From an optimization exercise on the open Yosys and OpenROAD flow, aimed at small area, a short achievable clock period and few clock cycles; shortcuts taken in it are not production practice. RTL that was checked went through simulation tests only; none was proved equivalent to the original. Some runs may be left out. An edit can pass the tests and still lose a function that they never use. The RTL of runs 5 and 6 was laid out without a check of its function.

===== design/flow/design.v =====
module neural_control (input logic clk, reset, run_inference, registers_initialized, data_loaded, data_processed, output_written,
                        input logic [7:0] totalLayerNumber,
                        output logic ready, begin_initialize_registers, begin_load_data, begin_process_data, begin_write_output, 
                        output logic [7:0] stage);
logic n_ready, n_begin_initialize_registers, n_begin_load_data, n_begin_process_data, n_begin_write_output;
logic [7:0] n_stage;
typedef enum logic [2:0] {s0 = 3'b000, 
        s1 = 3'b001, 
        s2 = 3'b010,
        s3 = 3'b011,
        s4 = 3'b100, 
          XX = 3'bxxx} state_1;
state_1 present_state, next_state;
always_ff @ (posedge clk, posedge reset)  
  begin
    if (reset)
      present_state <= s0;
    else
      present_state <= next_state;
  end
always_comb begin  
  next_state = XX;
  case (present_state)
    s0 : begin
      if(run_inference)
        next_state = s1;
      else
        next_state = s0;  
    end
    s1 : begin
      if(registers_initialized)
        next_state = s2;
      else
        next_state = s1;  
    end
    s2 : begin
      if(data_loaded)
        next_state = s3;
      else
        next_state = s2;  
    end
    s3 : begin
      if(data_processed)
        if(stage >= totalLayerNumber - 1)
          next_state = s4;
        else
          next_state = s2;
      else
        next_state = s3;  
    end
    s4 : begin
      if(output_written)
        next_state = s0;
      else
        next_state = s4;  
    end
  endcase
end
always_comb begin  
  n_stage = stage;
  n_ready = ready;
  n_begin_initialize_registers = begin_initialize_registers;
  n_begin_load_data = begin_load_data;
  n_begin_process_data = begin_process_data;
  n_begin_write_output = begin_write_output;
  case (next_state)
    s0 : begin
      n_ready = 1;
      n_stage = 0;
      n_begin_write_output = 0;
    end
    s1 : begin
      n_begin_initialize_registers = 1;
      n_ready = 0;
    end
    s2 : begin
      if(registers_initialized || data_processed)
        n_stage = stage + 1;
      n_begin_load_data = 1;
      n_begin_initialize_registers = 0;
      n_begin_process_data = 0;
    end
    s3 : begin
      n_begin_process_data = 1;
      n_begin_load_data = 0;
    end
    s4 : begin
      n_begin_write_output = 1;  
      n_begin_process_data = 0;
		end
  endcase
end
always_ff @ (posedge clk, posedge reset)  
  begin
    if (reset) begin
      stage <= 0;
      ready <= 1;
      begin_initialize_registers <= 0;
      begin_load_data <= 0;
      begin_process_data <= 0;
      begin_write_output <= 0;
    end else begin
      stage <= n_stage;
      ready <= n_ready;
      begin_initialize_registers <= n_begin_initialize_registers;
      begin_load_data <= n_begin_load_data;
      begin_process_data <= n_begin_process_data;
      begin_write_output <= n_begin_write_output;
    end
  end
endmodule
module complete_aux (input logic clk, reset, begin_initialize_registers, begin_load_data, begin_process_data, begin_write_output,
                      input logic [7:0] RAM_rd, stage,
                      output logic registers_initialized, data_loaded, data_processed, output_written, RAM_we, fifo_wr, input_fifo_wr, input_fifo_rd, input_mux, bias, reset_accumulators, output_layer, 
                      output logic [9:0] RAM_address,
                      output logic [7:0] totalLayerNumber, output_mux, fifo_wr_demux,
                      output logic [15:0] fifo_rd,
							 output logic [3:0] shift,
							 output logic [7:0] nodeNumberB);
logic n_registers_initialized, n_data_loaded, n_data_processed, n_output_written, n_RAM_we, n_reset_accumulators, n_output_layer;
logic n_input_mux, n_fifo_wr, n_input_fifo_rd, n_input_fifo_wr, n_bias;
logic [3:0] n_shift;
logic [7:0] n_totalLayerNumber, n_nodeNumberA, nodeNumberA, n_nodeNumberB;
logic [7:0] n_input_counter, input_counter, n_progress_counter, progress_counter;
logic [7:0] n_fifo_wr_ptr, fifo_wr_ptr, n_fifo_wr_demux, n_output_mux;
logic [15:0] n_fifo_rd;
logic [31:0] n_input_ptr, input_ptr, n_data_ptr, data_ptr, n_result_ptr, result_ptr, n_layer_ptr, layer_ptr, n_RAM_address, n_counter, counter;
typedef enum logic [4:0] {s0 = 5'b00000,
        s1 = 5'b00001, 
        s2 = 5'b00010,
        s3 = 5'b00011,
        s4 = 5'b00100, 
        s5 = 5'b00101, 
        s6 = 5'b00110, 
        s7 = 5'b00111, 
        s8 = 5'b01000, 
        s9 = 5'b01001, 
        s10 = 5'b01010, 
        s11 = 5'b01011, 
        s12 = 5'b01100, 
        s13 = 5'b01101, 
        s14 = 5'b01110,
        s15 = 5'b01111,
        s16 = 5'b10000,
        XX = 5'bxxxxx} state_2;
state_2 present_state, next_state;
always_ff @ (posedge clk, posedge reset)  
  begin
    if (reset)
      present_state <= s0;
    else
      present_state <= next_state;
  end
always_comb begin  
  next_state = XX;
  case (present_state)
    s0 : begin
      if(begin_initialize_registers)
        next_state = s1;
      else if(begin_load_data)
        next_state = s3;
      else if(begin_process_data)
        next_state = s12;
      else if(begin_write_output)
        next_state = s15;
      else
        next_state = s0;  
    end
    s1 : begin
      next_state = s2;
    end
    s2 : begin
      next_state = s0;
    end
    s3 : begin
      next_state = s4;
    end
    s4 : begin
      next_state = s5;
    end
    s5 : begin
      next_state = s6;
    end
    s6 : begin
      next_state = s7;
    end
    s7 : begin
      if(counter >= nodeNumberA * nodeNumberB + nodeNumberB)
        if(stage == 1)
          next_state = s8;
        else
          next_state = s9;
      else
        next_state = s7;  
    end
    s8 : begin
      if(input_counter >= nodeNumberA)
        next_state = s10;
      else
        next_state = s8;  
    end
    s9 : begin
      if(input_counter >= nodeNumberA)
        next_state = s10;
      else
        next_state = s9;  
    end
    s10 : begin
      next_state = s11;
    end
	 s11 : begin
      next_state = s0;
    end
    s12 : begin
      if(progress_counter >= nodeNumberB)
        next_state = s13;
      else
        next_state = s12;  
    end
    s13 : begin
      if(progress_counter >= nodeNumberA + nodeNumberB + 2)
        next_state = s14;
      else
        next_state = s13;  
    end
    s14 : begin
      next_state = s0;
    end
    s15 : begin
      next_state = s16;
    end
    s16 : begin
      next_state = s0;
    end
  endcase
end
always_comb begin  
  n_registers_initialized = registers_initialized;
  n_data_loaded = data_loaded;
  n_data_processed = data_processed;
  n_output_written = output_written;
  n_layer_ptr = layer_ptr;
  n_input_ptr = input_ptr;
  n_data_ptr = data_ptr;
  n_result_ptr = result_ptr;
  n_totalLayerNumber = totalLayerNumber;
  n_nodeNumberA = nodeNumberA;
  n_nodeNumberB = nodeNumberB;
  n_shift = shift;
  n_RAM_address = RAM_address;
  n_RAM_we = RAM_we;
  n_counter = counter;
  n_input_counter = input_counter;
  n_progress_counter = progress_counter;
  n_fifo_wr = fifo_wr;
  n_fifo_wr_ptr = fifo_wr_ptr;
  n_input_fifo_wr = input_fifo_wr;
  n_input_mux = input_mux;
  n_bias = bias;
  n_fifo_wr_demux = fifo_wr_demux;
  n_output_mux = output_mux;
  n_fifo_rd = fifo_rd;
  n_input_fifo_rd = input_fifo_rd;
  n_reset_accumulators = reset_accumulators;
  n_output_layer = output_layer;
  case (next_state)
    s0 : begin
      n_registers_initialized = 0;
      n_data_loaded = 0;
      n_data_processed = 0;
      n_output_written = 0;
      n_counter = 0;
      n_progress_counter = 0;
      n_input_counter = 0;
      n_fifo_wr_ptr = 0;
      n_bias = 0;
    end
    s1 : begin
      n_layer_ptr = 32'd0000;
      n_input_ptr = 32'd1015;
      n_result_ptr = 32'd1023;
      n_RAM_address = layer_ptr;
    end
    s2 : begin
      n_totalLayerNumber = RAM_rd;
      n_RAM_address = layer_ptr + 1;
      n_layer_ptr = layer_ptr + 1;
      n_data_ptr = layer_ptr + RAM_rd + 1;
      n_registers_initialized = 1;
    end
    s3 : begin
      n_RAM_address = layer_ptr + 1;
      n_layer_ptr = layer_ptr + 1;
      n_nodeNumberA = RAM_rd;
    end
    s4 : begin
      n_RAM_address = data_ptr;
    end
    s5 : begin
      n_nodeNumberB = RAM_rd;
      n_RAM_address = data_ptr;
      n_data_ptr = data_ptr + 1;
    end
    s6 : begin
      n_data_ptr = data_ptr + 1;
      n_shift = RAM_rd[3:0];
      n_RAM_address = data_ptr;
    end
    s7 : begin
      n_fifo_wr = 1;
      n_RAM_address = data_ptr;
      n_fifo_wr_demux = fifo_wr_ptr;
      n_counter = counter + 1;
      if(fifo_wr_ptr >= nodeNumberB - 1)
        n_fifo_wr_ptr = 0;
      else
        n_fifo_wr_ptr = fifo_wr_ptr + 1;
      if(counter < nodeNumberA * nodeNumberB + nodeNumberB - 1)
        n_data_ptr = data_ptr + 1;
      if(stage == 1 && counter >= nodeNumberA * nodeNumberB + nodeNumberB - 1)
        n_RAM_address = input_ptr;
    end
    s8 : begin
      n_fifo_wr = 0;
      n_input_fifo_wr = 1;
      n_input_mux = 0;
      n_RAM_address = input_ptr + 4;
      n_input_ptr = input_ptr + 4;
      n_input_counter = input_counter + 1;
    end
    s9 : begin
      n_fifo_wr = 0;
      n_input_fifo_wr = 1;
      n_input_mux = 1;
      n_output_mux = input_counter;
      n_input_counter = input_counter + 1;
    end
	 s10 : begin
      n_bias = 1;
    end
    s11 : begin
      n_input_fifo_wr = 0;
      n_data_loaded = 1;
      n_reset_accumulators = 1;
    end
    s12 : begin
	 	n_reset_accumulators = 0;
      n_input_fifo_rd = 1;
      n_fifo_rd = fifo_rd * 2 + 1;
      n_progress_counter = progress_counter + 1;
    end
    s13 : begin
      n_progress_counter = progress_counter + 1;
    end
    s14 : begin
      n_input_fifo_rd = 0;
      n_fifo_rd = 0;
      n_data_processed = 1;
      if(stage < totalLayerNumber - 1)
        n_RAM_address = layer_ptr;
    end
    s15 : begin
	   n_output_layer = 1;
      n_RAM_address = result_ptr;
      n_RAM_we = 1;
    end
    s16 : begin
      n_output_layer = 0;
      n_output_written = 1;
      n_RAM_we = 0;
      n_RAM_address = 32'h0000;
    end
  endcase
end
always_ff @ (posedge clk, posedge reset)  
  begin
    if (reset) begin
      registers_initialized <= 0;
      data_loaded <= 0;
      data_processed <= 0;
      output_written <= 0;
      layer_ptr <= 0;
      input_ptr <= 0;
      data_ptr <= 0;
      result_ptr <= 0;
      totalLayerNumber <= 0;
      nodeNumberA <= 0;
      nodeNumberB <= 0;
      shift <= 0;
      RAM_address <= 0;
      RAM_we <= 0;
      counter <= 0;
      input_counter <= 0;
      progress_counter <= 0;
      fifo_wr <= 0;
      fifo_wr_ptr <= 0;
      input_fifo_wr <= 0;
      input_mux <= 0;
      bias <= 0;
      fifo_wr_demux <= 0;
      output_mux <= 0;
      fifo_rd <= 0;
      input_fifo_rd <= 0;
      reset_accumulators <= 0;
      output_layer <= 0;
    end else begin
      registers_initialized <= n_registers_initialized;
      data_loaded <= n_data_loaded;
      data_processed <= n_data_processed;
      output_written <= n_output_written;
      layer_ptr <= n_layer_ptr;
      input_ptr <= n_input_ptr;
      data_ptr <= n_data_ptr;
      result_ptr <= n_result_ptr;
      totalLayerNumber <= n_totalLayerNumber;
      nodeNumberA <= n_nodeNumberA;
      nodeNumberB <= n_nodeNumberB;
      shift <= n_shift;
      RAM_address <= n_RAM_address;
      RAM_we <= n_RAM_we;
      counter <= n_counter;
      input_counter <= n_input_counter;
      progress_counter <= n_progress_counter;
      fifo_wr <= n_fifo_wr;
      fifo_wr_ptr <= n_fifo_wr_ptr;
      input_fifo_wr <= n_input_fifo_wr;
      input_mux <= n_input_mux;
      bias <= n_bias;
      fifo_wr_demux <= n_fifo_wr_demux;
      output_mux <= n_output_mux;
      fifo_rd <= n_fifo_rd;
      input_fifo_rd <= n_input_fifo_rd;
      reset_accumulators <= n_reset_accumulators;
      output_layer <= n_output_layer;
    end
  end
endmodule
module control_unit(input logic clk, reset, run_inference,
            input logic [7:0] RAM_rd,
            output logic ready,
            output logic RAM_we, fifo_wr, input_fifo_wr, input_fifo_rd, input_mux, bias, reset_accumulators, output_layer, 
            output logic [7:0] output_mux, fifo_wr_demux,
				output logic [3:0] shift,
            output logic [15:0] fifo_rd,
            output logic [9:0] RAM_address,
				output logic [7:0] outputNodeNumber);
  logic begin_initialize_registers, begin_load_data, begin_process_data, begin_write_output, registers_initialized, data_loaded, data_processed, output_written;
  logic [7:0] stage, totalLayerNumber;
  neural_control main(clk, reset, run_inference, registers_initialized, data_loaded, data_processed, output_written, totalLayerNumber,
                        ready, begin_initialize_registers, begin_load_data, begin_process_data, begin_write_output, 
                        stage);
  complete_aux secondary(clk, reset, begin_initialize_registers, begin_load_data, begin_process_data, begin_write_output, RAM_rd, stage,
                        registers_initialized, data_loaded, data_processed, output_written, RAM_we, fifo_wr, input_fifo_wr, input_fifo_rd, input_mux, bias, reset_accumulators, output_layer, 
                        RAM_address, totalLayerNumber, output_mux, fifo_wr_demux, fifo_rd, shift, outputNodeNumber);
endmodule
module fifo (input logic [7:0] data_in,  
              input logic clk, rst, rd, wr,
              output logic empty, full,
              output logic [7:0] fifo_cnt,  
              output logic [7:0] data_out);
  logic [7:0] fifo_ram[31:0];  
  logic [3:0] rd_ptr, wr_ptr;  
  assign empty = (fifo_cnt == 8'h0);
  assign full = (fifo_cnt == 8'h20);
  always @( posedge clk )
    if( rst )
      begin
        wr_ptr <= 0;  
        rd_ptr <= 0;  
        fifo_cnt <= 0;  
        data_out <= 0;
      end
    else
      begin
        if((wr && !full)||(wr && rd && !empty))  
          begin
            fifo_ram[wr_ptr] <= data_in;  
            wr_ptr <= wr_ptr + 1'b1;  
            if (!(rd && !empty)) fifo_cnt <= fifo_cnt + 1'b1;  
          end
        if(rd && !empty)  
          begin
            data_out <= fifo_ram[rd_ptr];
            rd_ptr <= rd_ptr + 1'b1;
            if (!wr) fifo_cnt <= fifo_cnt - 1'b1;
          end
        if(rd && empty)  
          begin
            data_out <= 0;
          end
      end
endmodule
module weight_fifos_16(input logic clk, reset, 
                      input logic [15:0] rd, wr,
                      input logic [7:0] data_in,
                      output logic [15:0] empty, full,
                      output logic [7:0] q0, q1, q2, q3, q4, q5, q6, q7, q8, q9, q10, q11, q12, q13, q14, q15);
	logic fifo_cnt1, fifo_cnt2, fifo_cnt3, fifo_cnt4, fifo_cnt5, fifo_cnt6, fifo_cnt7, fifo_cnt8,
	      fifo_cnt9, fifo_cnt10, fifo_cnt11, fifo_cnt12, fifo_cnt13, fifo_cnt14, fifo_cnt15, fifo_cnt16;
	fifo f1(data_in, clk, reset, rd[0], wr[0], empty[0], full[0], fifo_cnt1, q0);
	fifo f2(data_in, clk, reset, rd[1], wr[1], empty[1], full[1], fifo_cnt2, q1);
	fifo f3(data_in, clk, reset, rd[2], wr[2], empty[2], full[2], fifo_cnt3, q2);
	fifo f4(data_in, clk, reset, rd[3], wr[3], empty[3], full[3], fifo_cnt4, q3);
	fifo f5(data_in, clk, reset, rd[4], wr[4], empty[4], full[4], fifo_cnt5, q4);
	fifo f6(data_in, clk, reset, rd[5], wr[5], empty[5], full[5], fifo_cnt6, q5);
	fifo f7(data_in, clk, reset, rd[6], wr[6], empty[6], full[6], fifo_cnt7, q6);
	fifo f8(data_in, clk, reset, rd[7], wr[7], empty[7], full[7], fifo_cnt8, q7);
	fifo f9(data_in, clk, reset, rd[8], wr[8], empty[8], full[8], fifo_cnt9, q8);
	fifo f10(data_in, clk, reset, rd[9], wr[9], empty[9], full[9], fifo_cnt10, q9);
	fifo f11(data_in, clk, reset, rd[10], wr[10], empty[10], full[10], fifo_cnt11, q10);
	fifo f12(data_in, clk, reset, rd[11], wr[11], empty[11], full[11], fifo_cnt12, q11);
	fifo f13(data_in, clk, reset, rd[12], wr[12], empty[12], full[12], fifo_cnt13, q12);
	fifo f14(data_in, clk, reset, rd[13], wr[13], empty[13], full[13], fifo_cnt14, q13);
	fifo f15(data_in, clk, reset, rd[14], wr[14], empty[14], full[14], fifo_cnt15, q14);
	fifo f16(data_in, clk, reset, rd[15], wr[15], empty[15], full[15], fifo_cnt16, q15);
endmodule
module mult8bitmodule(input logic signed [7:0] xin, w,
                      input logic clk, rst,
                      output logic signed [15:0] result,
                      output logic signed [7:0] xout);
always @(posedge clk)
  if (rst)
    begin
      result <= 0;
      xout <= 0;
    end
  else
    begin
      result <= xin * w;
      xout <= xin;
    end
endmodule
module acc32bitmodule(input logic signed [15:0] zin, 
                      input logic clk, rst, 
                      output logic signed [31:0] accum);
always @(posedge clk)
  begin
    if (rst) accum <= 32'b0;
    else accum <= accum + zin;
  end
endmodule
module vector_unit(input logic signed [7:0] xin, w,
                    input logic clk, rst,
                    output logic signed [31:0] accum,
                    output logic signed [7:0] xout);
  logic [15:0] multOut, accIn;
  mult8bitmodule multiplier1(xin, w, clk, rst, multOut, xout);
  acc32bitmodule accumulator1(accIn, clk, rst, accum);
  assign accIn = multOut;
endmodule
module activation_module(input logic signed [31:0] accumulator,
                          input logic [3:0] shift,
                          input logic output_layer,
                          output logic signed [7:0] result);	
	logic signed [31:0] temp;
	assign temp = (accumulator >>> shift) > -128 ? ((accumulator >>> shift) < 127 ? (accumulator >>> shift) : 127) : -128;
	assign result = (!output_layer) ? ((temp < 0) ? 0 : temp) : temp;
endmodule
module vu_activation(input logic signed [7:0] xin, w,
                      input logic clk, rst,
                      input logic [3:0] shift,
                      input logic output_layer,
                      output logic signed [7:0] xout, 
                      output logic signed [7:0] result);
  logic [31:0] accum_o, accum_i;
  vector_unit single_vector_unit(xin, w, clk, rst, accum_o, xout);
  activation_module single_activation_module(accum_i, shift, output_layer, result);
  assign accum_i = accum_o;
endmodule
module systolic_array(input logic signed [7:0] xin, w1, w2, w3, w4, w5, w6, w7, w8, w9, w10, w11, w12, w13, w14, w15, w16, 
                input logic clk, reset, output_layer,
                input logic [3:0] shift,
                output logic signed [7:0] result0, result1, result2, result3, result4, result5, result6, result7, result8, result9, result10, result11, result12, result13, result14, result15,
                output logic signed [7:0] xout);
  logic [7:0]	x1_2, x2_3, x3_4, x4_5, x5_6, x6_7, x7_8, x8_9, x9_10, x10_11, x11_12, x12_13, x13_14, x14_15, x15_16;
  vu_activation vu1(xin, w1, clk, reset, shift, output_layer, x1_2, result0);
  vu_activation vu2(x1_2, w2, clk, reset, shift, output_layer, x2_3, result1);
  vu_activation vu3(x2_3, w3, clk, reset, shift, output_layer, x3_4, result2);
  vu_activation vu4(x3_4, w4, clk, reset, shift, output_layer, x4_5, result3);
  vu_activation vu5(x4_5, w5, clk, reset, shift, output_layer, x5_6, result4);
  vu_activation vu6(x5_6, w6, clk, reset, shift, output_layer, x6_7, result5);
  vu_activation vu7(x6_7, w7, clk, reset, shift, output_layer, x7_8, result6);
  vu_activation vu8(x7_8, w8, clk, reset, shift, output_layer, x8_9, result7);
  vu_activation vu9(x8_9, w9, clk, reset, shift, output_layer, x9_10, result8);
  vu_activation vu10(x9_10, w10, clk, reset, shift, output_layer, x10_11, result9);
  vu_activation vu11(x10_11, w11, clk, reset, shift, output_layer, x11_12, result10);
  vu_activation vu12(x11_12, w12, clk, reset, shift, output_layer, x12_13, result11);
  vu_activation vu13(x12_13, w13, clk, reset, shift, output_layer, x13_14, result12);
  vu_activation vu14(x13_14, w14, clk, reset, shift, output_layer, x14_15, result13);
  vu_activation vu15(x14_15, w15, clk, reset, shift, output_layer, x15_16, result14);
  vu_activation vu16(x15_16, w16, clk, reset, shift, output_layer, xout, result15);
endmodule
module classifier(input logic signed [7:0] result0, result1, result2, result3, result4, result5, result6, result7, result8, result9, result10, result11, result12, result13, result14, result15,
                  input logic [3:0] outputNodeNumber,
                  output logic [7:0] classification);	
  logic [7:0] result0_en, result1_en, result2_en, result3_en, result4_en, result5_en, result6_en, result7_en, result8_en, result9_en, result10_en, result11_en, result12_en, result13_en, result14_en, result15_en;
  logic [7:0] d1_y, d2_y, d3_y, d4_y, d5_y, d6_y, d7_y, d8_y, c1_y, c2_y, c3_y, c4_y, b1_y, b2_y, a1_y;
  logic [15:0] enabled;
  logic d1_winner, d2_winner, d3_winner, d4_winner, d5_winner, d6_winner, d7_winner, d8_winner, c1_winner, c2_winner, c3_winner, c4_winner, b1_winner, b2_winner;
  logic a, b, c, d;
  decode_enable_nodes decode_enable(outputNodeNumber-1, enabled);
  enable_mux_2 en1(result0, -8'd128, enabled[0], result0_en);
  enable_mux_2 en2(result1, -8'd128, enabled[1], result1_en);
  enable_mux_2 en3(result2, -8'd128, enabled[2], result2_en);
  enable_mux_2 en4(result3, -8'd128, enabled[3], result3_en);
  enable_mux_2 en5(result4, -8'd128, enabled[4], result4_en);
  enable_mux_2 en6(result5, -8'd128, enabled[5], result5_en);
  enable_mux_2 en7(result6, -8'd128, enabled[6], result6_en);
  enable_mux_2 en8(result7, -8'd128, enabled[7], result7_en);
  enable_mux_2 en9(result8, -8'd128, enabled[8], result8_en);
  enable_mux_2 en10(result9, -8'd128, enabled[9], result9_en);
  enable_mux_2 en11(result10, -8'd128, enabled[10], result10_en);
  enable_mux_2 en12(result11, -8'd128, enabled[11], result11_en);
  enable_mux_2 en13(result12, -8'd128, enabled[12], result12_en);
  enable_mux_2 en14(result13, -8'd128, enabled[13], result13_en);
  enable_mux_2 en15(result14, -8'd128, enabled[14], result14_en);
  enable_mux_2 en16(result15, -8'd128, enabled[15], result15_en);
  comparator d1(result0_en, result1_en, d1_y, d1_winner);
  comparator d2(result2_en, result3_en, d2_y, d2_winner);
  comparator d3(result4_en, result5_en, d3_y, d3_winner);
  comparator d4(result6_en, result7_en, d4_y, d4_winner);
  comparator d5(result8_en, result9_en, d5_y, d5_winner);
  comparator d6(result10_en, result11_en, d6_y, d6_winner);
  comparator d7(result12_en, result13_en, d7_y, d7_winner);
  comparator d8(result14_en, result15_en, d8_y, d8_winner);
  comparator c1(d1_y, d2_y, c1_y, c1_winner);
  comparator c2(d3_y, d4_y, c2_y, c2_winner);
  comparator c3(d5_y, d6_y, c3_y, c3_winner);
  comparator c4(d7_y, d8_y, c4_y, c4_winner);
  comparator b1(c1_y, c2_y, b1_y, b1_winner);
  comparator b2(c3_y, c4_y, b2_y, b2_winner);
  comparator a1(b1_y, b2_y, a1_y, a);
  class_mux_2 outputmux2(b1_winner, b2_winner, a, b);
  class_mux_4 outputmux4(c1_winner, c2_winner, c3_winner, c4_winner, {a, b}, c);
  class_mux_8 outputmux8(d1_winner, d2_winner, d3_winner, d4_winner, d5_winner, d6_winner, d7_winner, d8_winner, {a, b, c}, d);
  assign classification = {4'b0, a, b, c, d};
endmodule
module comparator(input logic signed [7:0] a, b,
						output logic signed [7:0] y,
						output logic winner);
	assign y = (a > b) ? a : b;
	assign winner = (a > b) ? 0 : 1;
endmodule
module class_mux_2(input logic a, b, s,
                    output logic y);
	assign y = s ? b : a;
endmodule
module enable_mux_2(input logic signed [7:0] a, b, 
                    input logic s,
                    output logic signed [7:0] y);
	assign y = s ? a : b;
endmodule
module class_mux_4(input logic a, b, c, d,
                    input logic [1:0] s,
						  output logic y);
	always_comb
	begin
		case(s)
			2'b00: y = a;
			2'b01: y = b;
			2'b10: y = c;
			2'b11: y = d;
			default: y = 0;
		endcase
	end
endmodule
module class_mux_8(input logic a, b, c, d, e, f, g, h,
                    input logic [2:0] s,
						        output logic y);
	always_comb
	begin
		case(s)
			3'b000: y = a;
			3'b001: y = b;
			3'b010: y = c;
			3'b011: y = d;
         3'b100: y = e;
			3'b101: y = f;
			3'b110: y = g;
			3'b111: y = h;
			default: y = 0;
		endcase
	end
endmodule
module decode_enable_nodes(input logic [3:0] s,
                    output logic [15:0] enabled);
	always_comb
	begin
		case(s)
			4'b0000: enabled = 16'b0000000000000001;
			4'b0001: enabled = 16'b0000000000000011;
			4'b0010: enabled = 16'b0000000000000111;
			4'b0011: enabled = 16'b0000000000001111;
			4'b0100: enabled = 16'b0000000000011111;
			4'b0101: enabled = 16'b0000000000111111;
			4'b0110: enabled = 16'b0000000001111111;
			4'b0111: enabled = 16'b0000000011111111;
         4'b1000: enabled = 16'b0000000111111111;
			4'b1001: enabled = 16'b0000001111111111;
			4'b1010: enabled = 16'b0000011111111111;
			4'b1011: enabled = 16'b0000111111111111;
			4'b1100: enabled = 16'b0001111111111111;
			4'b1101: enabled = 16'b0011111111111111;
			4'b1110: enabled = 16'b0111111111111111;
			4'b1111: enabled = 16'b1111111111111111;
			default: enabled = 16'b1111111111111111;
		endcase
	end
endmodule
module nn_mux_2(input logic s,
              input logic [7:0] a, b, 
              output logic [7:0] y);
  assign y = s ? b : a;
endmodule
module nn_mux_16(input logic [7:0] d0, d1, d2, d3, d4, d5, d6, d7, d8, d9, d10, d11, d12, d13, d14, d15,
              input logic [3:0] s,
              output logic  [7:0] y);
always_comb
  begin
    case(s)
      4'b0000 : y = d0;
      4'b0001 : y = d1;
      4'b0010 : y = d2;
      4'b0011 : y = d3;
      4'b0100 : y = d4;
      4'b0101 : y = d5;
      4'b0110 : y = d6;
      4'b0111 : y = d7;
      4'b1000 : y = d8;
      4'b1001 : y = d9;
      4'b1010 : y = d10;
      4'b1011 : y = d11;
      4'b1100 : y = d12;
      4'b1101 : y = d13;
      4'b1110 : y = d14;
      default : y = d15;
    endcase
  end
endmodule
module nn_demux_16(output logic [15:0] dout,
                input logic din,
                input logic  [3:0] s);
always_comb 
  begin
  dout = 16'b0;
    case(s)
      4'b0000 : dout[0] = din;
      4'b0001 : dout[1] = din;
      4'b0010 : dout[2] = din;
      4'b0011 : dout[3] = din;
      4'b0100 : dout[4] = din;
      4'b0101 : dout[5] = din;
      4'b0110 : dout[6] = din;
      4'b0111 : dout[7] = din;
      4'b1000 : dout[8] = din;
      4'b1001 : dout[9] = din;
      4'b1010 : dout[10] = din;
      4'b1011 : dout[11] = din;
      4'b1100 : dout[12] = din;
      4'b1101 : dout[13] = din;
      4'b1110 : dout[14] = din;
      default : dout[15] = din;
    endcase
  end
endmodule
module neural(input  logic clk, reset, run_inference,
              output logic ready,
              output logic [9:0] RAM_address, 
              output logic [7:0] RAM_wd,
              output logic RAM_we,
              input  logic [7:0] RAM_rd);
  logic fifo_wr, reset_accumulators;	
  logic [7:0] bias_data, input_data, output_data, input_mux, output_mux, y, fifo_wr_demux, xin;
  logic [3:0] shift;
  logic [7:0] w1, w2, w3, w4, w5, w6, w7, w8, w9, w10, w11, w12, w13, w14, w15, w16;
  logic [7:0] d0, d1, d2, d3, d4, d5, d6, d7, d8, d9, d10, d11, d12, d13, d14, d15;
  logic [15:0] fifo_rd, dout;
  logic [7:0] partial_classification, outputNodeNumber;
  logic input_fifo_wr, input_fifo_rd, bias, output_layer, empty_w, full_w, empty, full, fifo_cnt, xout;
  control_unit control(clk, reset, run_inference, RAM_rd, ready, RAM_we, fifo_wr, input_fifo_wr, input_fifo_rd, input_mux, bias, reset_accumulators, output_layer, 
                        output_mux, fifo_wr_demux, shift, fifo_rd, RAM_address, outputNodeNumber);
  weight_fifos_16 weight_fifos(clk, reset, fifo_rd, dout, RAM_rd, empty_w, full_w, w1, w2, w3, w4, w5, w6, w7, w8, w9, w10, w11, w12, w13, w14, w15, w16);
  fifo input_fifo(y, clk, reset, input_fifo_rd, input_fifo_wr, empty, full, fifo_cnt, xin);
  systolic_array systolic_vector_array(xin, w1, w2, w3, w4, w5, w6, w7, w8, w9, w10, w11, w12, w13, w14, w15, w16, 
                                        clk, reset_accumulators, output_layer, shift,
                                        d0, d1, d2, d3, d4, d5, d6, d7, d8, d9, d10, d11, d12, d13, d14, d15,
                                        xout);
  classifier output_classifier(d0, d1, d2, d3, d4, d5, d6, d7, d8, d9, d10, d11, d12, d13, d14, d15, outputNodeNumber, RAM_wd);
  nn_mux_2 input_multiplexer(input_mux, RAM_rd, output_data, input_data);
  nn_mux_2 bias_multiplexer(bias, input_data, bias_data, y);
  nn_mux_16 output_multiplexer(d0, d1, d2, d3, d4, d5, d6, d7, d8, d9, d10, d11, d12, d13, d14, d15, output_mux, output_data);
  nn_demux_16 fifo_wr_demultiplexer(dout, fifo_wr, fifo_wr_demux);
  assign bias_data = 8'h05;
endmodule

===== design/flow/run.sh =====
#!/bin/bash
# synth_recipe.tcl (not shown) runs the flow's synth.tcl, then flattens the netlist and writes it again
# the make line also repeats each setting of config.mk as NAME=value (left out here)
make -C /OpenROAD-flow-scripts/flow DESIGN_CONFIG=/design/flow/config.mk WORK_HOME=/design/flow/orfs CLKGATE_MAP_FILE= SYNTH_SCRIPT=/design/flow/synth_recipe.tcl finish

===== design/flow/config.mk =====
export PLATFORM = sky130hd
export DESIGN_NAME = neural
export DESIGN_NICKNAME = neural
export VERILOG_FILES = /design/flow/design.v
export SDC_FILE = /design/flow/constraint.sdc
export NUM_CORES = 4
export LEC_CHECK = 0
export CAP_MARGIN = 20
export CORE_MARGIN = 2
export CORE_UTILIZATION = 40
export SLEW_MARGIN = 20

===== design/flow/constraint.sdc =====
create_clock -name core_clock -period 20.0 [get_ports {clk}]
set_input_delay 4.0000 -clock core_clock [delete_from_list [all_inputs] [get_ports {clk}]]
set_output_delay 4.0000 -clock core_clock [all_outputs]
set_load 0.01 [all_outputs]

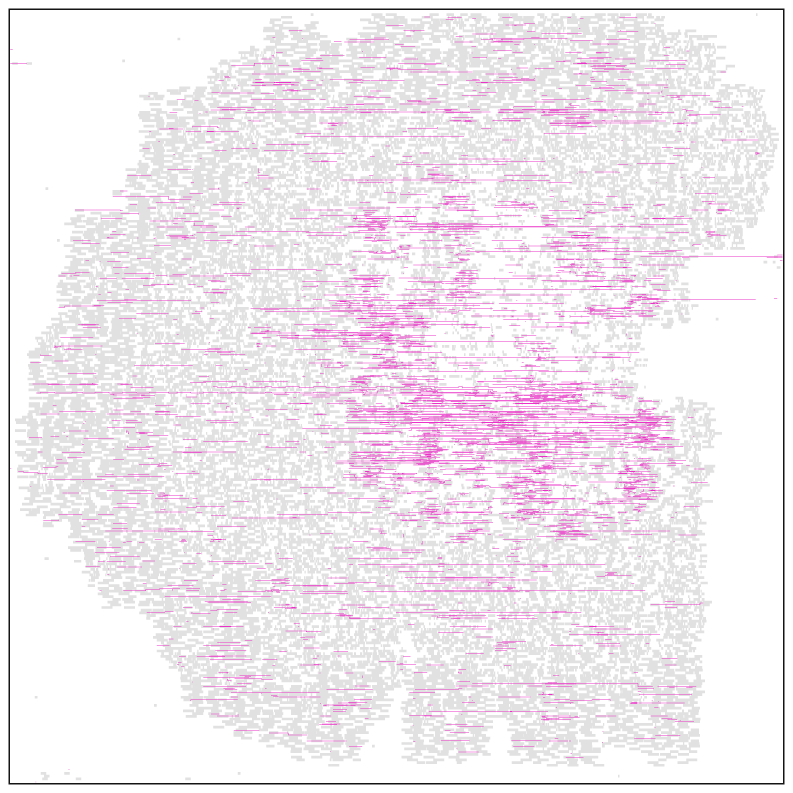
Figure 1: run 1, metal 3.
Scale: 1 px per um.
- wire length on this layer: 46.6 mm
- nets with wire on the layer: 1579

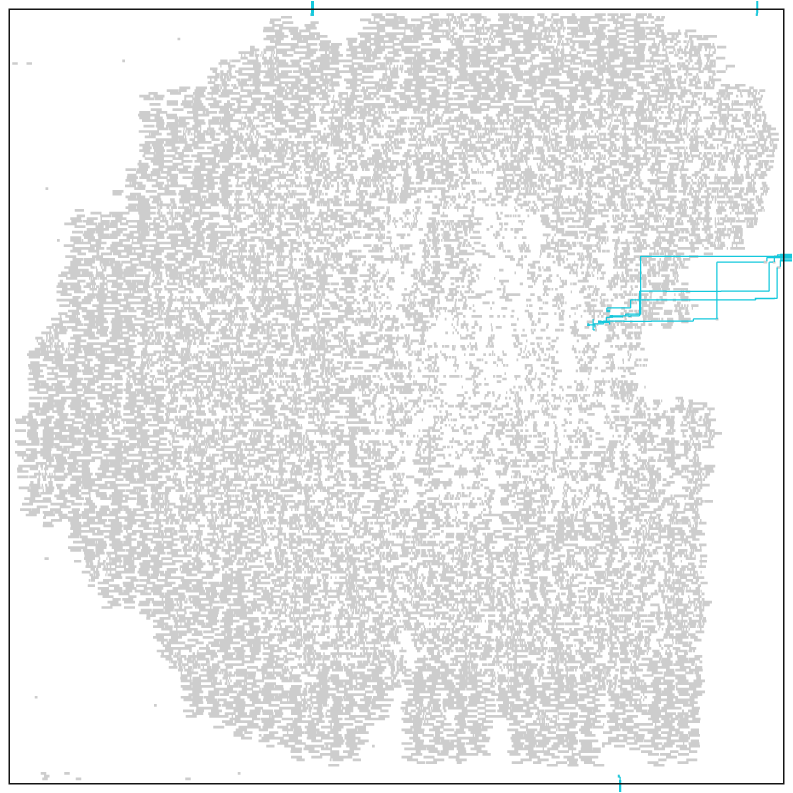
Figure 2: run 1, I/O nets highlighted.
Scale: 1 px per um.
- cyan: `RAM_wd` (direction output; end cells 8; buffers 7; wire 996 um)

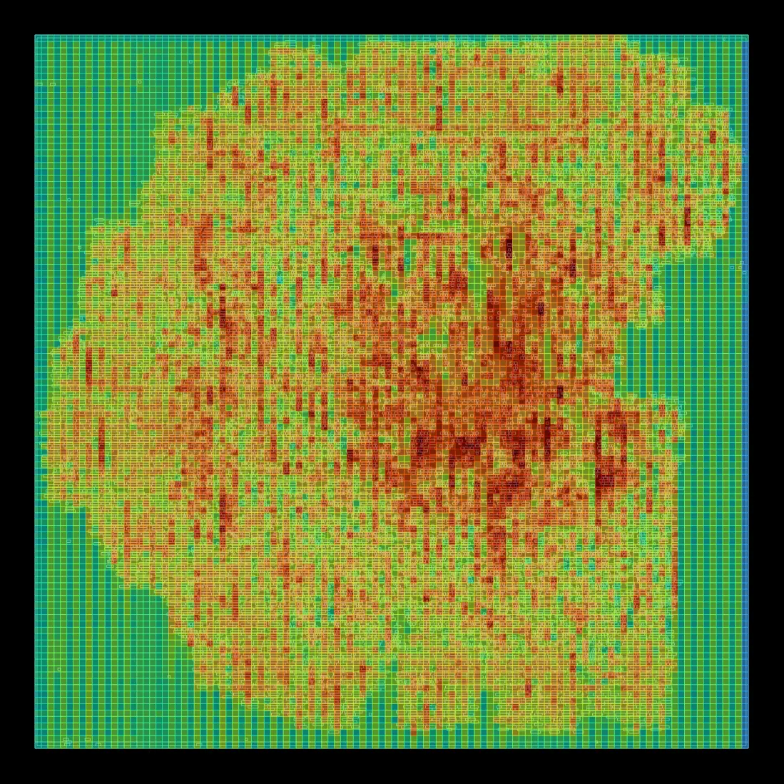
Figure 3: run 1, congestion heat map.
GR Util met3: 3.58%
GR peak layer: met2

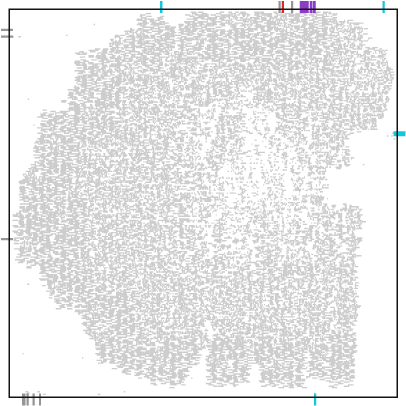
Figure 4: run 1, pin map.
Scale: 0.5 px per um. Pins as bars across the die edge, other pins in grey.
- cyan: `RAM_wd` (pins 8; direction output; edge 4 east, 3 north, 1 south)
- purple: `RAM_address` (pins 10; direction output; edge north)
- red: `run_inference` (pins 1; direction input; edge north)

==> results.ini, run 1 <==
[critical_path]
r2r-start = control.secondary.nodeNumberB[2]
cp_slowest_cell = dfrtp_4
cp_slowest_stage_delay_ns = 0.80
worstSetupPathType = register to output pin
path_max_fanout = 88
arrival_ns = 15.23

[drt]
wl_per_cell_um = 24.0
viasPerCell = 5.69
post-route-drc-count = 0
drt_iter0_markers = 14630

[final_layout]
finalNonFillerCells = 28799

[placed_design]
place.gp.congestion = 0.984
dp_hpwl_um = 504000
placed_cells = 27941

[yosys]
yosys_warnings = 36
synth_mux_area_share_pct = 14.2
synth_top_cell_area_share_pct = 27.6
synthXorXnorAreaFrac_pct = 3.45
synth_cell_type_count = 124
synthCells = 20696

[timing]
setup_ws_ns = 0.770
final-hold-violation-count = 0
finalCriticalPeriod_ns = 19.23
rsz0062_at_grt = false
fin_setup_tns_ns = 0
setup-violations-final = 0

[run_status]
outcome = no timing/DRC/antenna violations

[global_route]
grt_use_total_pct = 22.5
gr-total-overflow = 0
grt_max_degree = 163

[hold_path]
hold_depth = 1

[cts]
h-tree-depth = 5
cts_tree = built

[die]
die_width_um = 773
die_h_um = 773
die_area_um2 = 597000

Testbench counts for the RTL of run 1, summed over its fixed seeds: cycles 56,125.
-- run 1: what timing repair did --
item / in CTS / in global routing
buffers inserted: 0 / 1
resized for setup: 0 / 7
setup endpoints to repair: 0 / 3
-- run 1: per-layer routing --
metal	wire, um	global-route usage (%)	part of all wire [%]
met1	303000	31.3	44
met5	29	0	0.0042
met2	315000	35.7	46
met3	46600	3.58	6.7
met4	25800	7.73	3.7
-- run 1: metrics by stage --
step / cell area, um^2 / utilization, % / hold WS, ns
finish: 259000 / 43.9 / 0.461
global route: 259000 / 43.9 / 0.480
CTS: 259000 / 43.9 / 0.467
detailed placement: 245000 / 41.5 / 0.454
global placement: 245000 / 41.5 / 0.448
floorplan: 237000 / - / 0.427
-- run 1: worst max path at each step --
stage | depth (start not counted) | slack [ns] | to | start
2_1_floorplan | 71 | 2.98 | RAM_wd[0] | control.secondary.shift[2]
3_3_place_gp | 61 | 1.37 | RAM_wd[1] | control.secondary.shift[0]
3_5_place_dp | 60 | 1.64 | RAM_wd[1] | control.secondary.shift[0]
4_1_cts | 60 | 0.46 | RAM_wd[1] | control.secondary.shift[0]
5_1_grt | 56 | 0.04 | RAM_wd[1] | control.secondary.shift[0]
6_report | 56 | 0.77 | RAM_wd[1] | control.secondary.shift[0]
-- run 1: placed cells by master, fill, tap and decap left out, types with 366 or more instances in the layout --
cell,count
edfxtp_1,2176
nor2_1,2002
inv_1,1490
ha_1,1404
nand2_1,1275
dfxtp_1,1272
mux4_2,1171
fa_1,935
a21oi_1,833
and2_1,730
o21ai_0,672
xnor2_1,564
nor2b_1,504
clkbuf_16,413
mux2i_1,393
xor2_1,368
nor3_1,366
-- run 1: synth_stat cells, drive strengths merged, types with 455 or more instances --
library cell and n:
clkbuf 455, nor2 2012, and2 736, a21oi 836, ha 1404, dfxtp 1296
o21ai 709, inv 1495, mux4 1207, xnor2 564, nand2 1276, fa 935
nor2b 510, edfxtp 2176
-- run 1: cell type report --
| class | count | area (um^2) | area share (%) |
|---|---|---|---|
| multi-input combinational | 14657 | 131000 | 50.5 |
| tap | 7810 | 9770 | 3.78 |
| sequential | 3651 | 95800 | 37.0 |
| inverter | 1499 | 5650 | 2.18 |
| timing repair buffer | 326 | 2920 | 1.13 |
| clock buffer | 570 | 11500 | 4.45 |
| antenna | 98 | 245 | 0.0947 |
| clock inverter | 188 | 2310 | 0.893 |
-- run 1: cells by family (layout without fill, tap and decap cells) --
group | Yosys count | after routing
and+or+nand+nor | 6261 | 6261
DFF | 3651 | 3651
AOI/OAI and AO/OA | 3303 | 3303
buffers and inverters | 2391 | 2583
adders and majority gates | 2340 | 2340
muxes | 1817 | 1817
xor gates and xnor gates | 932 | 932
other | 1 | 102
Figure 5. Full-chip view from the flow's report step (run 1).
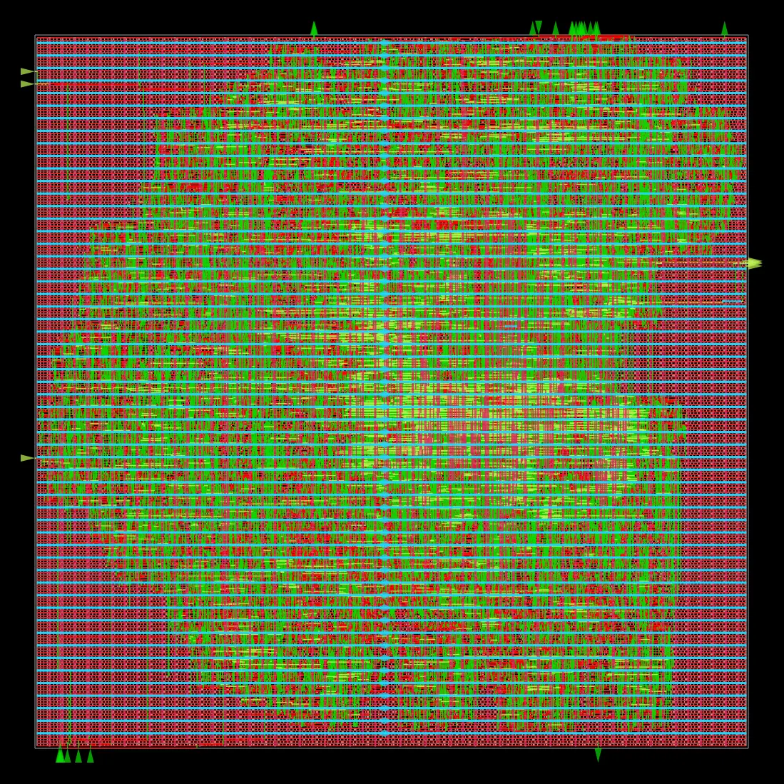

## Run 2: files that changed since run 1, shown whole
==> design/flow/design.v <==
module neural(input  logic clk, reset, run_inference,
              output logic ready,
              output logic [9:0] RAM_address,
              output logic [7:0] RAM_wd,
              output logic RAM_we,
              input  logic [7:0] RAM_rd);
  localparam logic [2:0] K_NONE = 3'd0, K_N0 = 3'd1, K_L = 3'd2, K_N1 = 3'd3,
                         K_NS = 3'd4, K_SH = 3'd5, K_IN = 3'd6, K_MAC = 3'd7;
  localparam logic [2:0] S_IDLE = 3'd0, S_INP = 3'd1, S_NODE = 3'd2,
                         S_SWITCH = 3'd3, S_DONE = 3'd4, S_WR = 3'd5, S_WE = 3'd6;
  logic [2:0]  st;
  logic [3:0]  icnt;           
  logic [3:0]  A;              
  logic [4:0]  B;              
  logic [4:0]  Bn;             
  logic [2:0]  Lr;             
  logic [2:0]  s;              
  logic [9:0]  colbase;        
  logic [9:0]  nxtP;           
  logic        rb;             
  logic [4:0]  nj;             
  logic        ph;             
  logic [14:0] abv;            
  logic        shpend;         
  logic        nspend;         
  logic        nsdone;         
  logic [3:0]  wc0, wc1;       
  logic [2:0]  dk;
  logic [4:0]  dr;             
  logic        dfirst, dlast, dbias, dfin, dn0, doutl, drb, dendl;
  logic [2:0]  pk, rk, mk, ck;
  logic [3:0]  pr, rr;
  logic        pfirst, rfirst, mfirst, cfirst;
  logic        plast, rlast, mlast, clast, vlast;
  logic        pbias, rbias, pfin, rfin;
  logic        pn0, rn0, mn0, cn0, vn0;
  logic        poutl, routl, moutl, coutl, voutl;
  logic        prb, rrb, mrb, crb, vrb;
  logic        pendl, rendl, mendl, cendl, vendl;
  logic        vmac;
  logic [7:0]  X [0:14];
  logic [6:0]  Y [0:14];
  logic signed [7:0]  wq, xq;
  logic signed [15:0] pq;
  logic signed [18:0] acc;
  logic [3:0]  sh_n, sh_cur;
  logic signed [7:0] mx;
  logic [3:0]  idx;
  logic        gt;
  wire start = (st == S_IDLE) && run_inference;
  logic [3:0]  wcr;
  logic [14:0] nz, known, amask, me, cnd, low, rest;
  logic [3:0]  lowk;
  logic        lowknown;
  always_comb begin
    wcr = rb ? wc1 : wc0;
    for (int k = 0; k < 15; k++) begin
      nz[k]    = rb ? (Y[k] != 7'd0) : (X[k] != 8'd0);
      known[k] = (k < wcr);
      amask[k] = (k < A);
      me[k]    = amask[k] & (known[k] ? nz[k] : 1'b1);
    end
    cnd  = ph ? (me & abv) : me;
    low  = cnd & (~cnd + 15'd1);
    rest = cnd & (cnd - 15'd1);
    lowk = 4'd0;
    for (int k = 14; k >= 0; k--) if (low[k]) lowk = 4'(k);
    lowknown = |(low & known);
  end
  wire outl    = (s == Lr - 3'd1);
  wire shneed  = shpend && (s < Lr - 3'd1);
  wire lastnode = (nj == B);    
  always_ff @(posedge clk or posedge reset) begin
    if (reset) begin
      st <= S_IDLE; icnt <= 4'd0; s <= 3'd0; rb <= 1'b0; nj <= 5'd0; ph <= 1'b0;
      shpend <= 1'b0; nspend <= 1'b0; nsdone <= 1'b0; wc0 <= 4'd0; wc1 <= 4'd0;
      dk <= K_NONE; dr <= 5'd0; dfirst <= 1'b0; dlast <= 1'b0; dbias <= 1'b0;
      dfin <= 1'b0; dn0 <= 1'b0; doutl <= 1'b0; drb <= 1'b0; dendl <= 1'b0;
      A <= 4'd0; B <= 5'd0; Bn <= 5'd0; Lr <= 3'd0; colbase <= 10'd0; nxtP <= 10'd0;
      abv <= 15'd0;
      ready <= 1'b1; RAM_we <= 1'b0; RAM_wd <= 8'd0; RAM_address <= 10'd2;
      pk <= K_NONE; rk <= K_NONE; mk <= K_NONE; ck <= K_NONE; vmac <= 1'b0;
      pr <= 4'd0; rr <= 4'd0;
      pfirst <= 1'b0; rfirst <= 1'b0; mfirst <= 1'b0; cfirst <= 1'b0;
      plast <= 1'b0; rlast <= 1'b0; mlast <= 1'b0; clast <= 1'b0; vlast <= 1'b0;
      pbias <= 1'b0; rbias <= 1'b0; pfin <= 1'b0; rfin <= 1'b0;
      pn0 <= 1'b0; rn0 <= 1'b0; mn0 <= 1'b0; cn0 <= 1'b0; vn0 <= 1'b0;
      poutl <= 1'b0; routl <= 1'b0; moutl <= 1'b0; coutl <= 1'b0; voutl <= 1'b0;
      prb <= 1'b0; rrb <= 1'b0; mrb <= 1'b0; crb <= 1'b0; vrb <= 1'b0;
      pendl <= 1'b0; rendl <= 1'b0; mendl <= 1'b0; cendl <= 1'b0; vendl <= 1'b0;
      sh_n <= 4'd0; sh_cur <= 4'd0; mx <= -8'sd128; idx <= 4'd0; gt <= 1'b0;
    end else begin
      dk <= K_NONE; dfirst <= 1'b0; dlast <= 1'b0; dbias <= 1'b0; dfin <= 1'b0;
      dn0 <= 1'b0; doutl <= outl; drb <= rb; dendl <= 1'b0;
      case (st)
        S_IDLE: if (run_inference) begin
          dk <= K_L; st <= S_INP; icnt <= 4'd0; wc0 <= 4'd0; nsdone <= 1'b0;
          s <= 3'd1; rb <= 1'b0; wc1 <= 4'd0; nj <= 5'd0; ph <= 1'b0; shpend <= 1'b1;
          ready <= 1'b0; mx <= -8'sd128; idx <= 4'd0; gt <= 1'b0;
        end
        S_INP: begin
          if (!nsdone && icnt == 4'd1) begin
            dk <= K_NS; nspend <= 1'b1; nsdone <= 1'b1;
          end else if (icnt == 4'd0 || icnt < A) begin
            dk <= K_IN; dr <= {1'b0, icnt}; icnt <= icnt + 4'd1;
            if (nsdone && icnt + 4'd1 == A) st <= S_NODE;
          end else st <= S_NODE;
        end
        S_NODE: begin
          if (shneed && nj != 5'd0) begin
            dk <= K_SH; dr <= {1'b0, A} + 5'd1; shpend <= 1'b0;
          end else if (!ph) begin
            dk <= K_MAC; dr <= {1'b0, A}; dfirst <= 1'b1; dbias <= 1'b1;
            dlast <= (cnd == 15'd0); dn0 <= (nj == 5'd0);
            dendl <= (nj + 5'd1 == B);
            colbase <= (nj == 5'd0) ? nxtP : colbase + 10'd1;
            nj <= nj + 5'd1;
            abv <= 15'h7fff;
            if (cnd == 15'd0) begin
              if (nj + 5'd1 == B) st <= outl ? S_DONE : S_SWITCH;
            end else ph <= 1'b1;
          end else if (cnd == 15'd0) begin
            dk <= K_MAC; dfin <= 1'b1; dlast <= 1'b1; dn0 <= (nj == 5'd1);
            dendl <= lastnode; ph <= 1'b0;
            if (lastnode) st <= outl ? S_DONE : S_SWITCH;
          end else if (lowknown) begin
            dk <= K_MAC; dr <= {1'b0, lowk}; dlast <= (rest == 15'd0);
            dn0 <= (nj == 5'd1); dendl <= lastnode && (rest == 15'd0);
            abv <= rest;
            if (rest == 15'd0) begin
              ph <= 1'b0;
              if (lastnode) st <= outl ? S_DONE : S_SWITCH;
            end
          end
          if (!shneed) shpend <= 1'b0;
        end
        S_SWITCH: begin
          if (shneed) begin
            dk <= K_SH; dr <= {1'b0, A} + 5'd1; shpend <= 1'b0;
          end else if (!nspend) begin
            s <= s + 3'd1; A <= B[3:0]; B <= Bn; rb <= ~rb; nj <= 5'd0; ph <= 1'b0;
            if (rb) wc1 <= 4'd0; else wc0 <= 4'd0;
            st <= S_NODE;
            if (s + 3'd2 < Lr) begin    
              dk <= K_NS; nspend <= 1'b1; shpend <= 1'b1;
            end else shpend <= 1'b0;
          end
        end
        default: ;
      endcase
      pk <= dk; pr <= dr[3:0]; pfirst <= dfirst; plast <= dlast; pbias <= dbias;
      pfin <= dfin; pn0 <= dn0; poutl <= doutl; prb <= drb; pendl <= dendl;
      case (dk)
        K_L:   RAM_address <= 10'd0;
        K_NS:  RAM_address <= {7'd0, s} + 10'd2;
        K_IN:  RAM_address <= {8'(dr[3:0] - 4'd3) , 2'b11};
        K_MAC, K_SH: RAM_address <= colbase + 10'(dr * B);
        default: ;
      endcase
      if (dk == K_SH) nxtP <= colbase + 10'(dr * B) + 10'd1;
      rk <= pk; rr <= pr; rfirst <= pfirst; rlast <= plast; rbias <= pbias;
      rfin <= pfin; rn0 <= pn0; routl <= poutl; rrb <= prb; rendl <= pendl;
      if (start) begin
        RAM_address <= 10'd1; pk <= K_N0; rk <= K_N1;
      end
      mk <= rk; mfirst <= rfirst; mlast <= rlast; mn0 <= rn0; moutl <= routl;
      mrb <= rrb; mendl <= rendl;
      case (rk)
        K_N0: A <= RAM_rd[3:0];
        K_L:  begin Lr <= RAM_rd[2:0]; nxtP <= {2'b0, RAM_rd} + 10'd2; end
        K_N1: B <= RAM_rd[4:0];
        K_NS: begin nspend <= 1'b0; if (Lr != 3'd2) Bn <= RAM_rd[4:0]; end
        K_IN: wc0 <= wc0 + 4'd1;
        default: ;
      endcase
      ck <= mk; cfirst <= mfirst; clast <= mlast; cn0 <= mn0; coutl <= moutl;
      crb <= mrb; cendl <= mendl;
      if (mk == K_SH || (mk == K_NS && Lr == 3'd2)) sh_n <= wq[3:0];
      vmac <= (ck == K_MAC); vlast <= clast; vn0 <= cn0; voutl <= coutl;
      vrb <= crb; vendl <= cendl;
      if (vmac && vlast) begin
        if (vn0) sh_cur <= sh_n;
        if (voutl) begin
          if (y8 >= mx) begin mx <= y8; idx <= vrb ? wc0 : wc1; end
          if (y8 != -8'sd128) gt <= 1'b1;
        end
        if (vrb) wc0 <= wc0 + 4'd1; else wc1 <= wc1 + 4'd1;
        if (voutl && vendl) st <= S_WR;
      end
      if (st == S_WR) begin
        RAM_we <= 1'b1; RAM_address <= 10'd1023; RAM_wd <= {4'd0, gt ? idx : 4'd15};
        st <= S_WE;
      end
      if (st == S_WE) begin
        RAM_we <= 1'b0; RAM_address <= 10'd2; ready <= 1'b1; st <= S_IDLE;
      end
    end
  end
  always_ff @(posedge clk) begin
    wq <= RAM_rd;
    xq <= rbias ? 8'sd5 : rfin ? 8'sd0 : (rrb ? {1'b0, Y[rr]} : X[rr]);
    pq <= wq * xq;
    if (ck == K_MAC) acc <= cfirst ? 19'(pq) : acc + 19'(pq);
  end
  wire [3:0] sh_use = vn0 ? sh_n : sh_cur;
  wire signed [18:0] shv = acc >>> sh_use;
  wire signed [7:0] y8 = (shv > 19'sd127) ? 8'sd127 : (shv < -19'sd128) ? -8'sd128 : shv[7:0];
  wire [6:0] y7 = y8[7] ? 7'd0 : y8[6:0];
  wire hw = vmac && vlast && !voutl;
  always_ff @(posedge clk) begin
    for (int k = 0; k < 15; k++) begin
      if (rk == K_IN && wc0 == 4'(k)) X[k] <= RAM_rd;
      else if (hw && vrb && wc0 == 4'(k)) X[k] <= {1'b0, y7};
      if (hw && !vrb && wc1 == 4'(k)) Y[k] <= y7;
    end
  end
endmodule
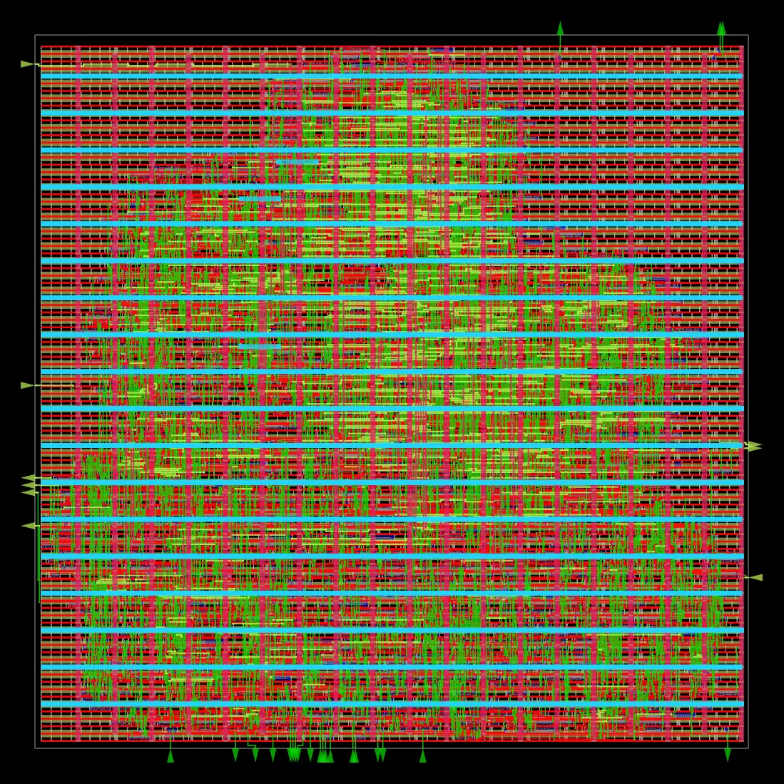
Figure 6: run 2, full-chip view from the flow's report step.
Finished Layout Cells: 3510
fin util: 45.1%

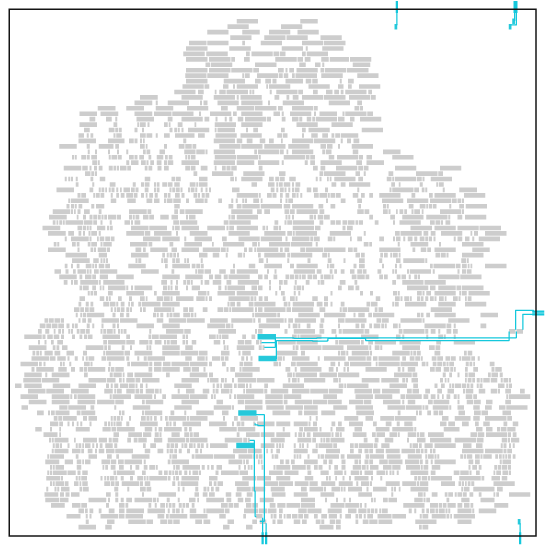
Figure 7: run 2, I/O nets highlighted.
Scale: 2 px per um.
- cyan: `RAM_wd` (direction output; end cells 8; buffers 4; wire 457 um)

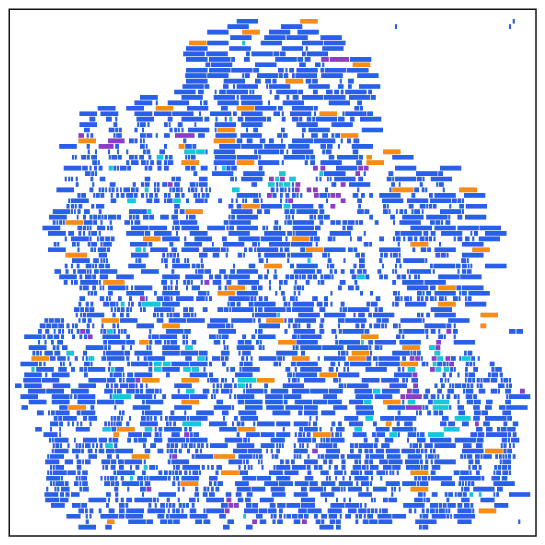
Figure 8: run 2, cell sizes after repair.
Scale: 2 px per um.
- blue: drive 1 or less (cells 2446; share 92%; most used nand2_1)
- orange: drive 6 and up (cells 70; share 2.6%; most used clkbuf_16)
- purple: drive 3 to 4 (cells 58; share 2.2%; most used buf_4)
- cyan: drive 2 (cells 72; share 2.7%; most used mux2_2)

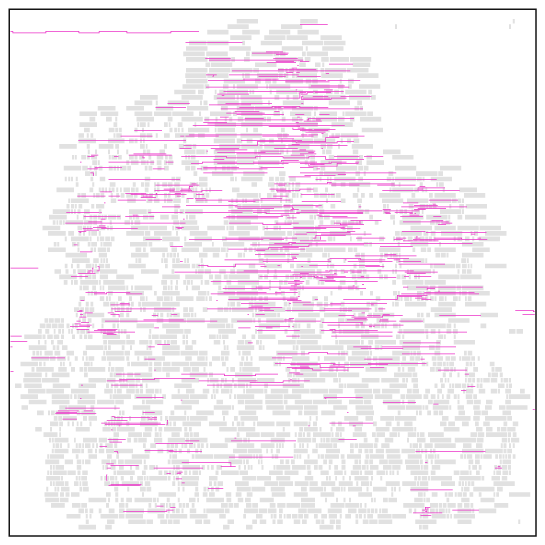
Figure 9: run 2, metal 3.
Scale: 2 px per um.
- main direction: horizontal
- longest straight run: 90.2 um
- share of all routed wire: 9.5%
- wire length on this layer: 7960 um

==> run 2 against run 1 <==
Against the previous run: highest routed layer unchanged; die area is 88% lower; core utilization is 1.2 points higher; sequential cell count is 3191 lower; via count is 87% lower; setup slack better by 13 ns; cell area is 89% lower; still clean; worst hold slack worse by 0.12 ns; largest cell class unchanged; critical endpoint is now A[0].
==> results.ini, run 2 <==
[critical_path]
cp_slowest_cell = nand3_1
r2r_end = mx[3]
arrival_ns = 6.62
reg2reg_depth = 23
r2r-start = vn0
cp_slowest_stage_delay_ns = 0.54
path_max_fanout = 11
cp_top_family = simple AND/OR/NAND/NOR gates
worstSetupPathType = input port to register
worst-path-buf-inv = 1
endpoint_kind = register
critPathLaunchType = input port

[job]
drv_cap = 0

[cts]
clock_tree.buffer_depth = 3
insertion_delay_ns = 0.61
postCtsHoldBufs = 0
cts_root_buffer = clkbuf_16
cts_resized = 0
h-tree-depth = 2
post_cts_buffers = 0
path_clk_slew_ns = 0.06
cts_tree = built

[run_status]
outcome = no timing/DRC/antenna violations

[timing]
min_period_over_period_pct = 30.8
finalCriticalPeriod_ns = 6.16
rsz0062_at_grt = false
tightest_slew_ns = 1.12
final-hold-violation-count = 0
setup_ws_ns = 13.84
whs_ns = 0.340
slew_violations = 0
fin_setup_tns_ns = 0
setup-violations-final = 0
finClkSkew_ns = 0.0219
max_freq_mhz = 162

[drt]
num_vias = 21258
viasPerCell = 6.06
postRouteAntennaNets = 0
post-route-drc-count = 0
drt_pass1_iterations = 10
wl_per_cell_um = 23.9
routed_wl_um = 84000
drt_iter0_markers = 2466

[hold_path]
hp-class = register to register
hp-start = mendl
hold_depth = 0
holdPathEnd = cendl

[final_layout]
layout_common_cells = nand2_1 (325), edfxtp_1 (244), dfrtp_1 (180)
fin_nets = 2796
syn2layout_area_growth_pct = 11.2
antenna_cells = 0
drive_gt1_share_pct = 7.56
final_common_cell = nand2_1
multi_input_area_um2 = 13100
final-seq-area_um2 = 12600
largest_reg_flops = 120

[yosys]
ys_seq_area_share_pct = 47.0
synth-main-ff-cell = edfxtp_1
syn_area_um2 = 26800
synthTopCellsByCount = nand2_1 (325), edfxtp_1 (244), dfrtp_1 (181), nor2_1 (174), inv_1 (144)
yosysMostFrequentCell = nand2_1
synthCells = 2622
ys_top_cells_by_area = edfxtp_1 (27%), dfrtp_1 (17%), fa_1 (5.5%), ha_1 (5.0%), nand2_1 (4.6%)
yosys_register_bits = 460
yosys_warnings = 3
synth_top_cell_area_share_pct = 27.4
async_flop_share_pct = 40.0
avgSynthCellArea_um2 = 10.2
synth_cell_type_count = 85
synth_top_cell_by_area = edfxtp_1

[global_route]
grt_pass1_wl_um = 128000
grt_pass1_vias = 20683
gr-total-overflow = 0
grt_max_degree = 131
grt_use_total_pct = 24.1
antenna_found_initial = 3

[die]
die_width_um = 263
core_um2 = 66000
num_rows = 94
die_area_um2 = 69000
initial_core_util_pct = 40.6
die_h_um = 263

[placed_design]
place.gp.congestion = 1.01
dp_hpwl_um = 60900
port_buffers = 26

Testbench counts for the RTL of run 2, summed over its fixed seeds: cycles 33,206.
-- run 2: changes by cell type in the layout (fill, tap and decap cells not counted), moves of 950 or more --
cell      previous run  this run
mux4_2            1171         5
dfxtp_1           1272        32
ha_1              1404       107
inv_1             1490       143
nor2_1            2002       171
edfxtp_1          2176       244
nand2_1           1275       325
-- run 2: worst reg2reg max path, stage by stage (launching register included) --
cell and delay [ns]:
dfrtp_1 0.58, mux2i_4 0.28, buf_4 0.37, mux4_2 0.62, and2_1 0.19, nor3_1 0.17, nand2_1 0.08, o31ai_1 0.25
a21oi_1 0.28, or2_2 0.39, nand2_1 0.08, buf_4 0.29, inv_1 0.09, ha_1 0.27, a21oi_1 0.14, nor2b_1 0.06
o21ai_0 0.14, nand2b_1 0.07, a21oi_1 0.15, nor2b_1 0.06, o21ai_0 0.14, nand3_1 0.09, nand2_1 0.48, mux2_2 0.40
-- run 2: cell families after synthesis --
family	count (synthesis)	share of synthesized area (%)
AOI/OAI and AO/OA	615	15.7
xor gates and xnor gates	71	2.32
adders and majority gates	181	10.5
buffers and inverters	292	4.30
DFF	460	47.0
muxes	85	3.51
other	1	0.0140
and+or+nand+nor	917	16.6
-- run 2: layout make-up --
cell class / count / share of cell area [%]
Multi-Input combinational cell: 1873 / 44.2
Sequential cell: 460 / 42.3
Clock buffer: 68 / 5.04
Tap cell: 864 / 3.63
Timing Repair Buffer: 73 / 2.04
Inverter: 144 / 1.84
Clock inverter: 28 / 0.972
-- run 2: worst max-delay path by stage --
stage	depth (start not counted)	startpoint	to
2_1_floorplan	1	reset	A[0]
3_3_place_gp	8	run_inference	A[3]
3_5_place_dp	8	run_inference	A[0]
4_1_cts	8	run_inference	A[0]
5_1_grt	8	run_inference	A[0]
6_report	8	run_inference	A[0]
-- run 2: stage by stage --
step,area (um^2),std cells
floorplan,26800,2625
global placement,28000,3414
detailed placement,28000,3414
CTS,29800,3510
global route,29700,3510
finish,29700,3510
-- run 2: layer usage --
| layer | track usage [%] | wire length (um) | vias to the layer above |
|---|---|---|---|
| li1 | - | - | 9468 |
| met1 | 33.9 | 35300 | 10541 |
| met2 | 38.0 | 38200 | 1072 |
| met3 | 4.51 | 7960 | 171 |
| met4 | 7.16 | 2510 | 6 |
| met5 | 0 | 41 | - |
Figure 10. Pin map (run 2).
Scale: 2 px per um. Pins as bars across the die edge, other pins in grey.
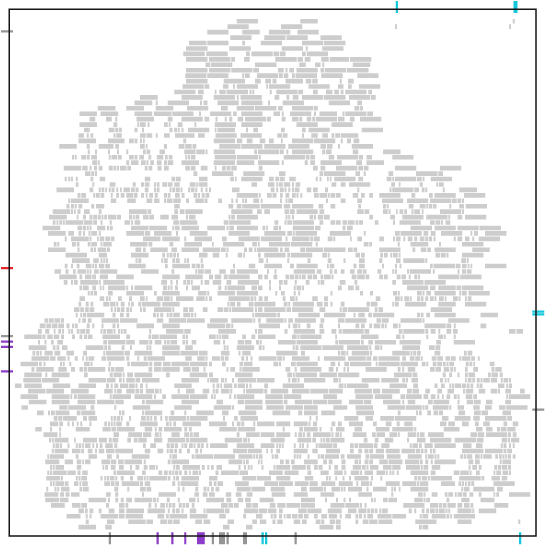

==> run 3: a larger rewrite; changed files in full <==
==> design/flow/design.v <==
module neural(input  logic clk, reset, run_inference,
              output logic ready,
              output logic [9:0] RAM_address,
              output logic [7:0] RAM_wd,
              output logic RAM_we,
              input  logic [7:0] RAM_rd);
  localparam logic [2:0] K_NONE = 3'd0, K_ZERO = 3'd1, K_NS = 3'd2, K_SH = 3'd3,
                         K_IN = 3'd4, K_MAC = 3'd5;
  localparam logic [2:0] S_IDLE = 3'd0, S_INP = 3'd1, S_NODE = 3'd2,
                         S_SWITCH = 3'd3, S_DONE = 3'd4, S_WE = 3'd5;
  logic [2:0]  st;
  logic [1:0]  hc;             
  logic [2:0]  dk, pk, rk, mk;
  logic        vmac;
  logic [3:0]  icnt;           
  logic [3:0]  A;              
  logic [4:0]  B;              
  logic [4:0]  Bn;             
  logic [2:0]  Lr;             
  logic [2:0]  s;              
  logic [9:0]  colbase;        
  logic [9:0]  nxtP;           
  logic        rb;             
  logic [4:0]  nj;             
  logic        ph;             
  logic [14:0] abv;            
  logic        shpend;         
  logic        nspend;         
  logic        nsdone;         
  logic [3:0]  wc0, wc1;       
  logic [4:0]  dr;             
  logic        dbias, dfin, dlast, drb, doutl, dendl;
  logic [3:0]  pr, rr;
  logic        pbias, pfin, plast, prb, poutl, pendl;
  logic        rbias, rfin, rlast, rrb, routl, rendl;
  logic        mbias, mlast, mrb, moutl, mendl;
  logic        vlast, vrb, voutl, vendl;
  logic [7:0]  X [0:14];
  logic [6:0]  Y [0:14];
  logic signed [7:0]  wq, xq;
  logic signed [18:0] acc;
  wire  signed [15:0] prod = wq * xq;
  logic [3:0]  sh;
  logic signed [7:0] mx;
  logic [3:0]  idx;
  logic [3:0]  wcr;
  logic [14:0] nz, known, amask, me, cnd, low, rest;
  logic [3:0]  lowk;
  logic        lowknown;
  always_comb begin
    wcr = rb ? wc1 : wc0;
    known = 15'(~(16'hffff << wcr));       
    amask = 15'(~(16'hffff << A));         
    for (int k = 0; k < 15; k++) begin
      nz[k]    = rb ? (Y[k] != 7'd0) : (X[k] != 8'd0);
      me[k]    = amask[k] & (~known[k] | nz[k]);
    end
    cnd  = ph ? (me & abv) : me;
    low  = cnd & (~cnd + 15'd1);
    rest = cnd & ~low;
    lowk = 4'd0;
    for (int k = 0; k < 15; k++) if (low[k]) lowk = lowk | 4'(k);
    lowknown = |(low & known);
  end
  wire hidden  = (s < Lr - 3'd1);
  wire shneed  = shpend && hidden;
  wire lastnode = (nj == B);    
  logic [2:0]  n_st, n_dk;
  logic [3:0]  n_icnt, n_A, n_wc0, n_wc1;
  logic [4:0]  n_B, n_nj, n_dr;
  logic [2:0]  n_s;
  logic [9:0]  n_colbase;
  logic        n_rb, n_ph, n_shpend, n_nspend, n_nsdone;
  logic [14:0] n_abv;
  logic        n_dbias, n_dfin, n_dlast, n_drb, n_doutl, n_dendl;
  logic        n_ready, n_we;
  logic [9:0]  n_addr;
  logic [7:0]  n_wd;
  logic [22:0] ae;
  logic [14:0] a1;
  logic [10:0] a2;
  logic [8:0]  a3;
  logic [7:0]  r8;
  logic        ovf;
  logic [15:0] shm;
  logic signed [7:0] y8;
  logic [6:0]  y7;
  always_comb begin
    ae = {{4{acc[18]}}, acc};
    for (int i = 0; i < 15; i++) a1[i] = sh[3] ? ae[i+8] : ae[i];
    for (int i = 0; i < 11; i++) a2[i] = sh[2] ? a1[i+4] : a1[i];
    for (int i = 0; i < 9; i++)  a3[i] = sh[1] ? a2[i+2] : a2[i];
    for (int i = 0; i < 8; i++)  r8[i] = sh[0] ? a3[i+1] : a3[i];
    shm = 16'hffff << sh;                  
    ovf = |((acc[17:7] ^ {11{acc[18]}}) & shm[10:0]);
    y8 = ovf ? (acc[18] ? 8'sh80 : 8'sh7f) : r8;
    y7 = acc[18] ? 7'd0 : (ovf ? 7'h7f : r8[6:0]);
  end
  wire [3:0] vj = vrb ? wc0 : wc1;
  wire ge = (y8 >= mx);
  wire signed [7:0] mx_n = ge ? y8 : mx;
  wire [3:0] idx_n = ge ? vj : idx;
  wire vdo = vmac && vlast;
  always_comb begin
    n_st = st; n_dk = K_NONE; n_icnt = icnt; n_A = A; n_B = B; n_s = s;
    n_nj = nj; n_dr = {1'b0, lowk}; n_colbase = colbase; n_rb = rb; n_ph = ph;
    n_shpend = shpend; n_nspend = nspend; n_nsdone = nsdone; n_abv = abv;
    n_wc0 = wc0; n_wc1 = wc1;
    n_dbias = 1'b0; n_dfin = 1'b0; n_dlast = 1'b0; n_drb = rb; n_doutl = ~hidden;
    n_dendl = 1'b0;
    n_ready = ready; n_we = 1'b0; n_addr = RAM_address;
    n_wd = {4'd0, (mx_n == -8'sd128) ? 4'd15 : idx_n};
    case (st)
      S_IDLE: if (run_inference) begin
        n_dk = K_ZERO; n_st = S_INP; n_icnt = 4'd0; n_wc0 = 4'd0; n_nsdone = 1'b0;
        n_s = 3'd1; n_rb = 1'b0; n_wc1 = 4'd0; n_nj = 5'd0; n_ph = 1'b0; n_shpend = 1'b1;
        n_ready = 1'b0; n_addr = 10'd1;
      end
      S_INP: begin
        if (!nsdone && icnt == 4'd1) begin
          n_dk = K_NS; n_nspend = 1'b1; n_nsdone = 1'b1;
        end else if (icnt == 4'd0 || icnt < A) begin
          n_dk = K_IN; n_dr = {1'b0, icnt}; n_icnt = icnt + 4'd1;
          if (nsdone && icnt + 4'd1 == A) n_st = S_NODE;
        end else n_st = S_NODE;
      end
      S_NODE: begin
        if (s == 3'd1 && nj == 5'd0) n_colbase = {7'd0, Lr} + 10'd2;
        if (shneed && nj == 5'd0) begin
          n_dk = K_SH; n_dr = {1'b0, A} + 5'd1; n_shpend = 1'b0;
        end else if (!ph) begin
          n_dk = K_MAC; n_dr = {1'b0, A}; n_dbias = 1'b1; n_dlast = (cnd == 15'd0);
          n_dendl = (nj + 5'd1 == B);
          if (nj != 5'd0) n_colbase = colbase + 10'd1;
          n_nj = nj + 5'd1;
          n_abv = 15'h7fff;
          if (cnd == 15'd0) begin
            if (nj + 5'd1 == B) n_st = hidden ? S_SWITCH : S_DONE;
          end else n_ph = 1'b1;
        end else if (cnd == 15'd0) begin
          n_dk = K_MAC; n_dfin = 1'b1; n_dlast = 1'b1; n_dendl = lastnode; n_ph = 1'b0;
          if (lastnode) n_st = hidden ? S_SWITCH : S_DONE;
        end else if (lowknown) begin
          n_dk = K_MAC; n_dr = {1'b0, lowk}; n_dlast = (rest == 15'd0);
          n_dendl = lastnode && (rest == 15'd0);
          n_abv = rest;
          if (rest == 15'd0) begin
            n_ph = 1'b0;
            if (lastnode) n_st = hidden ? S_SWITCH : S_DONE;
          end
        end
      end
      S_SWITCH: if (!nspend) begin
        n_s = s + 3'd1; n_A = B[3:0]; n_B = Bn; n_rb = ~rb; n_nj = 5'd0; n_ph = 1'b0;
        n_colbase = nxtP;
        if (rb) n_wc1 = 4'd0; else n_wc0 = 4'd0;
        n_st = S_NODE;
        if (s + 3'd2 < Lr) begin    
          n_dk = K_NS; n_nspend = 1'b1; n_shpend = 1'b1;
        end else begin
          n_shpend = 1'b0;
          n_dk = K_MAC; n_dr = {1'b0, B[3:0]}; n_dbias = 1'b1; n_drb = ~rb; n_doutl = 1'b1;
          n_dendl = (Bn == 5'd1);
          n_nj = 5'd1; n_ph = 1'b1; n_abv = 15'h7fff;
        end
      end
      S_WE: begin
        n_ready = 1'b1; n_addr = 10'd2; n_st = S_IDLE;
      end
      default: ;
    endcase
    case (dk)
      K_ZERO: n_addr = 10'd0;
      K_NS:   n_addr = {7'd0, s} + 10'd2;
      K_IN:   n_addr = {8'(dr[3:0] - 4'd3), 2'b11};
      K_MAC, K_SH: n_addr = colbase + 10'(dr * B);
      default: ;
    endcase
    if (rk == K_IN) n_wc0 = n_wc0 + 4'd1;
    if (vdo) begin
      if (vrb) n_wc0 = wc0 + 4'd1; else n_wc1 = wc1 + 4'd1;
      if (voutl && vendl) begin
        n_we = 1'b1; n_addr = 10'd1023;
        n_st = S_WE;
      end
    end
  end
  always_ff @(posedge clk or posedge reset) begin
    if (reset) begin
      st <= S_IDLE; hc <= 2'd0; dk <= K_NONE; pk <= K_NONE; rk <= K_NONE; mk <= K_NONE;
      vmac <= 1'b0; ready <= 1'b1; RAM_we <= 1'b0; RAM_address <= 10'd2;
    end else begin
      st <= n_st; dk <= n_dk; pk <= dk; rk <= pk; mk <= rk; vmac <= (mk == K_MAC);
      hc <= (st == S_IDLE && run_inference) ? 2'd1 : (hc == 2'd0) ? 2'd0 : hc + 2'd1;
      ready <= n_ready; RAM_we <= n_we; RAM_address <= n_addr;
    end
  end
  always_ff @(posedge clk) begin
    icnt <= n_icnt; A <= n_A; B <= n_B; s <= n_s; nj <= n_nj; dr <= n_dr;
    colbase <= n_colbase; rb <= n_rb; ph <= n_ph; shpend <= n_shpend;
    nspend <= n_nspend; nsdone <= n_nsdone; abv <= n_abv; wc0 <= n_wc0; wc1 <= n_wc1;
    RAM_wd <= n_wd;
    dbias <= n_dbias; dfin <= n_dfin; dlast <= n_dlast; drb <= n_drb; doutl <= n_doutl;
    dendl <= n_dendl;
    pr <= dr[3:0]; pbias <= dbias; pfin <= dfin; plast <= dlast; prb <= drb;
    poutl <= doutl; pendl <= dendl;
    if (dk == K_SH) nxtP <= colbase + 10'(dr * B) + 10'd1;
    rr <= pr; rbias <= pbias; rfin <= pfin; rlast <= plast; rrb <= prb;
    routl <= poutl; rendl <= pendl;
    case (hc)
      2'd1: B <= RAM_rd[4:0];
      2'd2: A <= RAM_rd[3:0];
      2'd3: Lr <= RAM_rd[2:0];
      default: ;
    endcase
    if (rk == K_NS) begin nspend <= 1'b0; Bn <= RAM_rd[4:0]; end
    wq <= RAM_rd;
    xq <= rbias ? 8'sd5 : (rfin || rk != K_MAC) ? 8'sd0 : (rrb ? {1'b0, Y[rr]} : X[rr]);
    mbias <= rbias && rk == K_MAC; mlast <= rlast; mrb <= rrb; moutl <= routl; mendl <= rendl;
    acc <= (mbias ? 19'sd0 : acc) + prod;
    if (mk == K_SH || (mk == K_NS && Lr == 3'd2)) sh <= wq[3:0];
    vlast <= mlast; vrb <= mrb; voutl <= moutl; vendl <= mendl;
    if (vdo && voutl) begin mx <= mx_n; idx <= idx_n; end
    if (st == S_IDLE) begin mx <= -8'sd128; idx <= 4'd0; end
  end
  wire inw = (rk == K_IN);
  wire hw  = vdo && !voutl;
  wire [7:0] xwd = inw ? RAM_rd : {1'b0, y7};
  always_ff @(posedge clk) begin
    for (int k = 0; k < 15; k++) begin
      if ((inw || (hw && vrb)) && wc0 == 4'(k)) X[k] <= xwd;
      if (hw && !vrb && wc1 == 4'(k)) Y[k] <= y7;
    end
  end
endmodule
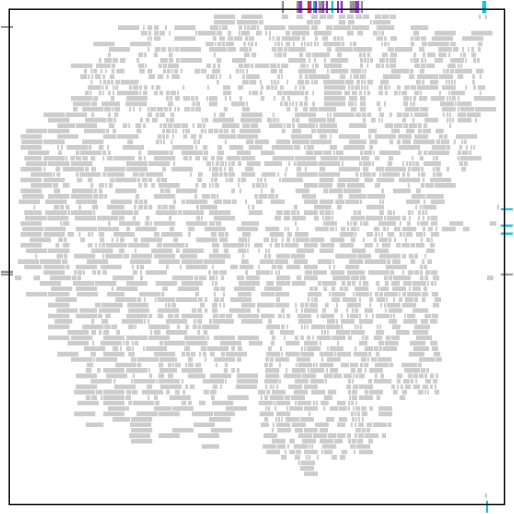
Figure 11: run 3, pin map.
Scale: 2 px per um. Pins as bars across the die edge, other pins in grey.
- cyan: `RAM_wd` (pins 8; direction output; edge 4 north, 3 east, 1 south)
- purple: `RAM_address` (pins 10; direction output; edge north)
- red: `run_inference` (pins 1; direction input; edge north)
- all pins by edge: 23 north, 4 east, 3 west, 1 south

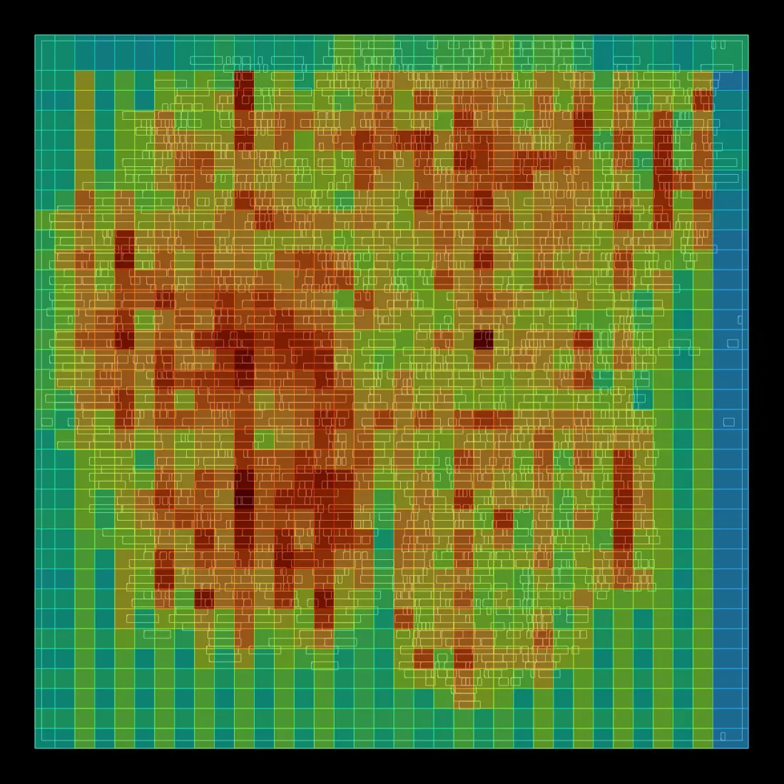
Figure 12: run 3, congestion heat map.
post-DR wirelength/cell: 23.7 um
met1 Use GR: 32.0%

==> run 3 against run 2 <==
Against the previous run: highest routed layer is now met4; cell area is 11% lower; clock skew is 0.0031 ns lower; sequential cell count is 33 lower.
==> results.ini, run 3 <==
[yosys]
ys_top_cells_by_area = edfxtp_1 (38%), fa_1 (8.6%), dfxtp_1 (8.5%), ha_1 (5.7%), dfrtp_1 (3.0%)
synth_edf_count = 297
yosys_register_bits = 427
syn_area_um2 = 23600
synthCells = 2059
synthTopCellsByCount = edfxtp_1 (297), nand2_1 (170), inv_1 (146), nor2_1 (135), ha_1 (107)
synth_cell_type_count = 88
yosysMostFrequentCell = edfxtp_1
avgSynthCellArea_um2 = 11.5
synth_top_cell_area_share_pct = 37.8
yosys_warnings = 3
synth_top_cell_by_area = edfxtp_1
synth-main-ff-cell = edfxtp_1
ys_seq_area_share_pct = 49.5
async_flop_share_pct = 7.03

[final_layout]
fin_nets = 2304
final_common_cell = edfxtp_1
antenna_cells = 0
fillCellCount = 5370
drive_gt1_share_pct = 8.57
largest_register = X
layout_common_cells = edfxtp_1 (297), nand2_1 (170), inv_1 (146)
largest_reg_flops = 120
finalNonFillerCells = 2897
syn2layout_area_growth_pct = 11.9

[timing]
min_period_over_period_pct = 29.6
tightest_slew_ns = 1.19
fin_setup_tns_ns = 0
max_freq_mhz = 169
finClkSkew_ns = 0.0188
final-hold-violation-count = 0
rsz0062_at_grt = false
whs_ns = 0.327
finalCriticalPeriod_ns = 5.92
slew_violations = 0
setup-violations-final = 0

[placed_design]
dp_hpwl_um = 50800
placed_cells = 2809
port_buffers = 26
place.gp.congestion = 0.923

[drt]
post-route-drc-count = 0
drt_pass1_iterations = 7
num_vias = 16939
drt_iter0_markers = 1955
postRouteAntennaNets = 0
viasPerCell = 5.85
routed_wl_um = 68600

[critical_path]
worstSetupPathType = register to register
r2r_end = acc[18]
reg2reg_depth = 17
r2r-start = xq[0]
path_max_fanout = 12
arrival_ns = 6.44
endpoint_kind = register
critPathLaunchType = register
cp.required_ns = 20.52

[hold_path]
hp-start = pendl
hp-class = register to register
holdPathEnd = rendl
hold_depth = 0

[cts]
h-tree-depth = 2
insertion_delay_ns = 0.60
postCtsHoldBufs = 0
cts_made_buffers = 47
clkSinkCount = 427
cts_root_buffer = clkbuf_16
cts_resized = 0
post_cts_buffers = 0
clock_tree.buffer_depth = 3
path_clk_slew_ns = 0.07
cts_tree = built

[job]
drv_cap = 0

[global_route]
top_usage_layer = met2
use_met2_pct = 35.3
antenna_found_initial = 0
grt_pass1_vias = 17063
grtUsageMet3_pct = 3.71
gr-total-overflow = 0
grt_pass1_wl_um = 105000
grt_max_degree = 55
grt_use_total_pct = 22.8

[run_status]
outcome = no timing/DRC/antenna violations

[die]
die_width_um = 247
die_area_um2 = 60900
initial_core_util_pct = 40.2
core_um2 = 58700
num_rows = 89

Testbench counts for the RTL of run 3, summed over its fixed seeds: cycles 32,526.
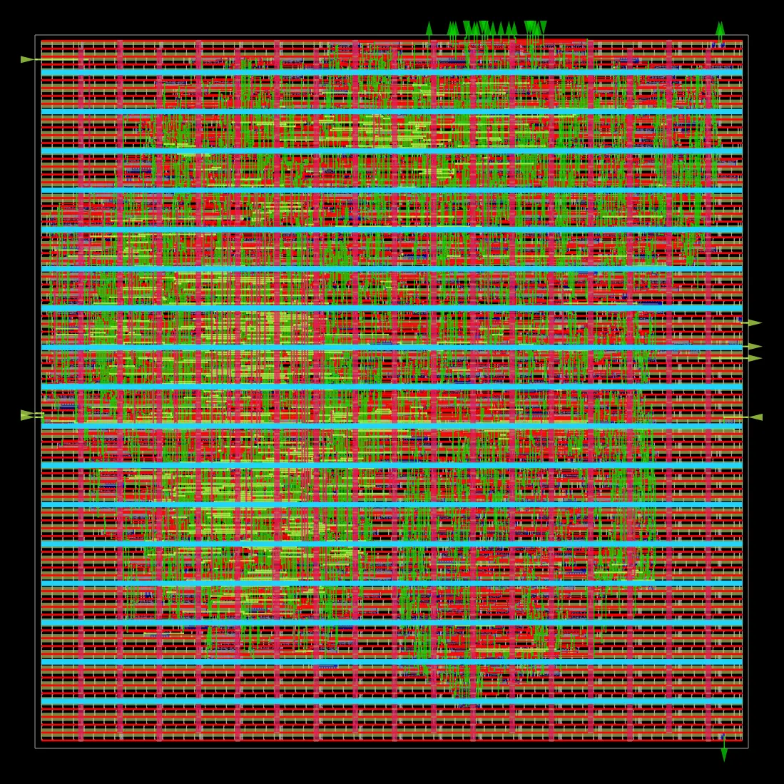
Figure 13: run 3, full-chip view from the flow's report step.
Ports: 31
Die Y: 247 um

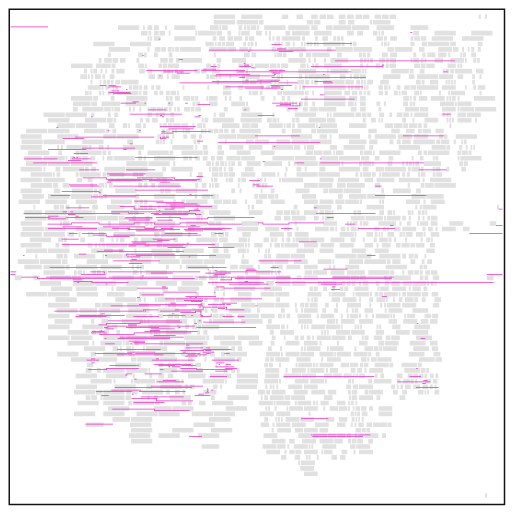
Figure 14: run 3, metal 3.
Scale: 2 px per um.
- nets with wire on the layer: 238
- wire length on this layer: 5420 um
- main direction: horizontal

## run 3: cell count changes in the layout (fill, tap and decap cells not counted), sizes merged, moves of 20 or more
cell and change:
nand2 -153, mux2i -34, dfxtp +68, a21oi -33, o21ai -76, dfrtp -153
buf -20, o31ai -90, and2 -22, nor2 -39, fa +28, edfxtp +53
## run 3: metal layers
metal	share of wire, %	routed length, um	vias to the layer above
li1	-	-	7593
met1	43	29500	8458
met2	45	30800	757
met3	7.9	5420	131
met4	4.1	2800	0
met5	0	0	-
## run 3: cells by family after synthesis
| group | count (synthesis) | share of synthesized area, % |
|---|---|---|
| buffers and inverters | 228 | 3.82 |
| AOI/OAI and AO/OA | 397 | 12.0 |
| other | 1 | 0.0159 |
| xor gates and xnor gates | 62 | 2.30 |
| adders and majority gates | 210 | 14.3 |
| muxes | 61 | 3.25 |
| DFF | 427 | 49.5 |
| and+or+nand+nor | 673 | 14.8 |
## run 3: critical path, cell delays in order, from the launching register on
cell and delay [ns]:
dfxtp_1 0.52, and2_1 0.69, fa_1 0.56, fa_1 0.49
fa_1 0.56, fa_1 0.43, fa_1 0.44, ha_1 0.33
a21oi_1 0.23, o21bai_1 0.09, a21oi_1 0.22, o21bai_1 0.09
a21oi_1 0.22, o21ai_0 0.16, o41ai_1 0.43, o21bai_1 0.10
a21oi_1 0.18, xnor2_1 0.13
## run 3: worst max path at each step
stage                       start      end  slack (ns)  cells past startpoint
floorplan           run_inference   wc0[2]       14.48                     12
detailed placement  run_inference   wc0[2]       13.58                     13
CTS                         xq[0]  acc[18]       14.06                     17
global route                xq[0]  acc[18]       13.65                     17
global placement    run_inference   wc0[2]       13.54                     13
finish                      xq[0]  acc[18]       14.08                     17
## run 3: cell type report
type	count	area (um^2)	area share (%)
inverters	148	556	2.11
well taps	773	967	3.67
flip-flops and latches	427	11700	44.2
clock inverters	28	284	1.08
clock buffers	60	1350	5.12
repair buffers	54	470	1.78
multi-input cells	1407	11100	42.0
## run 3: through the flow
| stage | worst slack, ns | instance area [um^2] | util [%] |
|---|---|---|---|
| 2_1_floorplan | 14.48 | 23600 | - |
| 3_3_place_gp | 13.54 | 24700 | 42.2 |
| 3_5_place_dp | 13.58 | 24700 | 42.2 |
| 4_1_cts | 14.06 | 26400 | 45.0 |
| 5_1_grt | 13.65 | 26400 | 45.0 |
| 6_report | 14.08 | 26400 | 45.0 |
Figure 15. Cell sizes after repair (run 3).
Scale: 2 px per um.
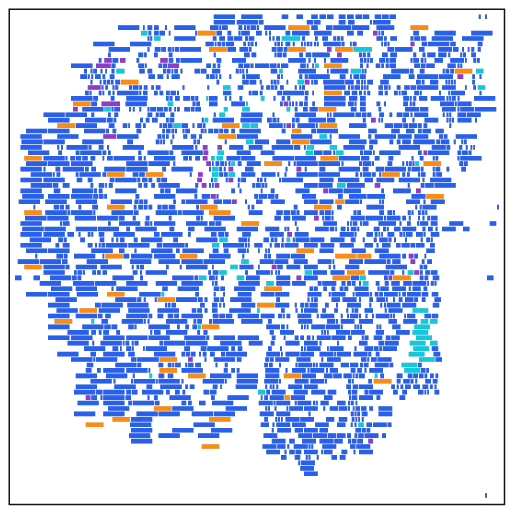

--- run 4 (diff from run 3) ---
--- a/design/flow/design.v
+++ b/design/flow/design.v
@@ -34,12 +34,20 @@
   logic        pbias, pfin, plast, prb, poutl, pendl;
   logic        rbias, rfin, rlast, rrb, routl, rendl;
   logic        mbias, mlast, mrb, moutl, mendl;
+  logic        cbias, clast, crb, coutl, cendl;
+  logic [2:0]  ck;
   logic        vlast, vrb, voutl, vendl;
   logic [7:0]  X [0:14];
   logic [6:0]  Y [0:14];
   logic signed [7:0]  wq, xq;
   logic signed [18:0] acc;
-  wire  signed [15:0] prod = wq * xq;
+  logic [15:0] pp [0:7];
+  logic signed [15:0] pq;
+  always_comb
+    for (int i = 0; i < 8; i++) begin
+      pp[i] = '0;
+      for (int j = 0; j < 8; j++) pp[i][i+j] = (wq[j] & xq[i]) ^ ((i == 7) ^ (j == 7));
+    end
   logic [3:0]  sh;
   logic signed [7:0] mx;
   logic [3:0]  idx;
@@ -109,12 +117,14 @@
     n_dbias = 1'b0; n_dfin = 1'b0; n_dlast = 1'b0; n_drb = rb; n_doutl = ~hidden;
     n_dendl = 1'b0;
     n_ready = ready; n_we = 1'b0; n_addr = RAM_address;
-    n_wd = {4'd0, (mx_n == -8'sd128) ? 4'd15 : idx_n};
+    n_wd = {4'd0, (mx == -8'sd128 && y8 == -8'sd128) ? 4'd15 : idx_n};
     case (st)
-      S_IDLE: if (run_inference) begin
-        n_dk = K_ZERO; n_st = S_INP; n_icnt = 4'd0; n_wc0 = 4'd0; n_nsdone = 1'b0;
+      S_IDLE: begin
+        n_icnt = 4'd0; n_wc0 = 4'd0; n_nsdone = 1'b0;
         n_s = 3'd1; n_rb = 1'b0; n_wc1 = 4'd0; n_nj = 5'd0; n_ph = 1'b0; n_shpend = 1'b1;
-        n_ready = 1'b0; n_addr = 10'd1;
+        if (run_inference) begin
+          n_dk = K_ZERO; n_st = S_INP; n_ready = 1'b0; n_addr = 10'd1;
+        end
       end
       S_INP: begin
         if (!nsdone && icnt == 4'd1) begin
@@ -188,9 +198,10 @@
   always_ff @(posedge clk or posedge reset) begin
     if (reset) begin
       st <= S_IDLE; hc <= 2'd0; dk <= K_NONE; pk <= K_NONE; rk <= K_NONE; mk <= K_NONE;
+      ck <= K_NONE;
       vmac <= 1'b0; ready <= 1'b1; RAM_we <= 1'b0; RAM_address <= 10'd2;
     end else begin
-      st <= n_st; dk <= n_dk; pk <= dk; rk <= pk; mk <= rk; vmac <= (mk == K_MAC);
+      st <= n_st; dk <= n_dk; pk <= dk; rk <= pk; mk <= rk; ck <= mk; vmac <= (ck == K_MAC);
       hc <= (st == S_IDLE && run_inference) ? 2'd1 : (hc == 2'd0) ? 2'd0 : hc + 2'd1;
       ready <= n_ready; RAM_we <= n_we; RAM_address <= n_addr;
     end
@@ -215,11 +226,14 @@
     endcase
     if (rk == K_NS) begin nspend <= 1'b0; Bn <= RAM_rd[4:0]; end
     wq <= RAM_rd;
-    xq <= rbias ? 8'sd5 : (rfin || rk != K_MAC) ? 8'sd0 : (rrb ? {1'b0, Y[rr]} : X[rr]);
+    xq <= rbias ? 8'sd5 : (rk == K_SH || rk == K_NS) ? 8'sd1 : (rfin || rk != K_MAC) ? 8'sd0 :
+          (rrb ? {1'b0, Y[rr]} : X[rr]);
     mbias <= rbias && rk == K_MAC; mlast <= rlast; mrb <= rrb; moutl <= routl; mendl <= rendl;
-    acc <= (mbias ? 19'sd0 : acc) + prod;
-    if (mk == K_SH || (mk == K_NS && Lr == 3'd2)) sh <= wq[3:0];
-    vlast <= mlast; vrb <= mrb; voutl <= moutl; vendl <= mendl;
+    pq <= pp[0] + pp[1] + pp[2] + pp[3] + pp[4] + pp[5] + pp[6] + pp[7] + 16'h8100;
+    cbias <= mbias; clast <= mlast; crb <= mrb; coutl <= moutl; cendl <= mendl;
+    acc <= (cbias ? 19'sd0 : acc) + 19'(pq);
+    if (ck == K_SH || (ck == K_NS && Lr == 3'd2)) sh <= pq[3:0];
+    vlast <= clast; vrb <= crb; voutl <= coutl; vendl <= cendl;
     if (vdo && voutl) begin mx <= mx_n; idx <= idx_n; end
     if (st == S_IDLE) begin mx <= -8'sd128; idx <= 4'd0; end
   end
==> design/flow/flow/run.sh (new file) <==
#!/bin/bash
# The standard layout, with faster port buffers than buffer_ports picks by default.
set -euo pipefail
export BUFFER_PORTS_ARGS="-buffer_cell sky130_fd_sc_hd__buf_4"
bash standard.sh > make_finish.log 2>&1
==> design/flow/standard.sh (new file) <==
#!/bin/bash
# synth_recipe.tcl (not shown) runs the flow's synth.tcl, then flattens the netlist and writes it again
# the make line also repeats each setting of config.mk as NAME=value (left out here)
make -C /OpenROAD-flow-scripts/flow DESIGN_CONFIG=/design/flow/config.mk WORK_HOME=/design/flow/orfs CLKGATE_MAP_FILE= SYNTH_SCRIPT=/design/flow/synth_recipe.tcl "${@:-finish}"
removed: design/flow/run.sh
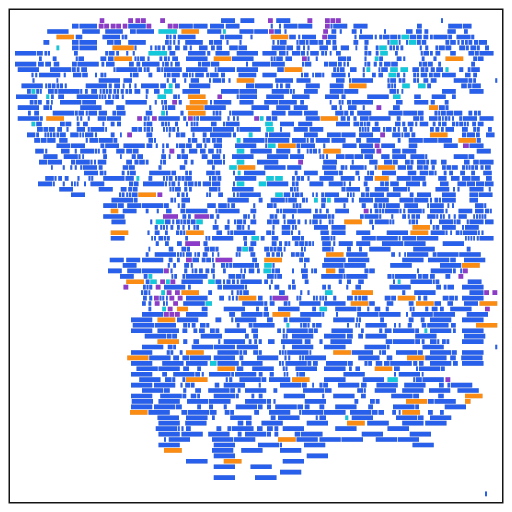
Figure 16: run 4, cell sizes after repair.
Scale: 2 px per um.
final instance area: 26200 um^2
area growth from synthesis to final layout: 11.8%
worst setup margin: 14.53 ns
non-clock buffer count: 59

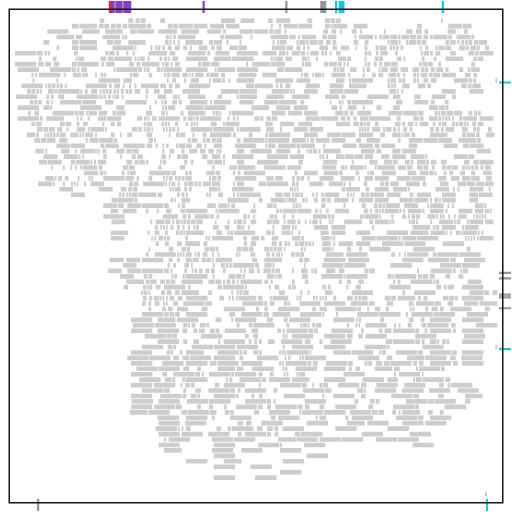
Figure 17: run 4, pin map.
Scale: 2 px per um. Pins as bars across the die edge, other pins in grey.
- cyan: `RAM_wd` (pins 8; direction output; edge 5 north, 2 east, 1 south)
- red: `run_inference` (pins 1; direction input; edge north)
- purple: `RAM_address` (pins 10; direction output; edge north)
- all pins by edge: 22 north, 7 east, 2 south

==> run 4 against run 3 <==
Against the previous run: synthesized area down 0.66%; count of clock-buffer cells in the layout increased by 1; still clean; critical path depth rose by 3; sequential cell count grew 24.
==> results.ini, run 4 <==
[run_status]
outcome = no timing/DRC/antenna violations

[critical_path]
cp_slowest_stage_delay_ns = 0.99
r2r-start = acc[18]
cp_slowest_cell = dfxtp_1
reg2reg_depth = 20
arrival_ns = 5.94
r2r_end = mx[7]

[cts]
cts_root_buffer = clkbuf_16
post_cts_buffers = 0
cts_made_buffers = 49
insertion_delay_ns = 0.60
h-tree-depth = 2
clkSinkCount = 451

[final_layout]
drive_gt1_share_pct = 8.93
fin_nets = 2333
final_common_cell = edfxtp_1

[drt]
num_vias = 17367
viasPerCell = 5.87
post-route-drc-count = 0
postRouteAntennaNets = 0

[yosys]
yosys_warnings = 4
yosys_register_bits = 451
synth_top_cell_area_share_pct = 38.1
ys_top_cells_by_area = edfxtp_1 (38%), dfxtp_1 (10%), ha_1 (6.0%), fa_1 (4.8%), dfrtp_1 (3.3%)
avgSynthCellArea_um2 = 11.0
synth_edf_count = 297
synthTopCellsByCount = edfxtp_1 (297), nand2_1 (199), nor2_1 (185), dfxtp_1 (121), inv_1 (117)

[timing]
max_freq_mhz = 183
setup-violations-final = 0
slew_violations = 0
final-hold-violation-count = 0
tightest_slew_ns = 1.13

[die]
pin_count = 31
die_area_um2 = 60500
num_rows = 88

[global_route]
grt_max_degree = 55
antenna_found_initial = 0

[placed_design]
place.gp.congestion = 0.941
dp_hpwl_um = 49700

[job]
drv_cap = 0

Testbench counts for the RTL of run 4, summed over its fixed seeds: cycles 32,920.
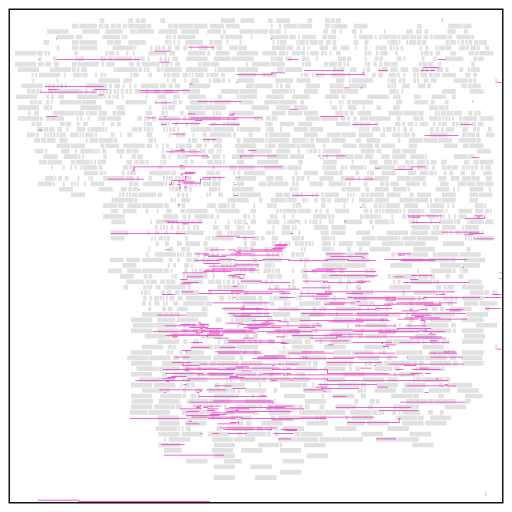
Figure 18: run 4, metal 3.
Scale: 2 px per um.
- longest straight run: 73.8 um
- main direction: horizontal
- share of all routed wire: 8.0%

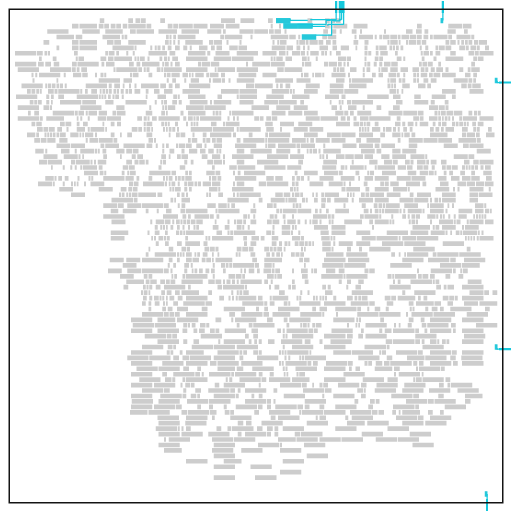
Figure 19: run 4, I/O nets highlighted.
Scale: 2 px per um.
IO Port Bufs: 26

## run 4: worst max path at each step
stage / to / startpoint / slack, ns
floorplan: RAM_address[0] / reset / 15.28
global placement: mx[7] / acc[18] / 14.79
detailed placement: mx[7] / acc[18] / 14.59
CTS: mx[7] / acc[18] / 14.56
global route: mx[7] / acc[18] / 14.00
finish: mx[7] / acc[18] / 14.53
## run 4: stage by stage
step | hold slack [ns] | instance area (um^2) | setup slack [ns] | std cells
after floorplan | 0.310 | 23400 | 15.28 | 2127
after CTS | 0.320 | 26200 | 14.56 | 2958
after global routing | 0.328 | 26200 | 14.00 | 2959
final | 0.321 | 26200 | 14.53 | 2959
after global placement | 0.310 | 24500 | 14.79 | 2867
after detailed placement | 0.312 | 24500 | 14.59 | 2867
## run 4: layer usage
metal / vias up / GRT usage [%] / part of all wire (%)
li1: 7874 / - / -
met1: 8585 / 30.6 / 43
met2: 785 / 35.8 / 46
met3: 123 / 3.43 / 8.0
met4: 0 / 8.20 / 3.4
met5: - / 0 / 0
## run 4: kinds of logic after synthesis
| logic type | Yosys count | synth area share (%) |
|---|---|---|
| AND/OR/NAND/NOR | 763 | 16.2 |
| flip-flops | 451 | 51.9 |
| AO/OA/AOI/OAI | 420 | 12.6 |
| buffers and inverters | 200 | 3.51 |
| adder cells (fa/ha/maj) | 168 | 10.8 |
| XOR/XNOR | 67 | 2.50 |
| multiplexers | 54 | 2.49 |
| other | 1 | 0.0160 |
## run 4: critical path, delay by kind of cell, from the launching register on
kind | cells | cell delay, ns
and+or+nand+nor | 6 | 1.11
AOI/OAI and AO/OA | 9 | 2.31
muxes | 2 | 0.29
DFF | 1 | 0.99
adders and majority gates | 1 | 0.26
buffers and inverters | 2 | 0.39
## run 4: layout make-up
class / count / area [um^2]
clock buffers: 61 / 1360
clock inverters: 30 / 364
fillers: 5347 / 31600
inverters: 117 / 439
multi-input cells: 1476 / 10500
flip-flops and latches: 451 / 12200
well taps: 765 / 957
repair buffers: 59 / 443
Figure 20. Congestion heat map (run 4).
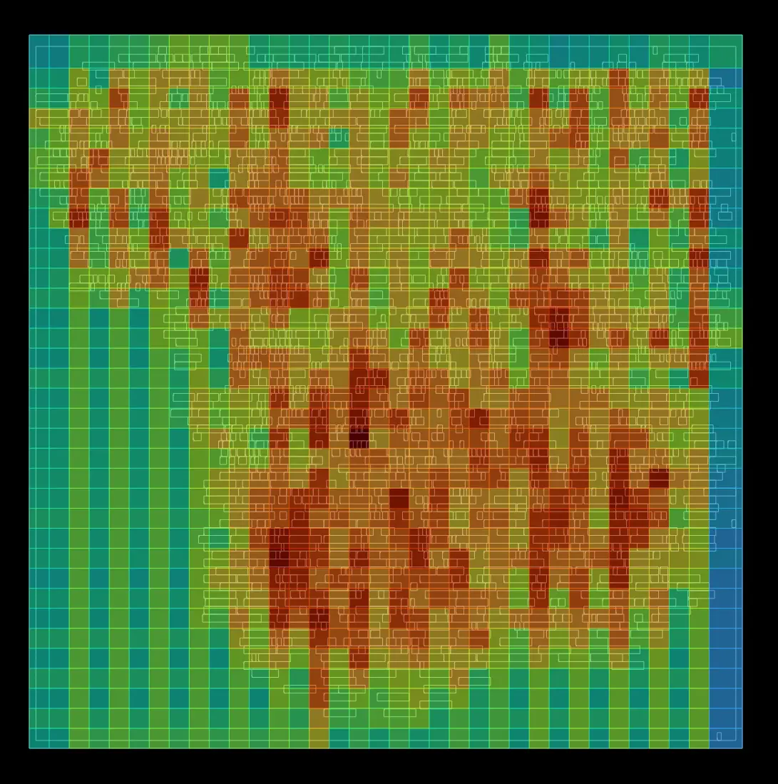

--- run 5 (diff from run 4) ---
--- a/design/flow/design.v
+++ b/design/flow/design.v
@@ -105,9 +105,12 @@
     y7 = acc[18] ? 7'd0 : (ovf ? 7'h7f : r8[6:0]);
   end
   wire [3:0] vj = vrb ? wc0 : wc1;
-  wire ge = (y8 >= mx);
-  wire signed [7:0] mx_n = ge ? y8 : mx;
-  wire [3:0] idx_n = ge ? vj : idx;
+  logic signed [7:0] yq;
+  logic [3:0]  wj;
+  logic        wv, wend;
+  wire ge = (yq >= mx);
+  wire signed [7:0] mx_n = ge ? yq : mx;
+  wire [3:0] idx_n = ge ? wj : idx;
   wire vdo = vmac && vlast;
   always_comb begin
     n_st = st; n_dk = K_NONE; n_icnt = icnt; n_A = A; n_B = B; n_s = s;
@@ -117,7 +120,7 @@
     n_dbias = 1'b0; n_dfin = 1'b0; n_dlast = 1'b0; n_drb = rb; n_doutl = ~hidden;
     n_dendl = 1'b0;
     n_ready = ready; n_we = 1'b0; n_addr = RAM_address;
-    n_wd = {4'd0, (mx == -8'sd128 && y8 == -8'sd128) ? 4'd15 : idx_n};
+    n_wd = {4'd0, (mx == -8'sd128 && yq == -8'sd128) ? 4'd15 : idx_n};
     case (st)
       S_IDLE: begin
         n_icnt = 4'd0; n_wc0 = 4'd0; n_nsdone = 1'b0;
@@ -189,19 +192,20 @@
     if (rk == K_IN) n_wc0 = n_wc0 + 4'd1;
     if (vdo) begin
       if (vrb) n_wc0 = wc0 + 4'd1; else n_wc1 = wc1 + 4'd1;
-      if (voutl && vendl) begin
-        n_we = 1'b1; n_addr = 10'd1023;
-        n_st = S_WE;
-      end
+    end
+    if (wend) begin
+      n_we = 1'b1; n_addr = 10'd1023;
+      n_st = S_WE;
     end
   end
   always_ff @(posedge clk or posedge reset) begin
     if (reset) begin
       st <= S_IDLE; hc <= 2'd0; dk <= K_NONE; pk <= K_NONE; rk <= K_NONE; mk <= K_NONE;
-      ck <= K_NONE;
+      ck <= K_NONE; wv <= 1'b0; wend <= 1'b0;
       vmac <= 1'b0; ready <= 1'b1; RAM_we <= 1'b0; RAM_address <= 10'd2;
     end else begin
       st <= n_st; dk <= n_dk; pk <= dk; rk <= pk; mk <= rk; ck <= mk; vmac <= (ck == K_MAC);
+      wv <= vdo && voutl; wend <= vdo && voutl && vendl;
       hc <= (st == S_IDLE && run_inference) ? 2'd1 : (hc == 2'd0) ? 2'd0 : hc + 2'd1;
       ready <= n_ready; RAM_we <= n_we; RAM_address <= n_addr;
     end
@@ -234,7 +238,8 @@
     acc <= (cbias ? 19'sd0 : acc) + 19'(pq);
     if (ck == K_SH || (ck == K_NS && Lr == 3'd2)) sh <= pq[3:0];
     vlast <= clast; vrb <= crb; voutl <= coutl; vendl <= cendl;
-    if (vdo && voutl) begin mx <= mx_n; idx <= idx_n; end
+    yq <= y8; wj <= vj;
+    if (wv) begin mx <= mx_n; idx <= idx_n; end
     if (st == S_IDLE) begin mx <= -8'sd128; idx <= 4'd0; end
   end
   wire inw = (rk == K_IN);
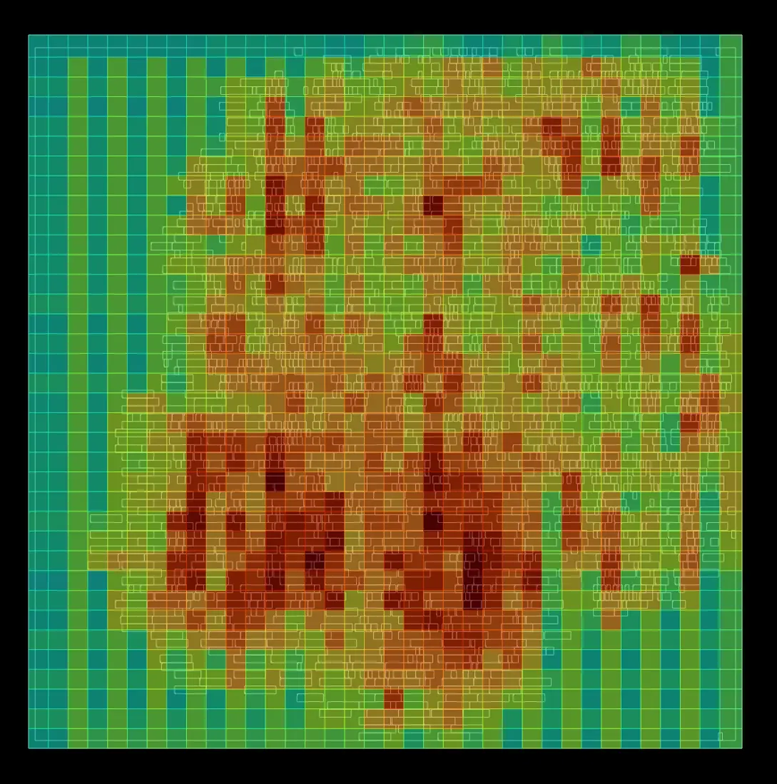
Figure 21: run 5, congestion heat map.
GR Util met3: 4.51%
GRT Util Overall: 22.2%
met1 Use GR: 29.5%
grt met2 use: 35.3%
post-DR wirelength/cell: 23.5 um

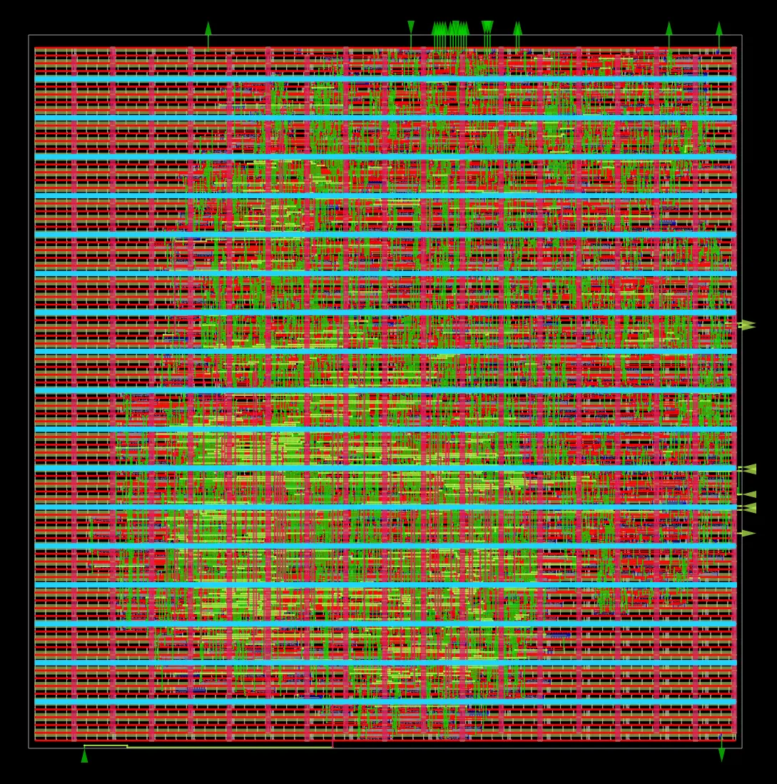
Figure 22: run 5, full-chip view from the flow's report step.
Die Y: 249 um
fin util: 45.3%
row cnt: 89
final instance area: 26800 um^2

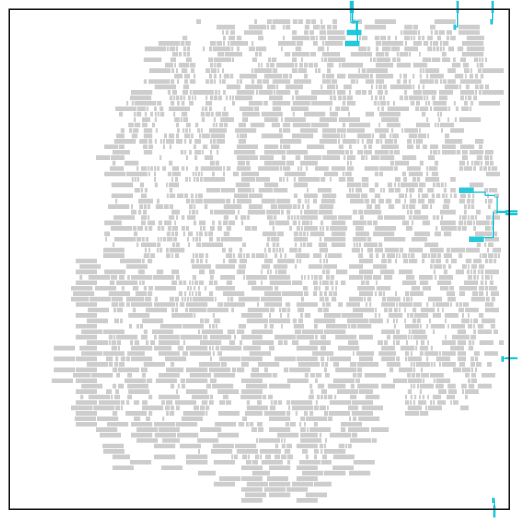
Figure 23: run 5, I/O nets highlighted.
Scale: 2 px per um.

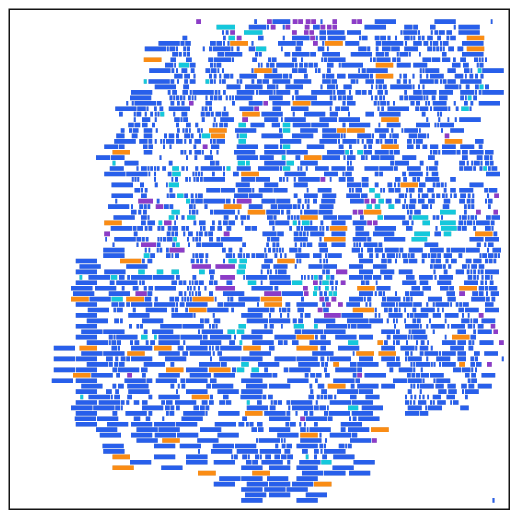
Figure 24: run 5, cell sizes after repair.
Scale: 2 px per um.
- blue: drive 1 or less (cells 1957; share 89%; most used edfxtp_1)
- purple: drive 3 to 4 (cells 73; share 3.3%; most used buf_4)
- cyan: drive 2 (cells 96; share 4.4%; most used mux2_2)
- orange: drive 6 and up (cells 66; share 3.0%; most used clkbuf_16)

==> run 5 against run 4 <==
Against the previous run: count of clock-buffer cells in the layout fell by 4; die area rose by 2.6%; fmax rose by 4.1%; highest routed layer unchanged; still clean; non-clock buffer count fell by 11; cell area rose by 2.4%; critical path type is now register to output pin.
==> results.ini, run 5 <==
[drt]
post-route-drc-count = 0
postRouteAntennaNets = 0
drt_iter0_markers = 2007
routed_wl_um = 69600
viasPerCell = 5.93
drt_pass1_iterations = 7

[timing]
min_period_over_period_pct = 26.3
finClkSkew_ns = 0.0307
tightest_slew_ns = 1.20
setup-violations-final = 0
final-hold-violation-count = 0
rsz0062_at_grt = false
fin_setup_tns_ns = 0
finalCriticalPeriod_ns = 5.26
max_freq_mhz = 190

[yosys]
ys_seq_area_share_pct = 51.8
yosys_warnings = 4
yosysMostFrequentCell = edfxtp_1
synth_cell_type_count = 100
synth_top_cell_by_area = edfxtp_1
synthTopCellsByCount = edfxtp_1 (297), nand2_1 (189), nor2_1 (166), dfxtp_1 (133), inv_1 (133)
yosys_register_bits = 465
synthCells = 2138
synth_edf_count = 297
ys_top_cells_by_area = edfxtp_1 (37%), dfxtp_1 (11%), ha_1 (5.8%), fa_1 (4.7%), dfrtp_1 (3.4%)
synth_top_cell_area_share_pct = 37.1

[final_layout]
largest_reg_flops = 120
largest_register = X
syn2layout_area_growth_pct = 11.5
layout_common_cells = edfxtp_1 (297), nand2_1 (189), nor2_1 (159)
fillCellCount = 5428
drive_gt1_share_pct = 10.7

[hold_path]
hp-class = register to register

[global_route]
grt_max_degree = 51
grt_pass1_vias = 17260
antenna_found_initial = 2
gr-total-overflow = 0
grt_pass1_wl_um = 106000

[critical_path]
endpoint_kind = output pin
arrival_ns = 1.26
cp_top_family = flip-flops
cp_slowest_stage_delay_ns = 0.54
critPathLaunchType = register
worstSetupPathType = register to output pin
path_max_fanout = 3
cp.required_ns = 16.00

[placed_design]
port_buffers = 26
dp_hpwl_um = 50500
place.gp.congestion = 0.942
place_area_um2 = 25000
dp_slack_ns = 14.52

[die]
core_um2 = 59200
die_width_um = 249
die_area_um2 = 62100
initial_core_util_pct = 40.6
pin_count = 31

[cts]
insertion_delay_ns = 0.61
clkSinkCount = 465
h-tree-depth = 2
cts_root_buffer = clkbuf_16
cts_resized = 0
clock_tree.buffer_depth = 3
postCtsHoldBufs = 0

[run_status]
outcome = no timing/DRC/antenna violations

[job]
drv_cap = 0

## run 5: cell types whose count changed after synthesis, moves of 7 or more
cell / previous run / this run
a21oi_1: 88 / 73
dfxtp_1: 121 / 133
inv_1: 117 / 133
nand2_1: 199 / 189
nor2_1: 185 / 166
o211ai_1: 10 / 3
o311ai_0: 1 / 9
## run 5: cell families after synthesis
kind of cell / Yosys count / share of synthesized area (%)
and+or+nand+nor: 742 / 15.9
DFF: 465 / 51.8
AOI/OAI and AO/OA: 414 / 12.7
buffers and inverters: 225 / 3.86
adders and majority gates: 168 / 10.5
xor gates and xnor gates: 65 / 2.37
muxes: 58 / 2.83
other: 1 / 0.0156
## run 5: per-stage QoR
step | instances | hold slack, ns
floorplan | 2141 | 0.310
global placement | 2871 | 0.310
detailed placement | 2871 | 0.312
CTS | 2965 | 0.303
global route | 2965 | 0.310
finish | 2966 | 0.305
## run 5: path summary, 6_finish.rpt
path	start	depth (start not counted)	endpoint	slack, ns
setup reg to reg	wq[5]	19	pq[15]	15.34
hold reg to reg	cendl	0	vendl	0.30
hold / removal	cendl	0	vendl	0.30
min in group asynchronous	reset	3	RAM_address[6]	3.49
max in group asynchronous	reset	3	ready	16.14
setup / recovery	ready	1	ready	14.74
## run 5: routing by layer
| layer | GRT usage, % | part of all wire, % |
|---|---|---|
| met1 | 29.5 | 42 |
| met2 | 35.3 | 45 |
| met3 | 4.51 | 8.5 |
| met4 | 9.31 | 4.3 |
| met5 | 0 | 0 |
## run 5: layout make-up
cell class	instances	area, um^2	area share (%)
Multi-Input combinational cell	1451	10800	40.1
Tap cell	773	967	3.60
Clock buffer	57	1350	5.04
Timing Repair Buffer	48	360	1.34
Inverter	134	503	1.87
Sequential cell	465	12500	46.4
Antenna cell	1	2.50	0.00933
Clock inverter	37	437	1.63
Figure 25. Pin map (run 5).
Scale: 2 px per um. Pins as bars across the die edge, other pins in grey.
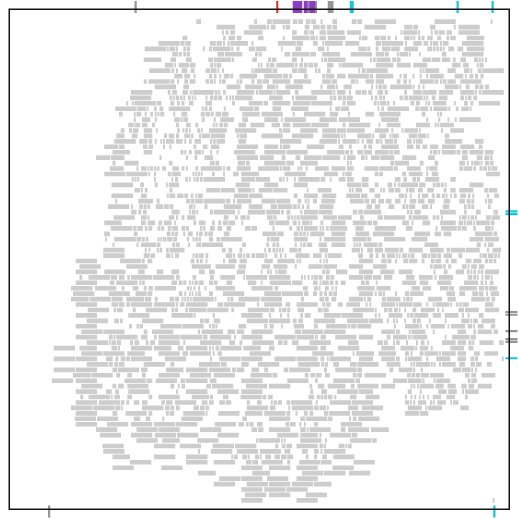

## Run 6: large edit since run 5, in outline
design/flow/design.v: 254 -> 258 lines; modules unchanged: 0
  neural: edited, 254 -> 258 lines
--- a/design/flow/config.mk
+++ b/design/flow/config.mk
@@ -8,4 +8,7 @@
 export CAP_MARGIN = 20
 export CORE_MARGIN = 2
-export CORE_UTILIZATION = 40
+export CORE_UTILIZATION = 60
+export CTS_BUF_LIST = sky130_fd_sc_hd__clkbuf_8
+export CTS_CLUSTER_DIAMETER = 50
+export CTS_CLUSTER_SIZE = 16
 export SLEW_MARGIN = 20
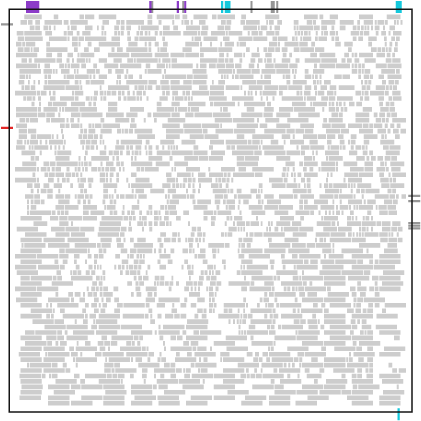
Figure 26: run 6, pin map.
Scale: 2 px per um. Pins as bars across the die edge, other pins in grey.
- cyan: `RAM_wd` (pins 8; direction output; edge 7 north, 1 south)
- red: `run_inference` (pins 1; direction input; edge west)
- purple: `RAM_address` (pins 10; direction output; edge north)
- all pins by edge: 23 north, 5 east, 2 west, 1 south

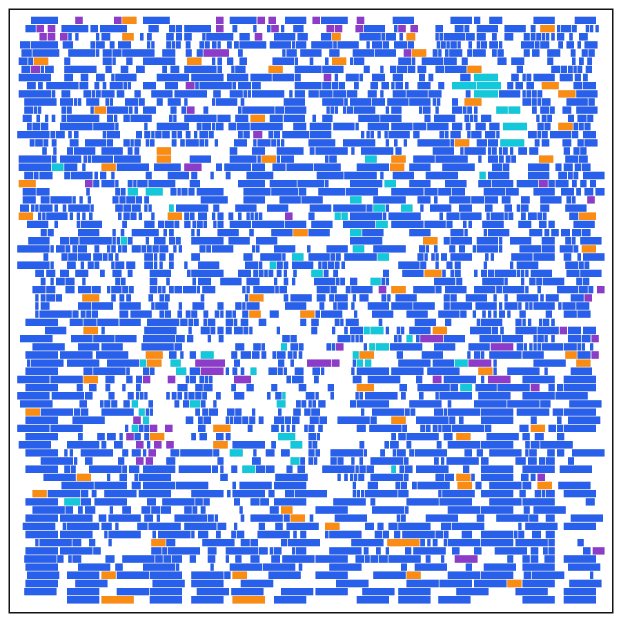
Figure 27: run 6, cell sizes after repair.
Scale: 3 px per um.
- purple: drive 3 to 4 (cells 65; share 3.1%; most used buf_4)
- orange: drive 6 and up (cells 71; share 3.3%; most used clkbuf_8)
- blue: drive 1 or less (cells 1934; share 91%; most used edfxtp_1)
- cyan: drive 2 (cells 59; share 2.8%; most used mux2_2)

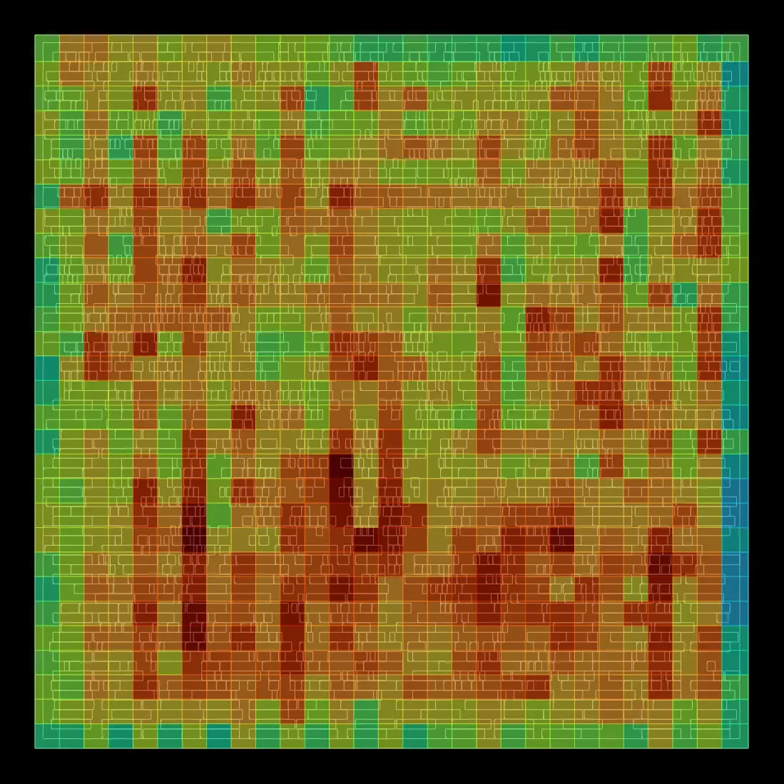
Figure 28: run 6, congestion heat map.
met1 Use GR: 45.9%
GR Util met3: 6.83%
grt met2 use: 50.6%
post-DR wirelength/cell: 24.3 um
fin util: 65.4%

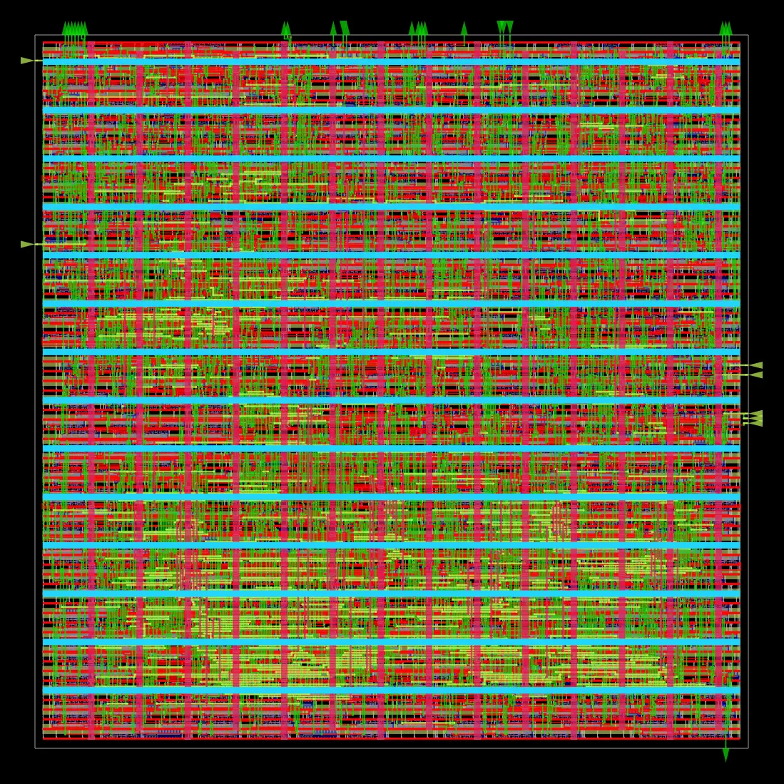
Figure 29: run 6, full-chip view from the flow's report step.
Finished Layout Cells: 2647
die width: 201 um
final instance area: 25100 um^2
Die Footprint: 40300 um^2

==> run 6 against run 5 <==
Against the previous run: still clean; cell area fell by 6.5%; first-iteration DRC count is 0.50% higher; count of clock-buffer cells in the layout fell by 6; critical path depth did not move; register-to-register slack got worse by 0.18 ns; sequential cell count shrank 14; die area decreased by 35%; fmax increased by 0.61%; critical path type unchanged.
==> results.ini, run 6 <==
[drt]
top_layer_used = met4
routed-wl-met3_um = 6320
num_vias = 17107

[run_status]
outcome = no timing/DRC/antenna violations

[final_layout]
multi_input_area_um2 = 10500
fillCellCount = 3066
layout_common_cells = edfxtp_1 (283), nor2_1 (171), nand2_1 (167)

[cts]
insertion_delay_ns = 0.69
path_clk_slew_ns = 0.10
post_cts_buffers = 0
cts_made_buffers = 49
clock_tree.buffer_depth = 3

[placed_design]
dp_hpwl_um = 47000
port_buffers = 26

[yosys]
synth_cell_type_count = 98
synth-main-ff-cell = edfxtp_1
synth_top_cell_area_share_pct = 36.6

[critical_path]
cp_slowest_cell = dfrtp_1
cp.required_ns = 16.00

[timing]
max_freq_mhz = 191
fin_setup_tns_ns = 0
min_period_over_period_pct = 26.1
setup_ws_ns = 14.78

[global_route]
grt_pass1_vias = 16833

run 6: changes by cell type after synthesis, moves of 8 or more:
cell	delta
or3_1	+8
a21oi_1	+9
edfxtp_1	-14
nor2b_1	-8
and3_1	-9
inv_1	-27
nor2_1	+15
o211ai_1	+9
nand2_1	-22
run 6: worst min path at each step:
stage,startpoint,to,slack [ns],depth (start not counted)
floorplan,mbias,cbias,0.31,0
global placement,mendl,cendl,0.31,0
detailed placement,moutl,coutl,0.31,0
CTS,moutl,coutl,0.33,0
global route,mendl,cendl,0.34,0
finish,coutl,voutl,0.33,0
run 6: stage by stage:
step                      cells  util [%]  cell area (um^2)
after floorplan            2077         -             23200
after global placement     2556      62.3             23900
after detailed placement   2556      62.3             23900
after CTS                  2646      65.2             25000
after global routing       2647      65.4             25100
final                      2647      65.4             25100
run 6: cell families after synthesis:
kind of cell	count (synthesis)	share of synthesized area (%)
buffers and inverters	190	3.36
and+or+nand+nor	731	15.9
muxes	54	2.79
xor gates and xnor gates	66	2.49
adders and majority gates	167	10.8
AOI/OAI and AO/OA	414	12.8
DFF	451	51.9
other	1	0.0162

separate check: timing with driven ports:
Ports are ideal in the flow. The routed layouts listed here were re-timed in OpenROAD. Step 1 sets driving cells, clkbuf_16 on the clock port and buf_2 on the other inputs (assumed; they add their load-dependent delay and slew). Step 2 also shifts input and output timing later by t, the mid clock arrival at the registers, as if the neighbouring blocks saw the same clock. Three values: ideal ports, drivers, drivers and shift; two values: the first two.
run | shift t [ns] | setup WS [ns] | hold slack, ns | worst slew at a driven data input, ns
run 1 | 1.143 | 0.770 / 0.629 / 1.773 | 0.461 / 0.461 / 0.461 | 0.11
run 2 | 0.654 | 13.841 / 13.867 / 13.213 | 0.340 / 0.340 / 0.340 | 0.04
run 3 | 0.649 | 14.084 / 14.084 / 13.530 | 0.327 / 0.327 / 0.327 | 0.03
run 4 | 0.651 | 14.528 / 14.528 / 14.528 | 0.321 / 0.321 / 0.321 | 0.04
run 5 | 0.655 | 14.744 / 14.685 / 14.548 | 0.305 / 0.305 / 0.305 | 0.04
run 6 | 0.726 | 14.775 / 14.722 / 14.564 | 0.329 / 0.329 / 0.329 | 0.04
After both steps setup and hold are still met in every run listed. The setup slack of run 2, which loses most, moves by +0.026 ns with the drivers and by -0.628 ns with both steps.
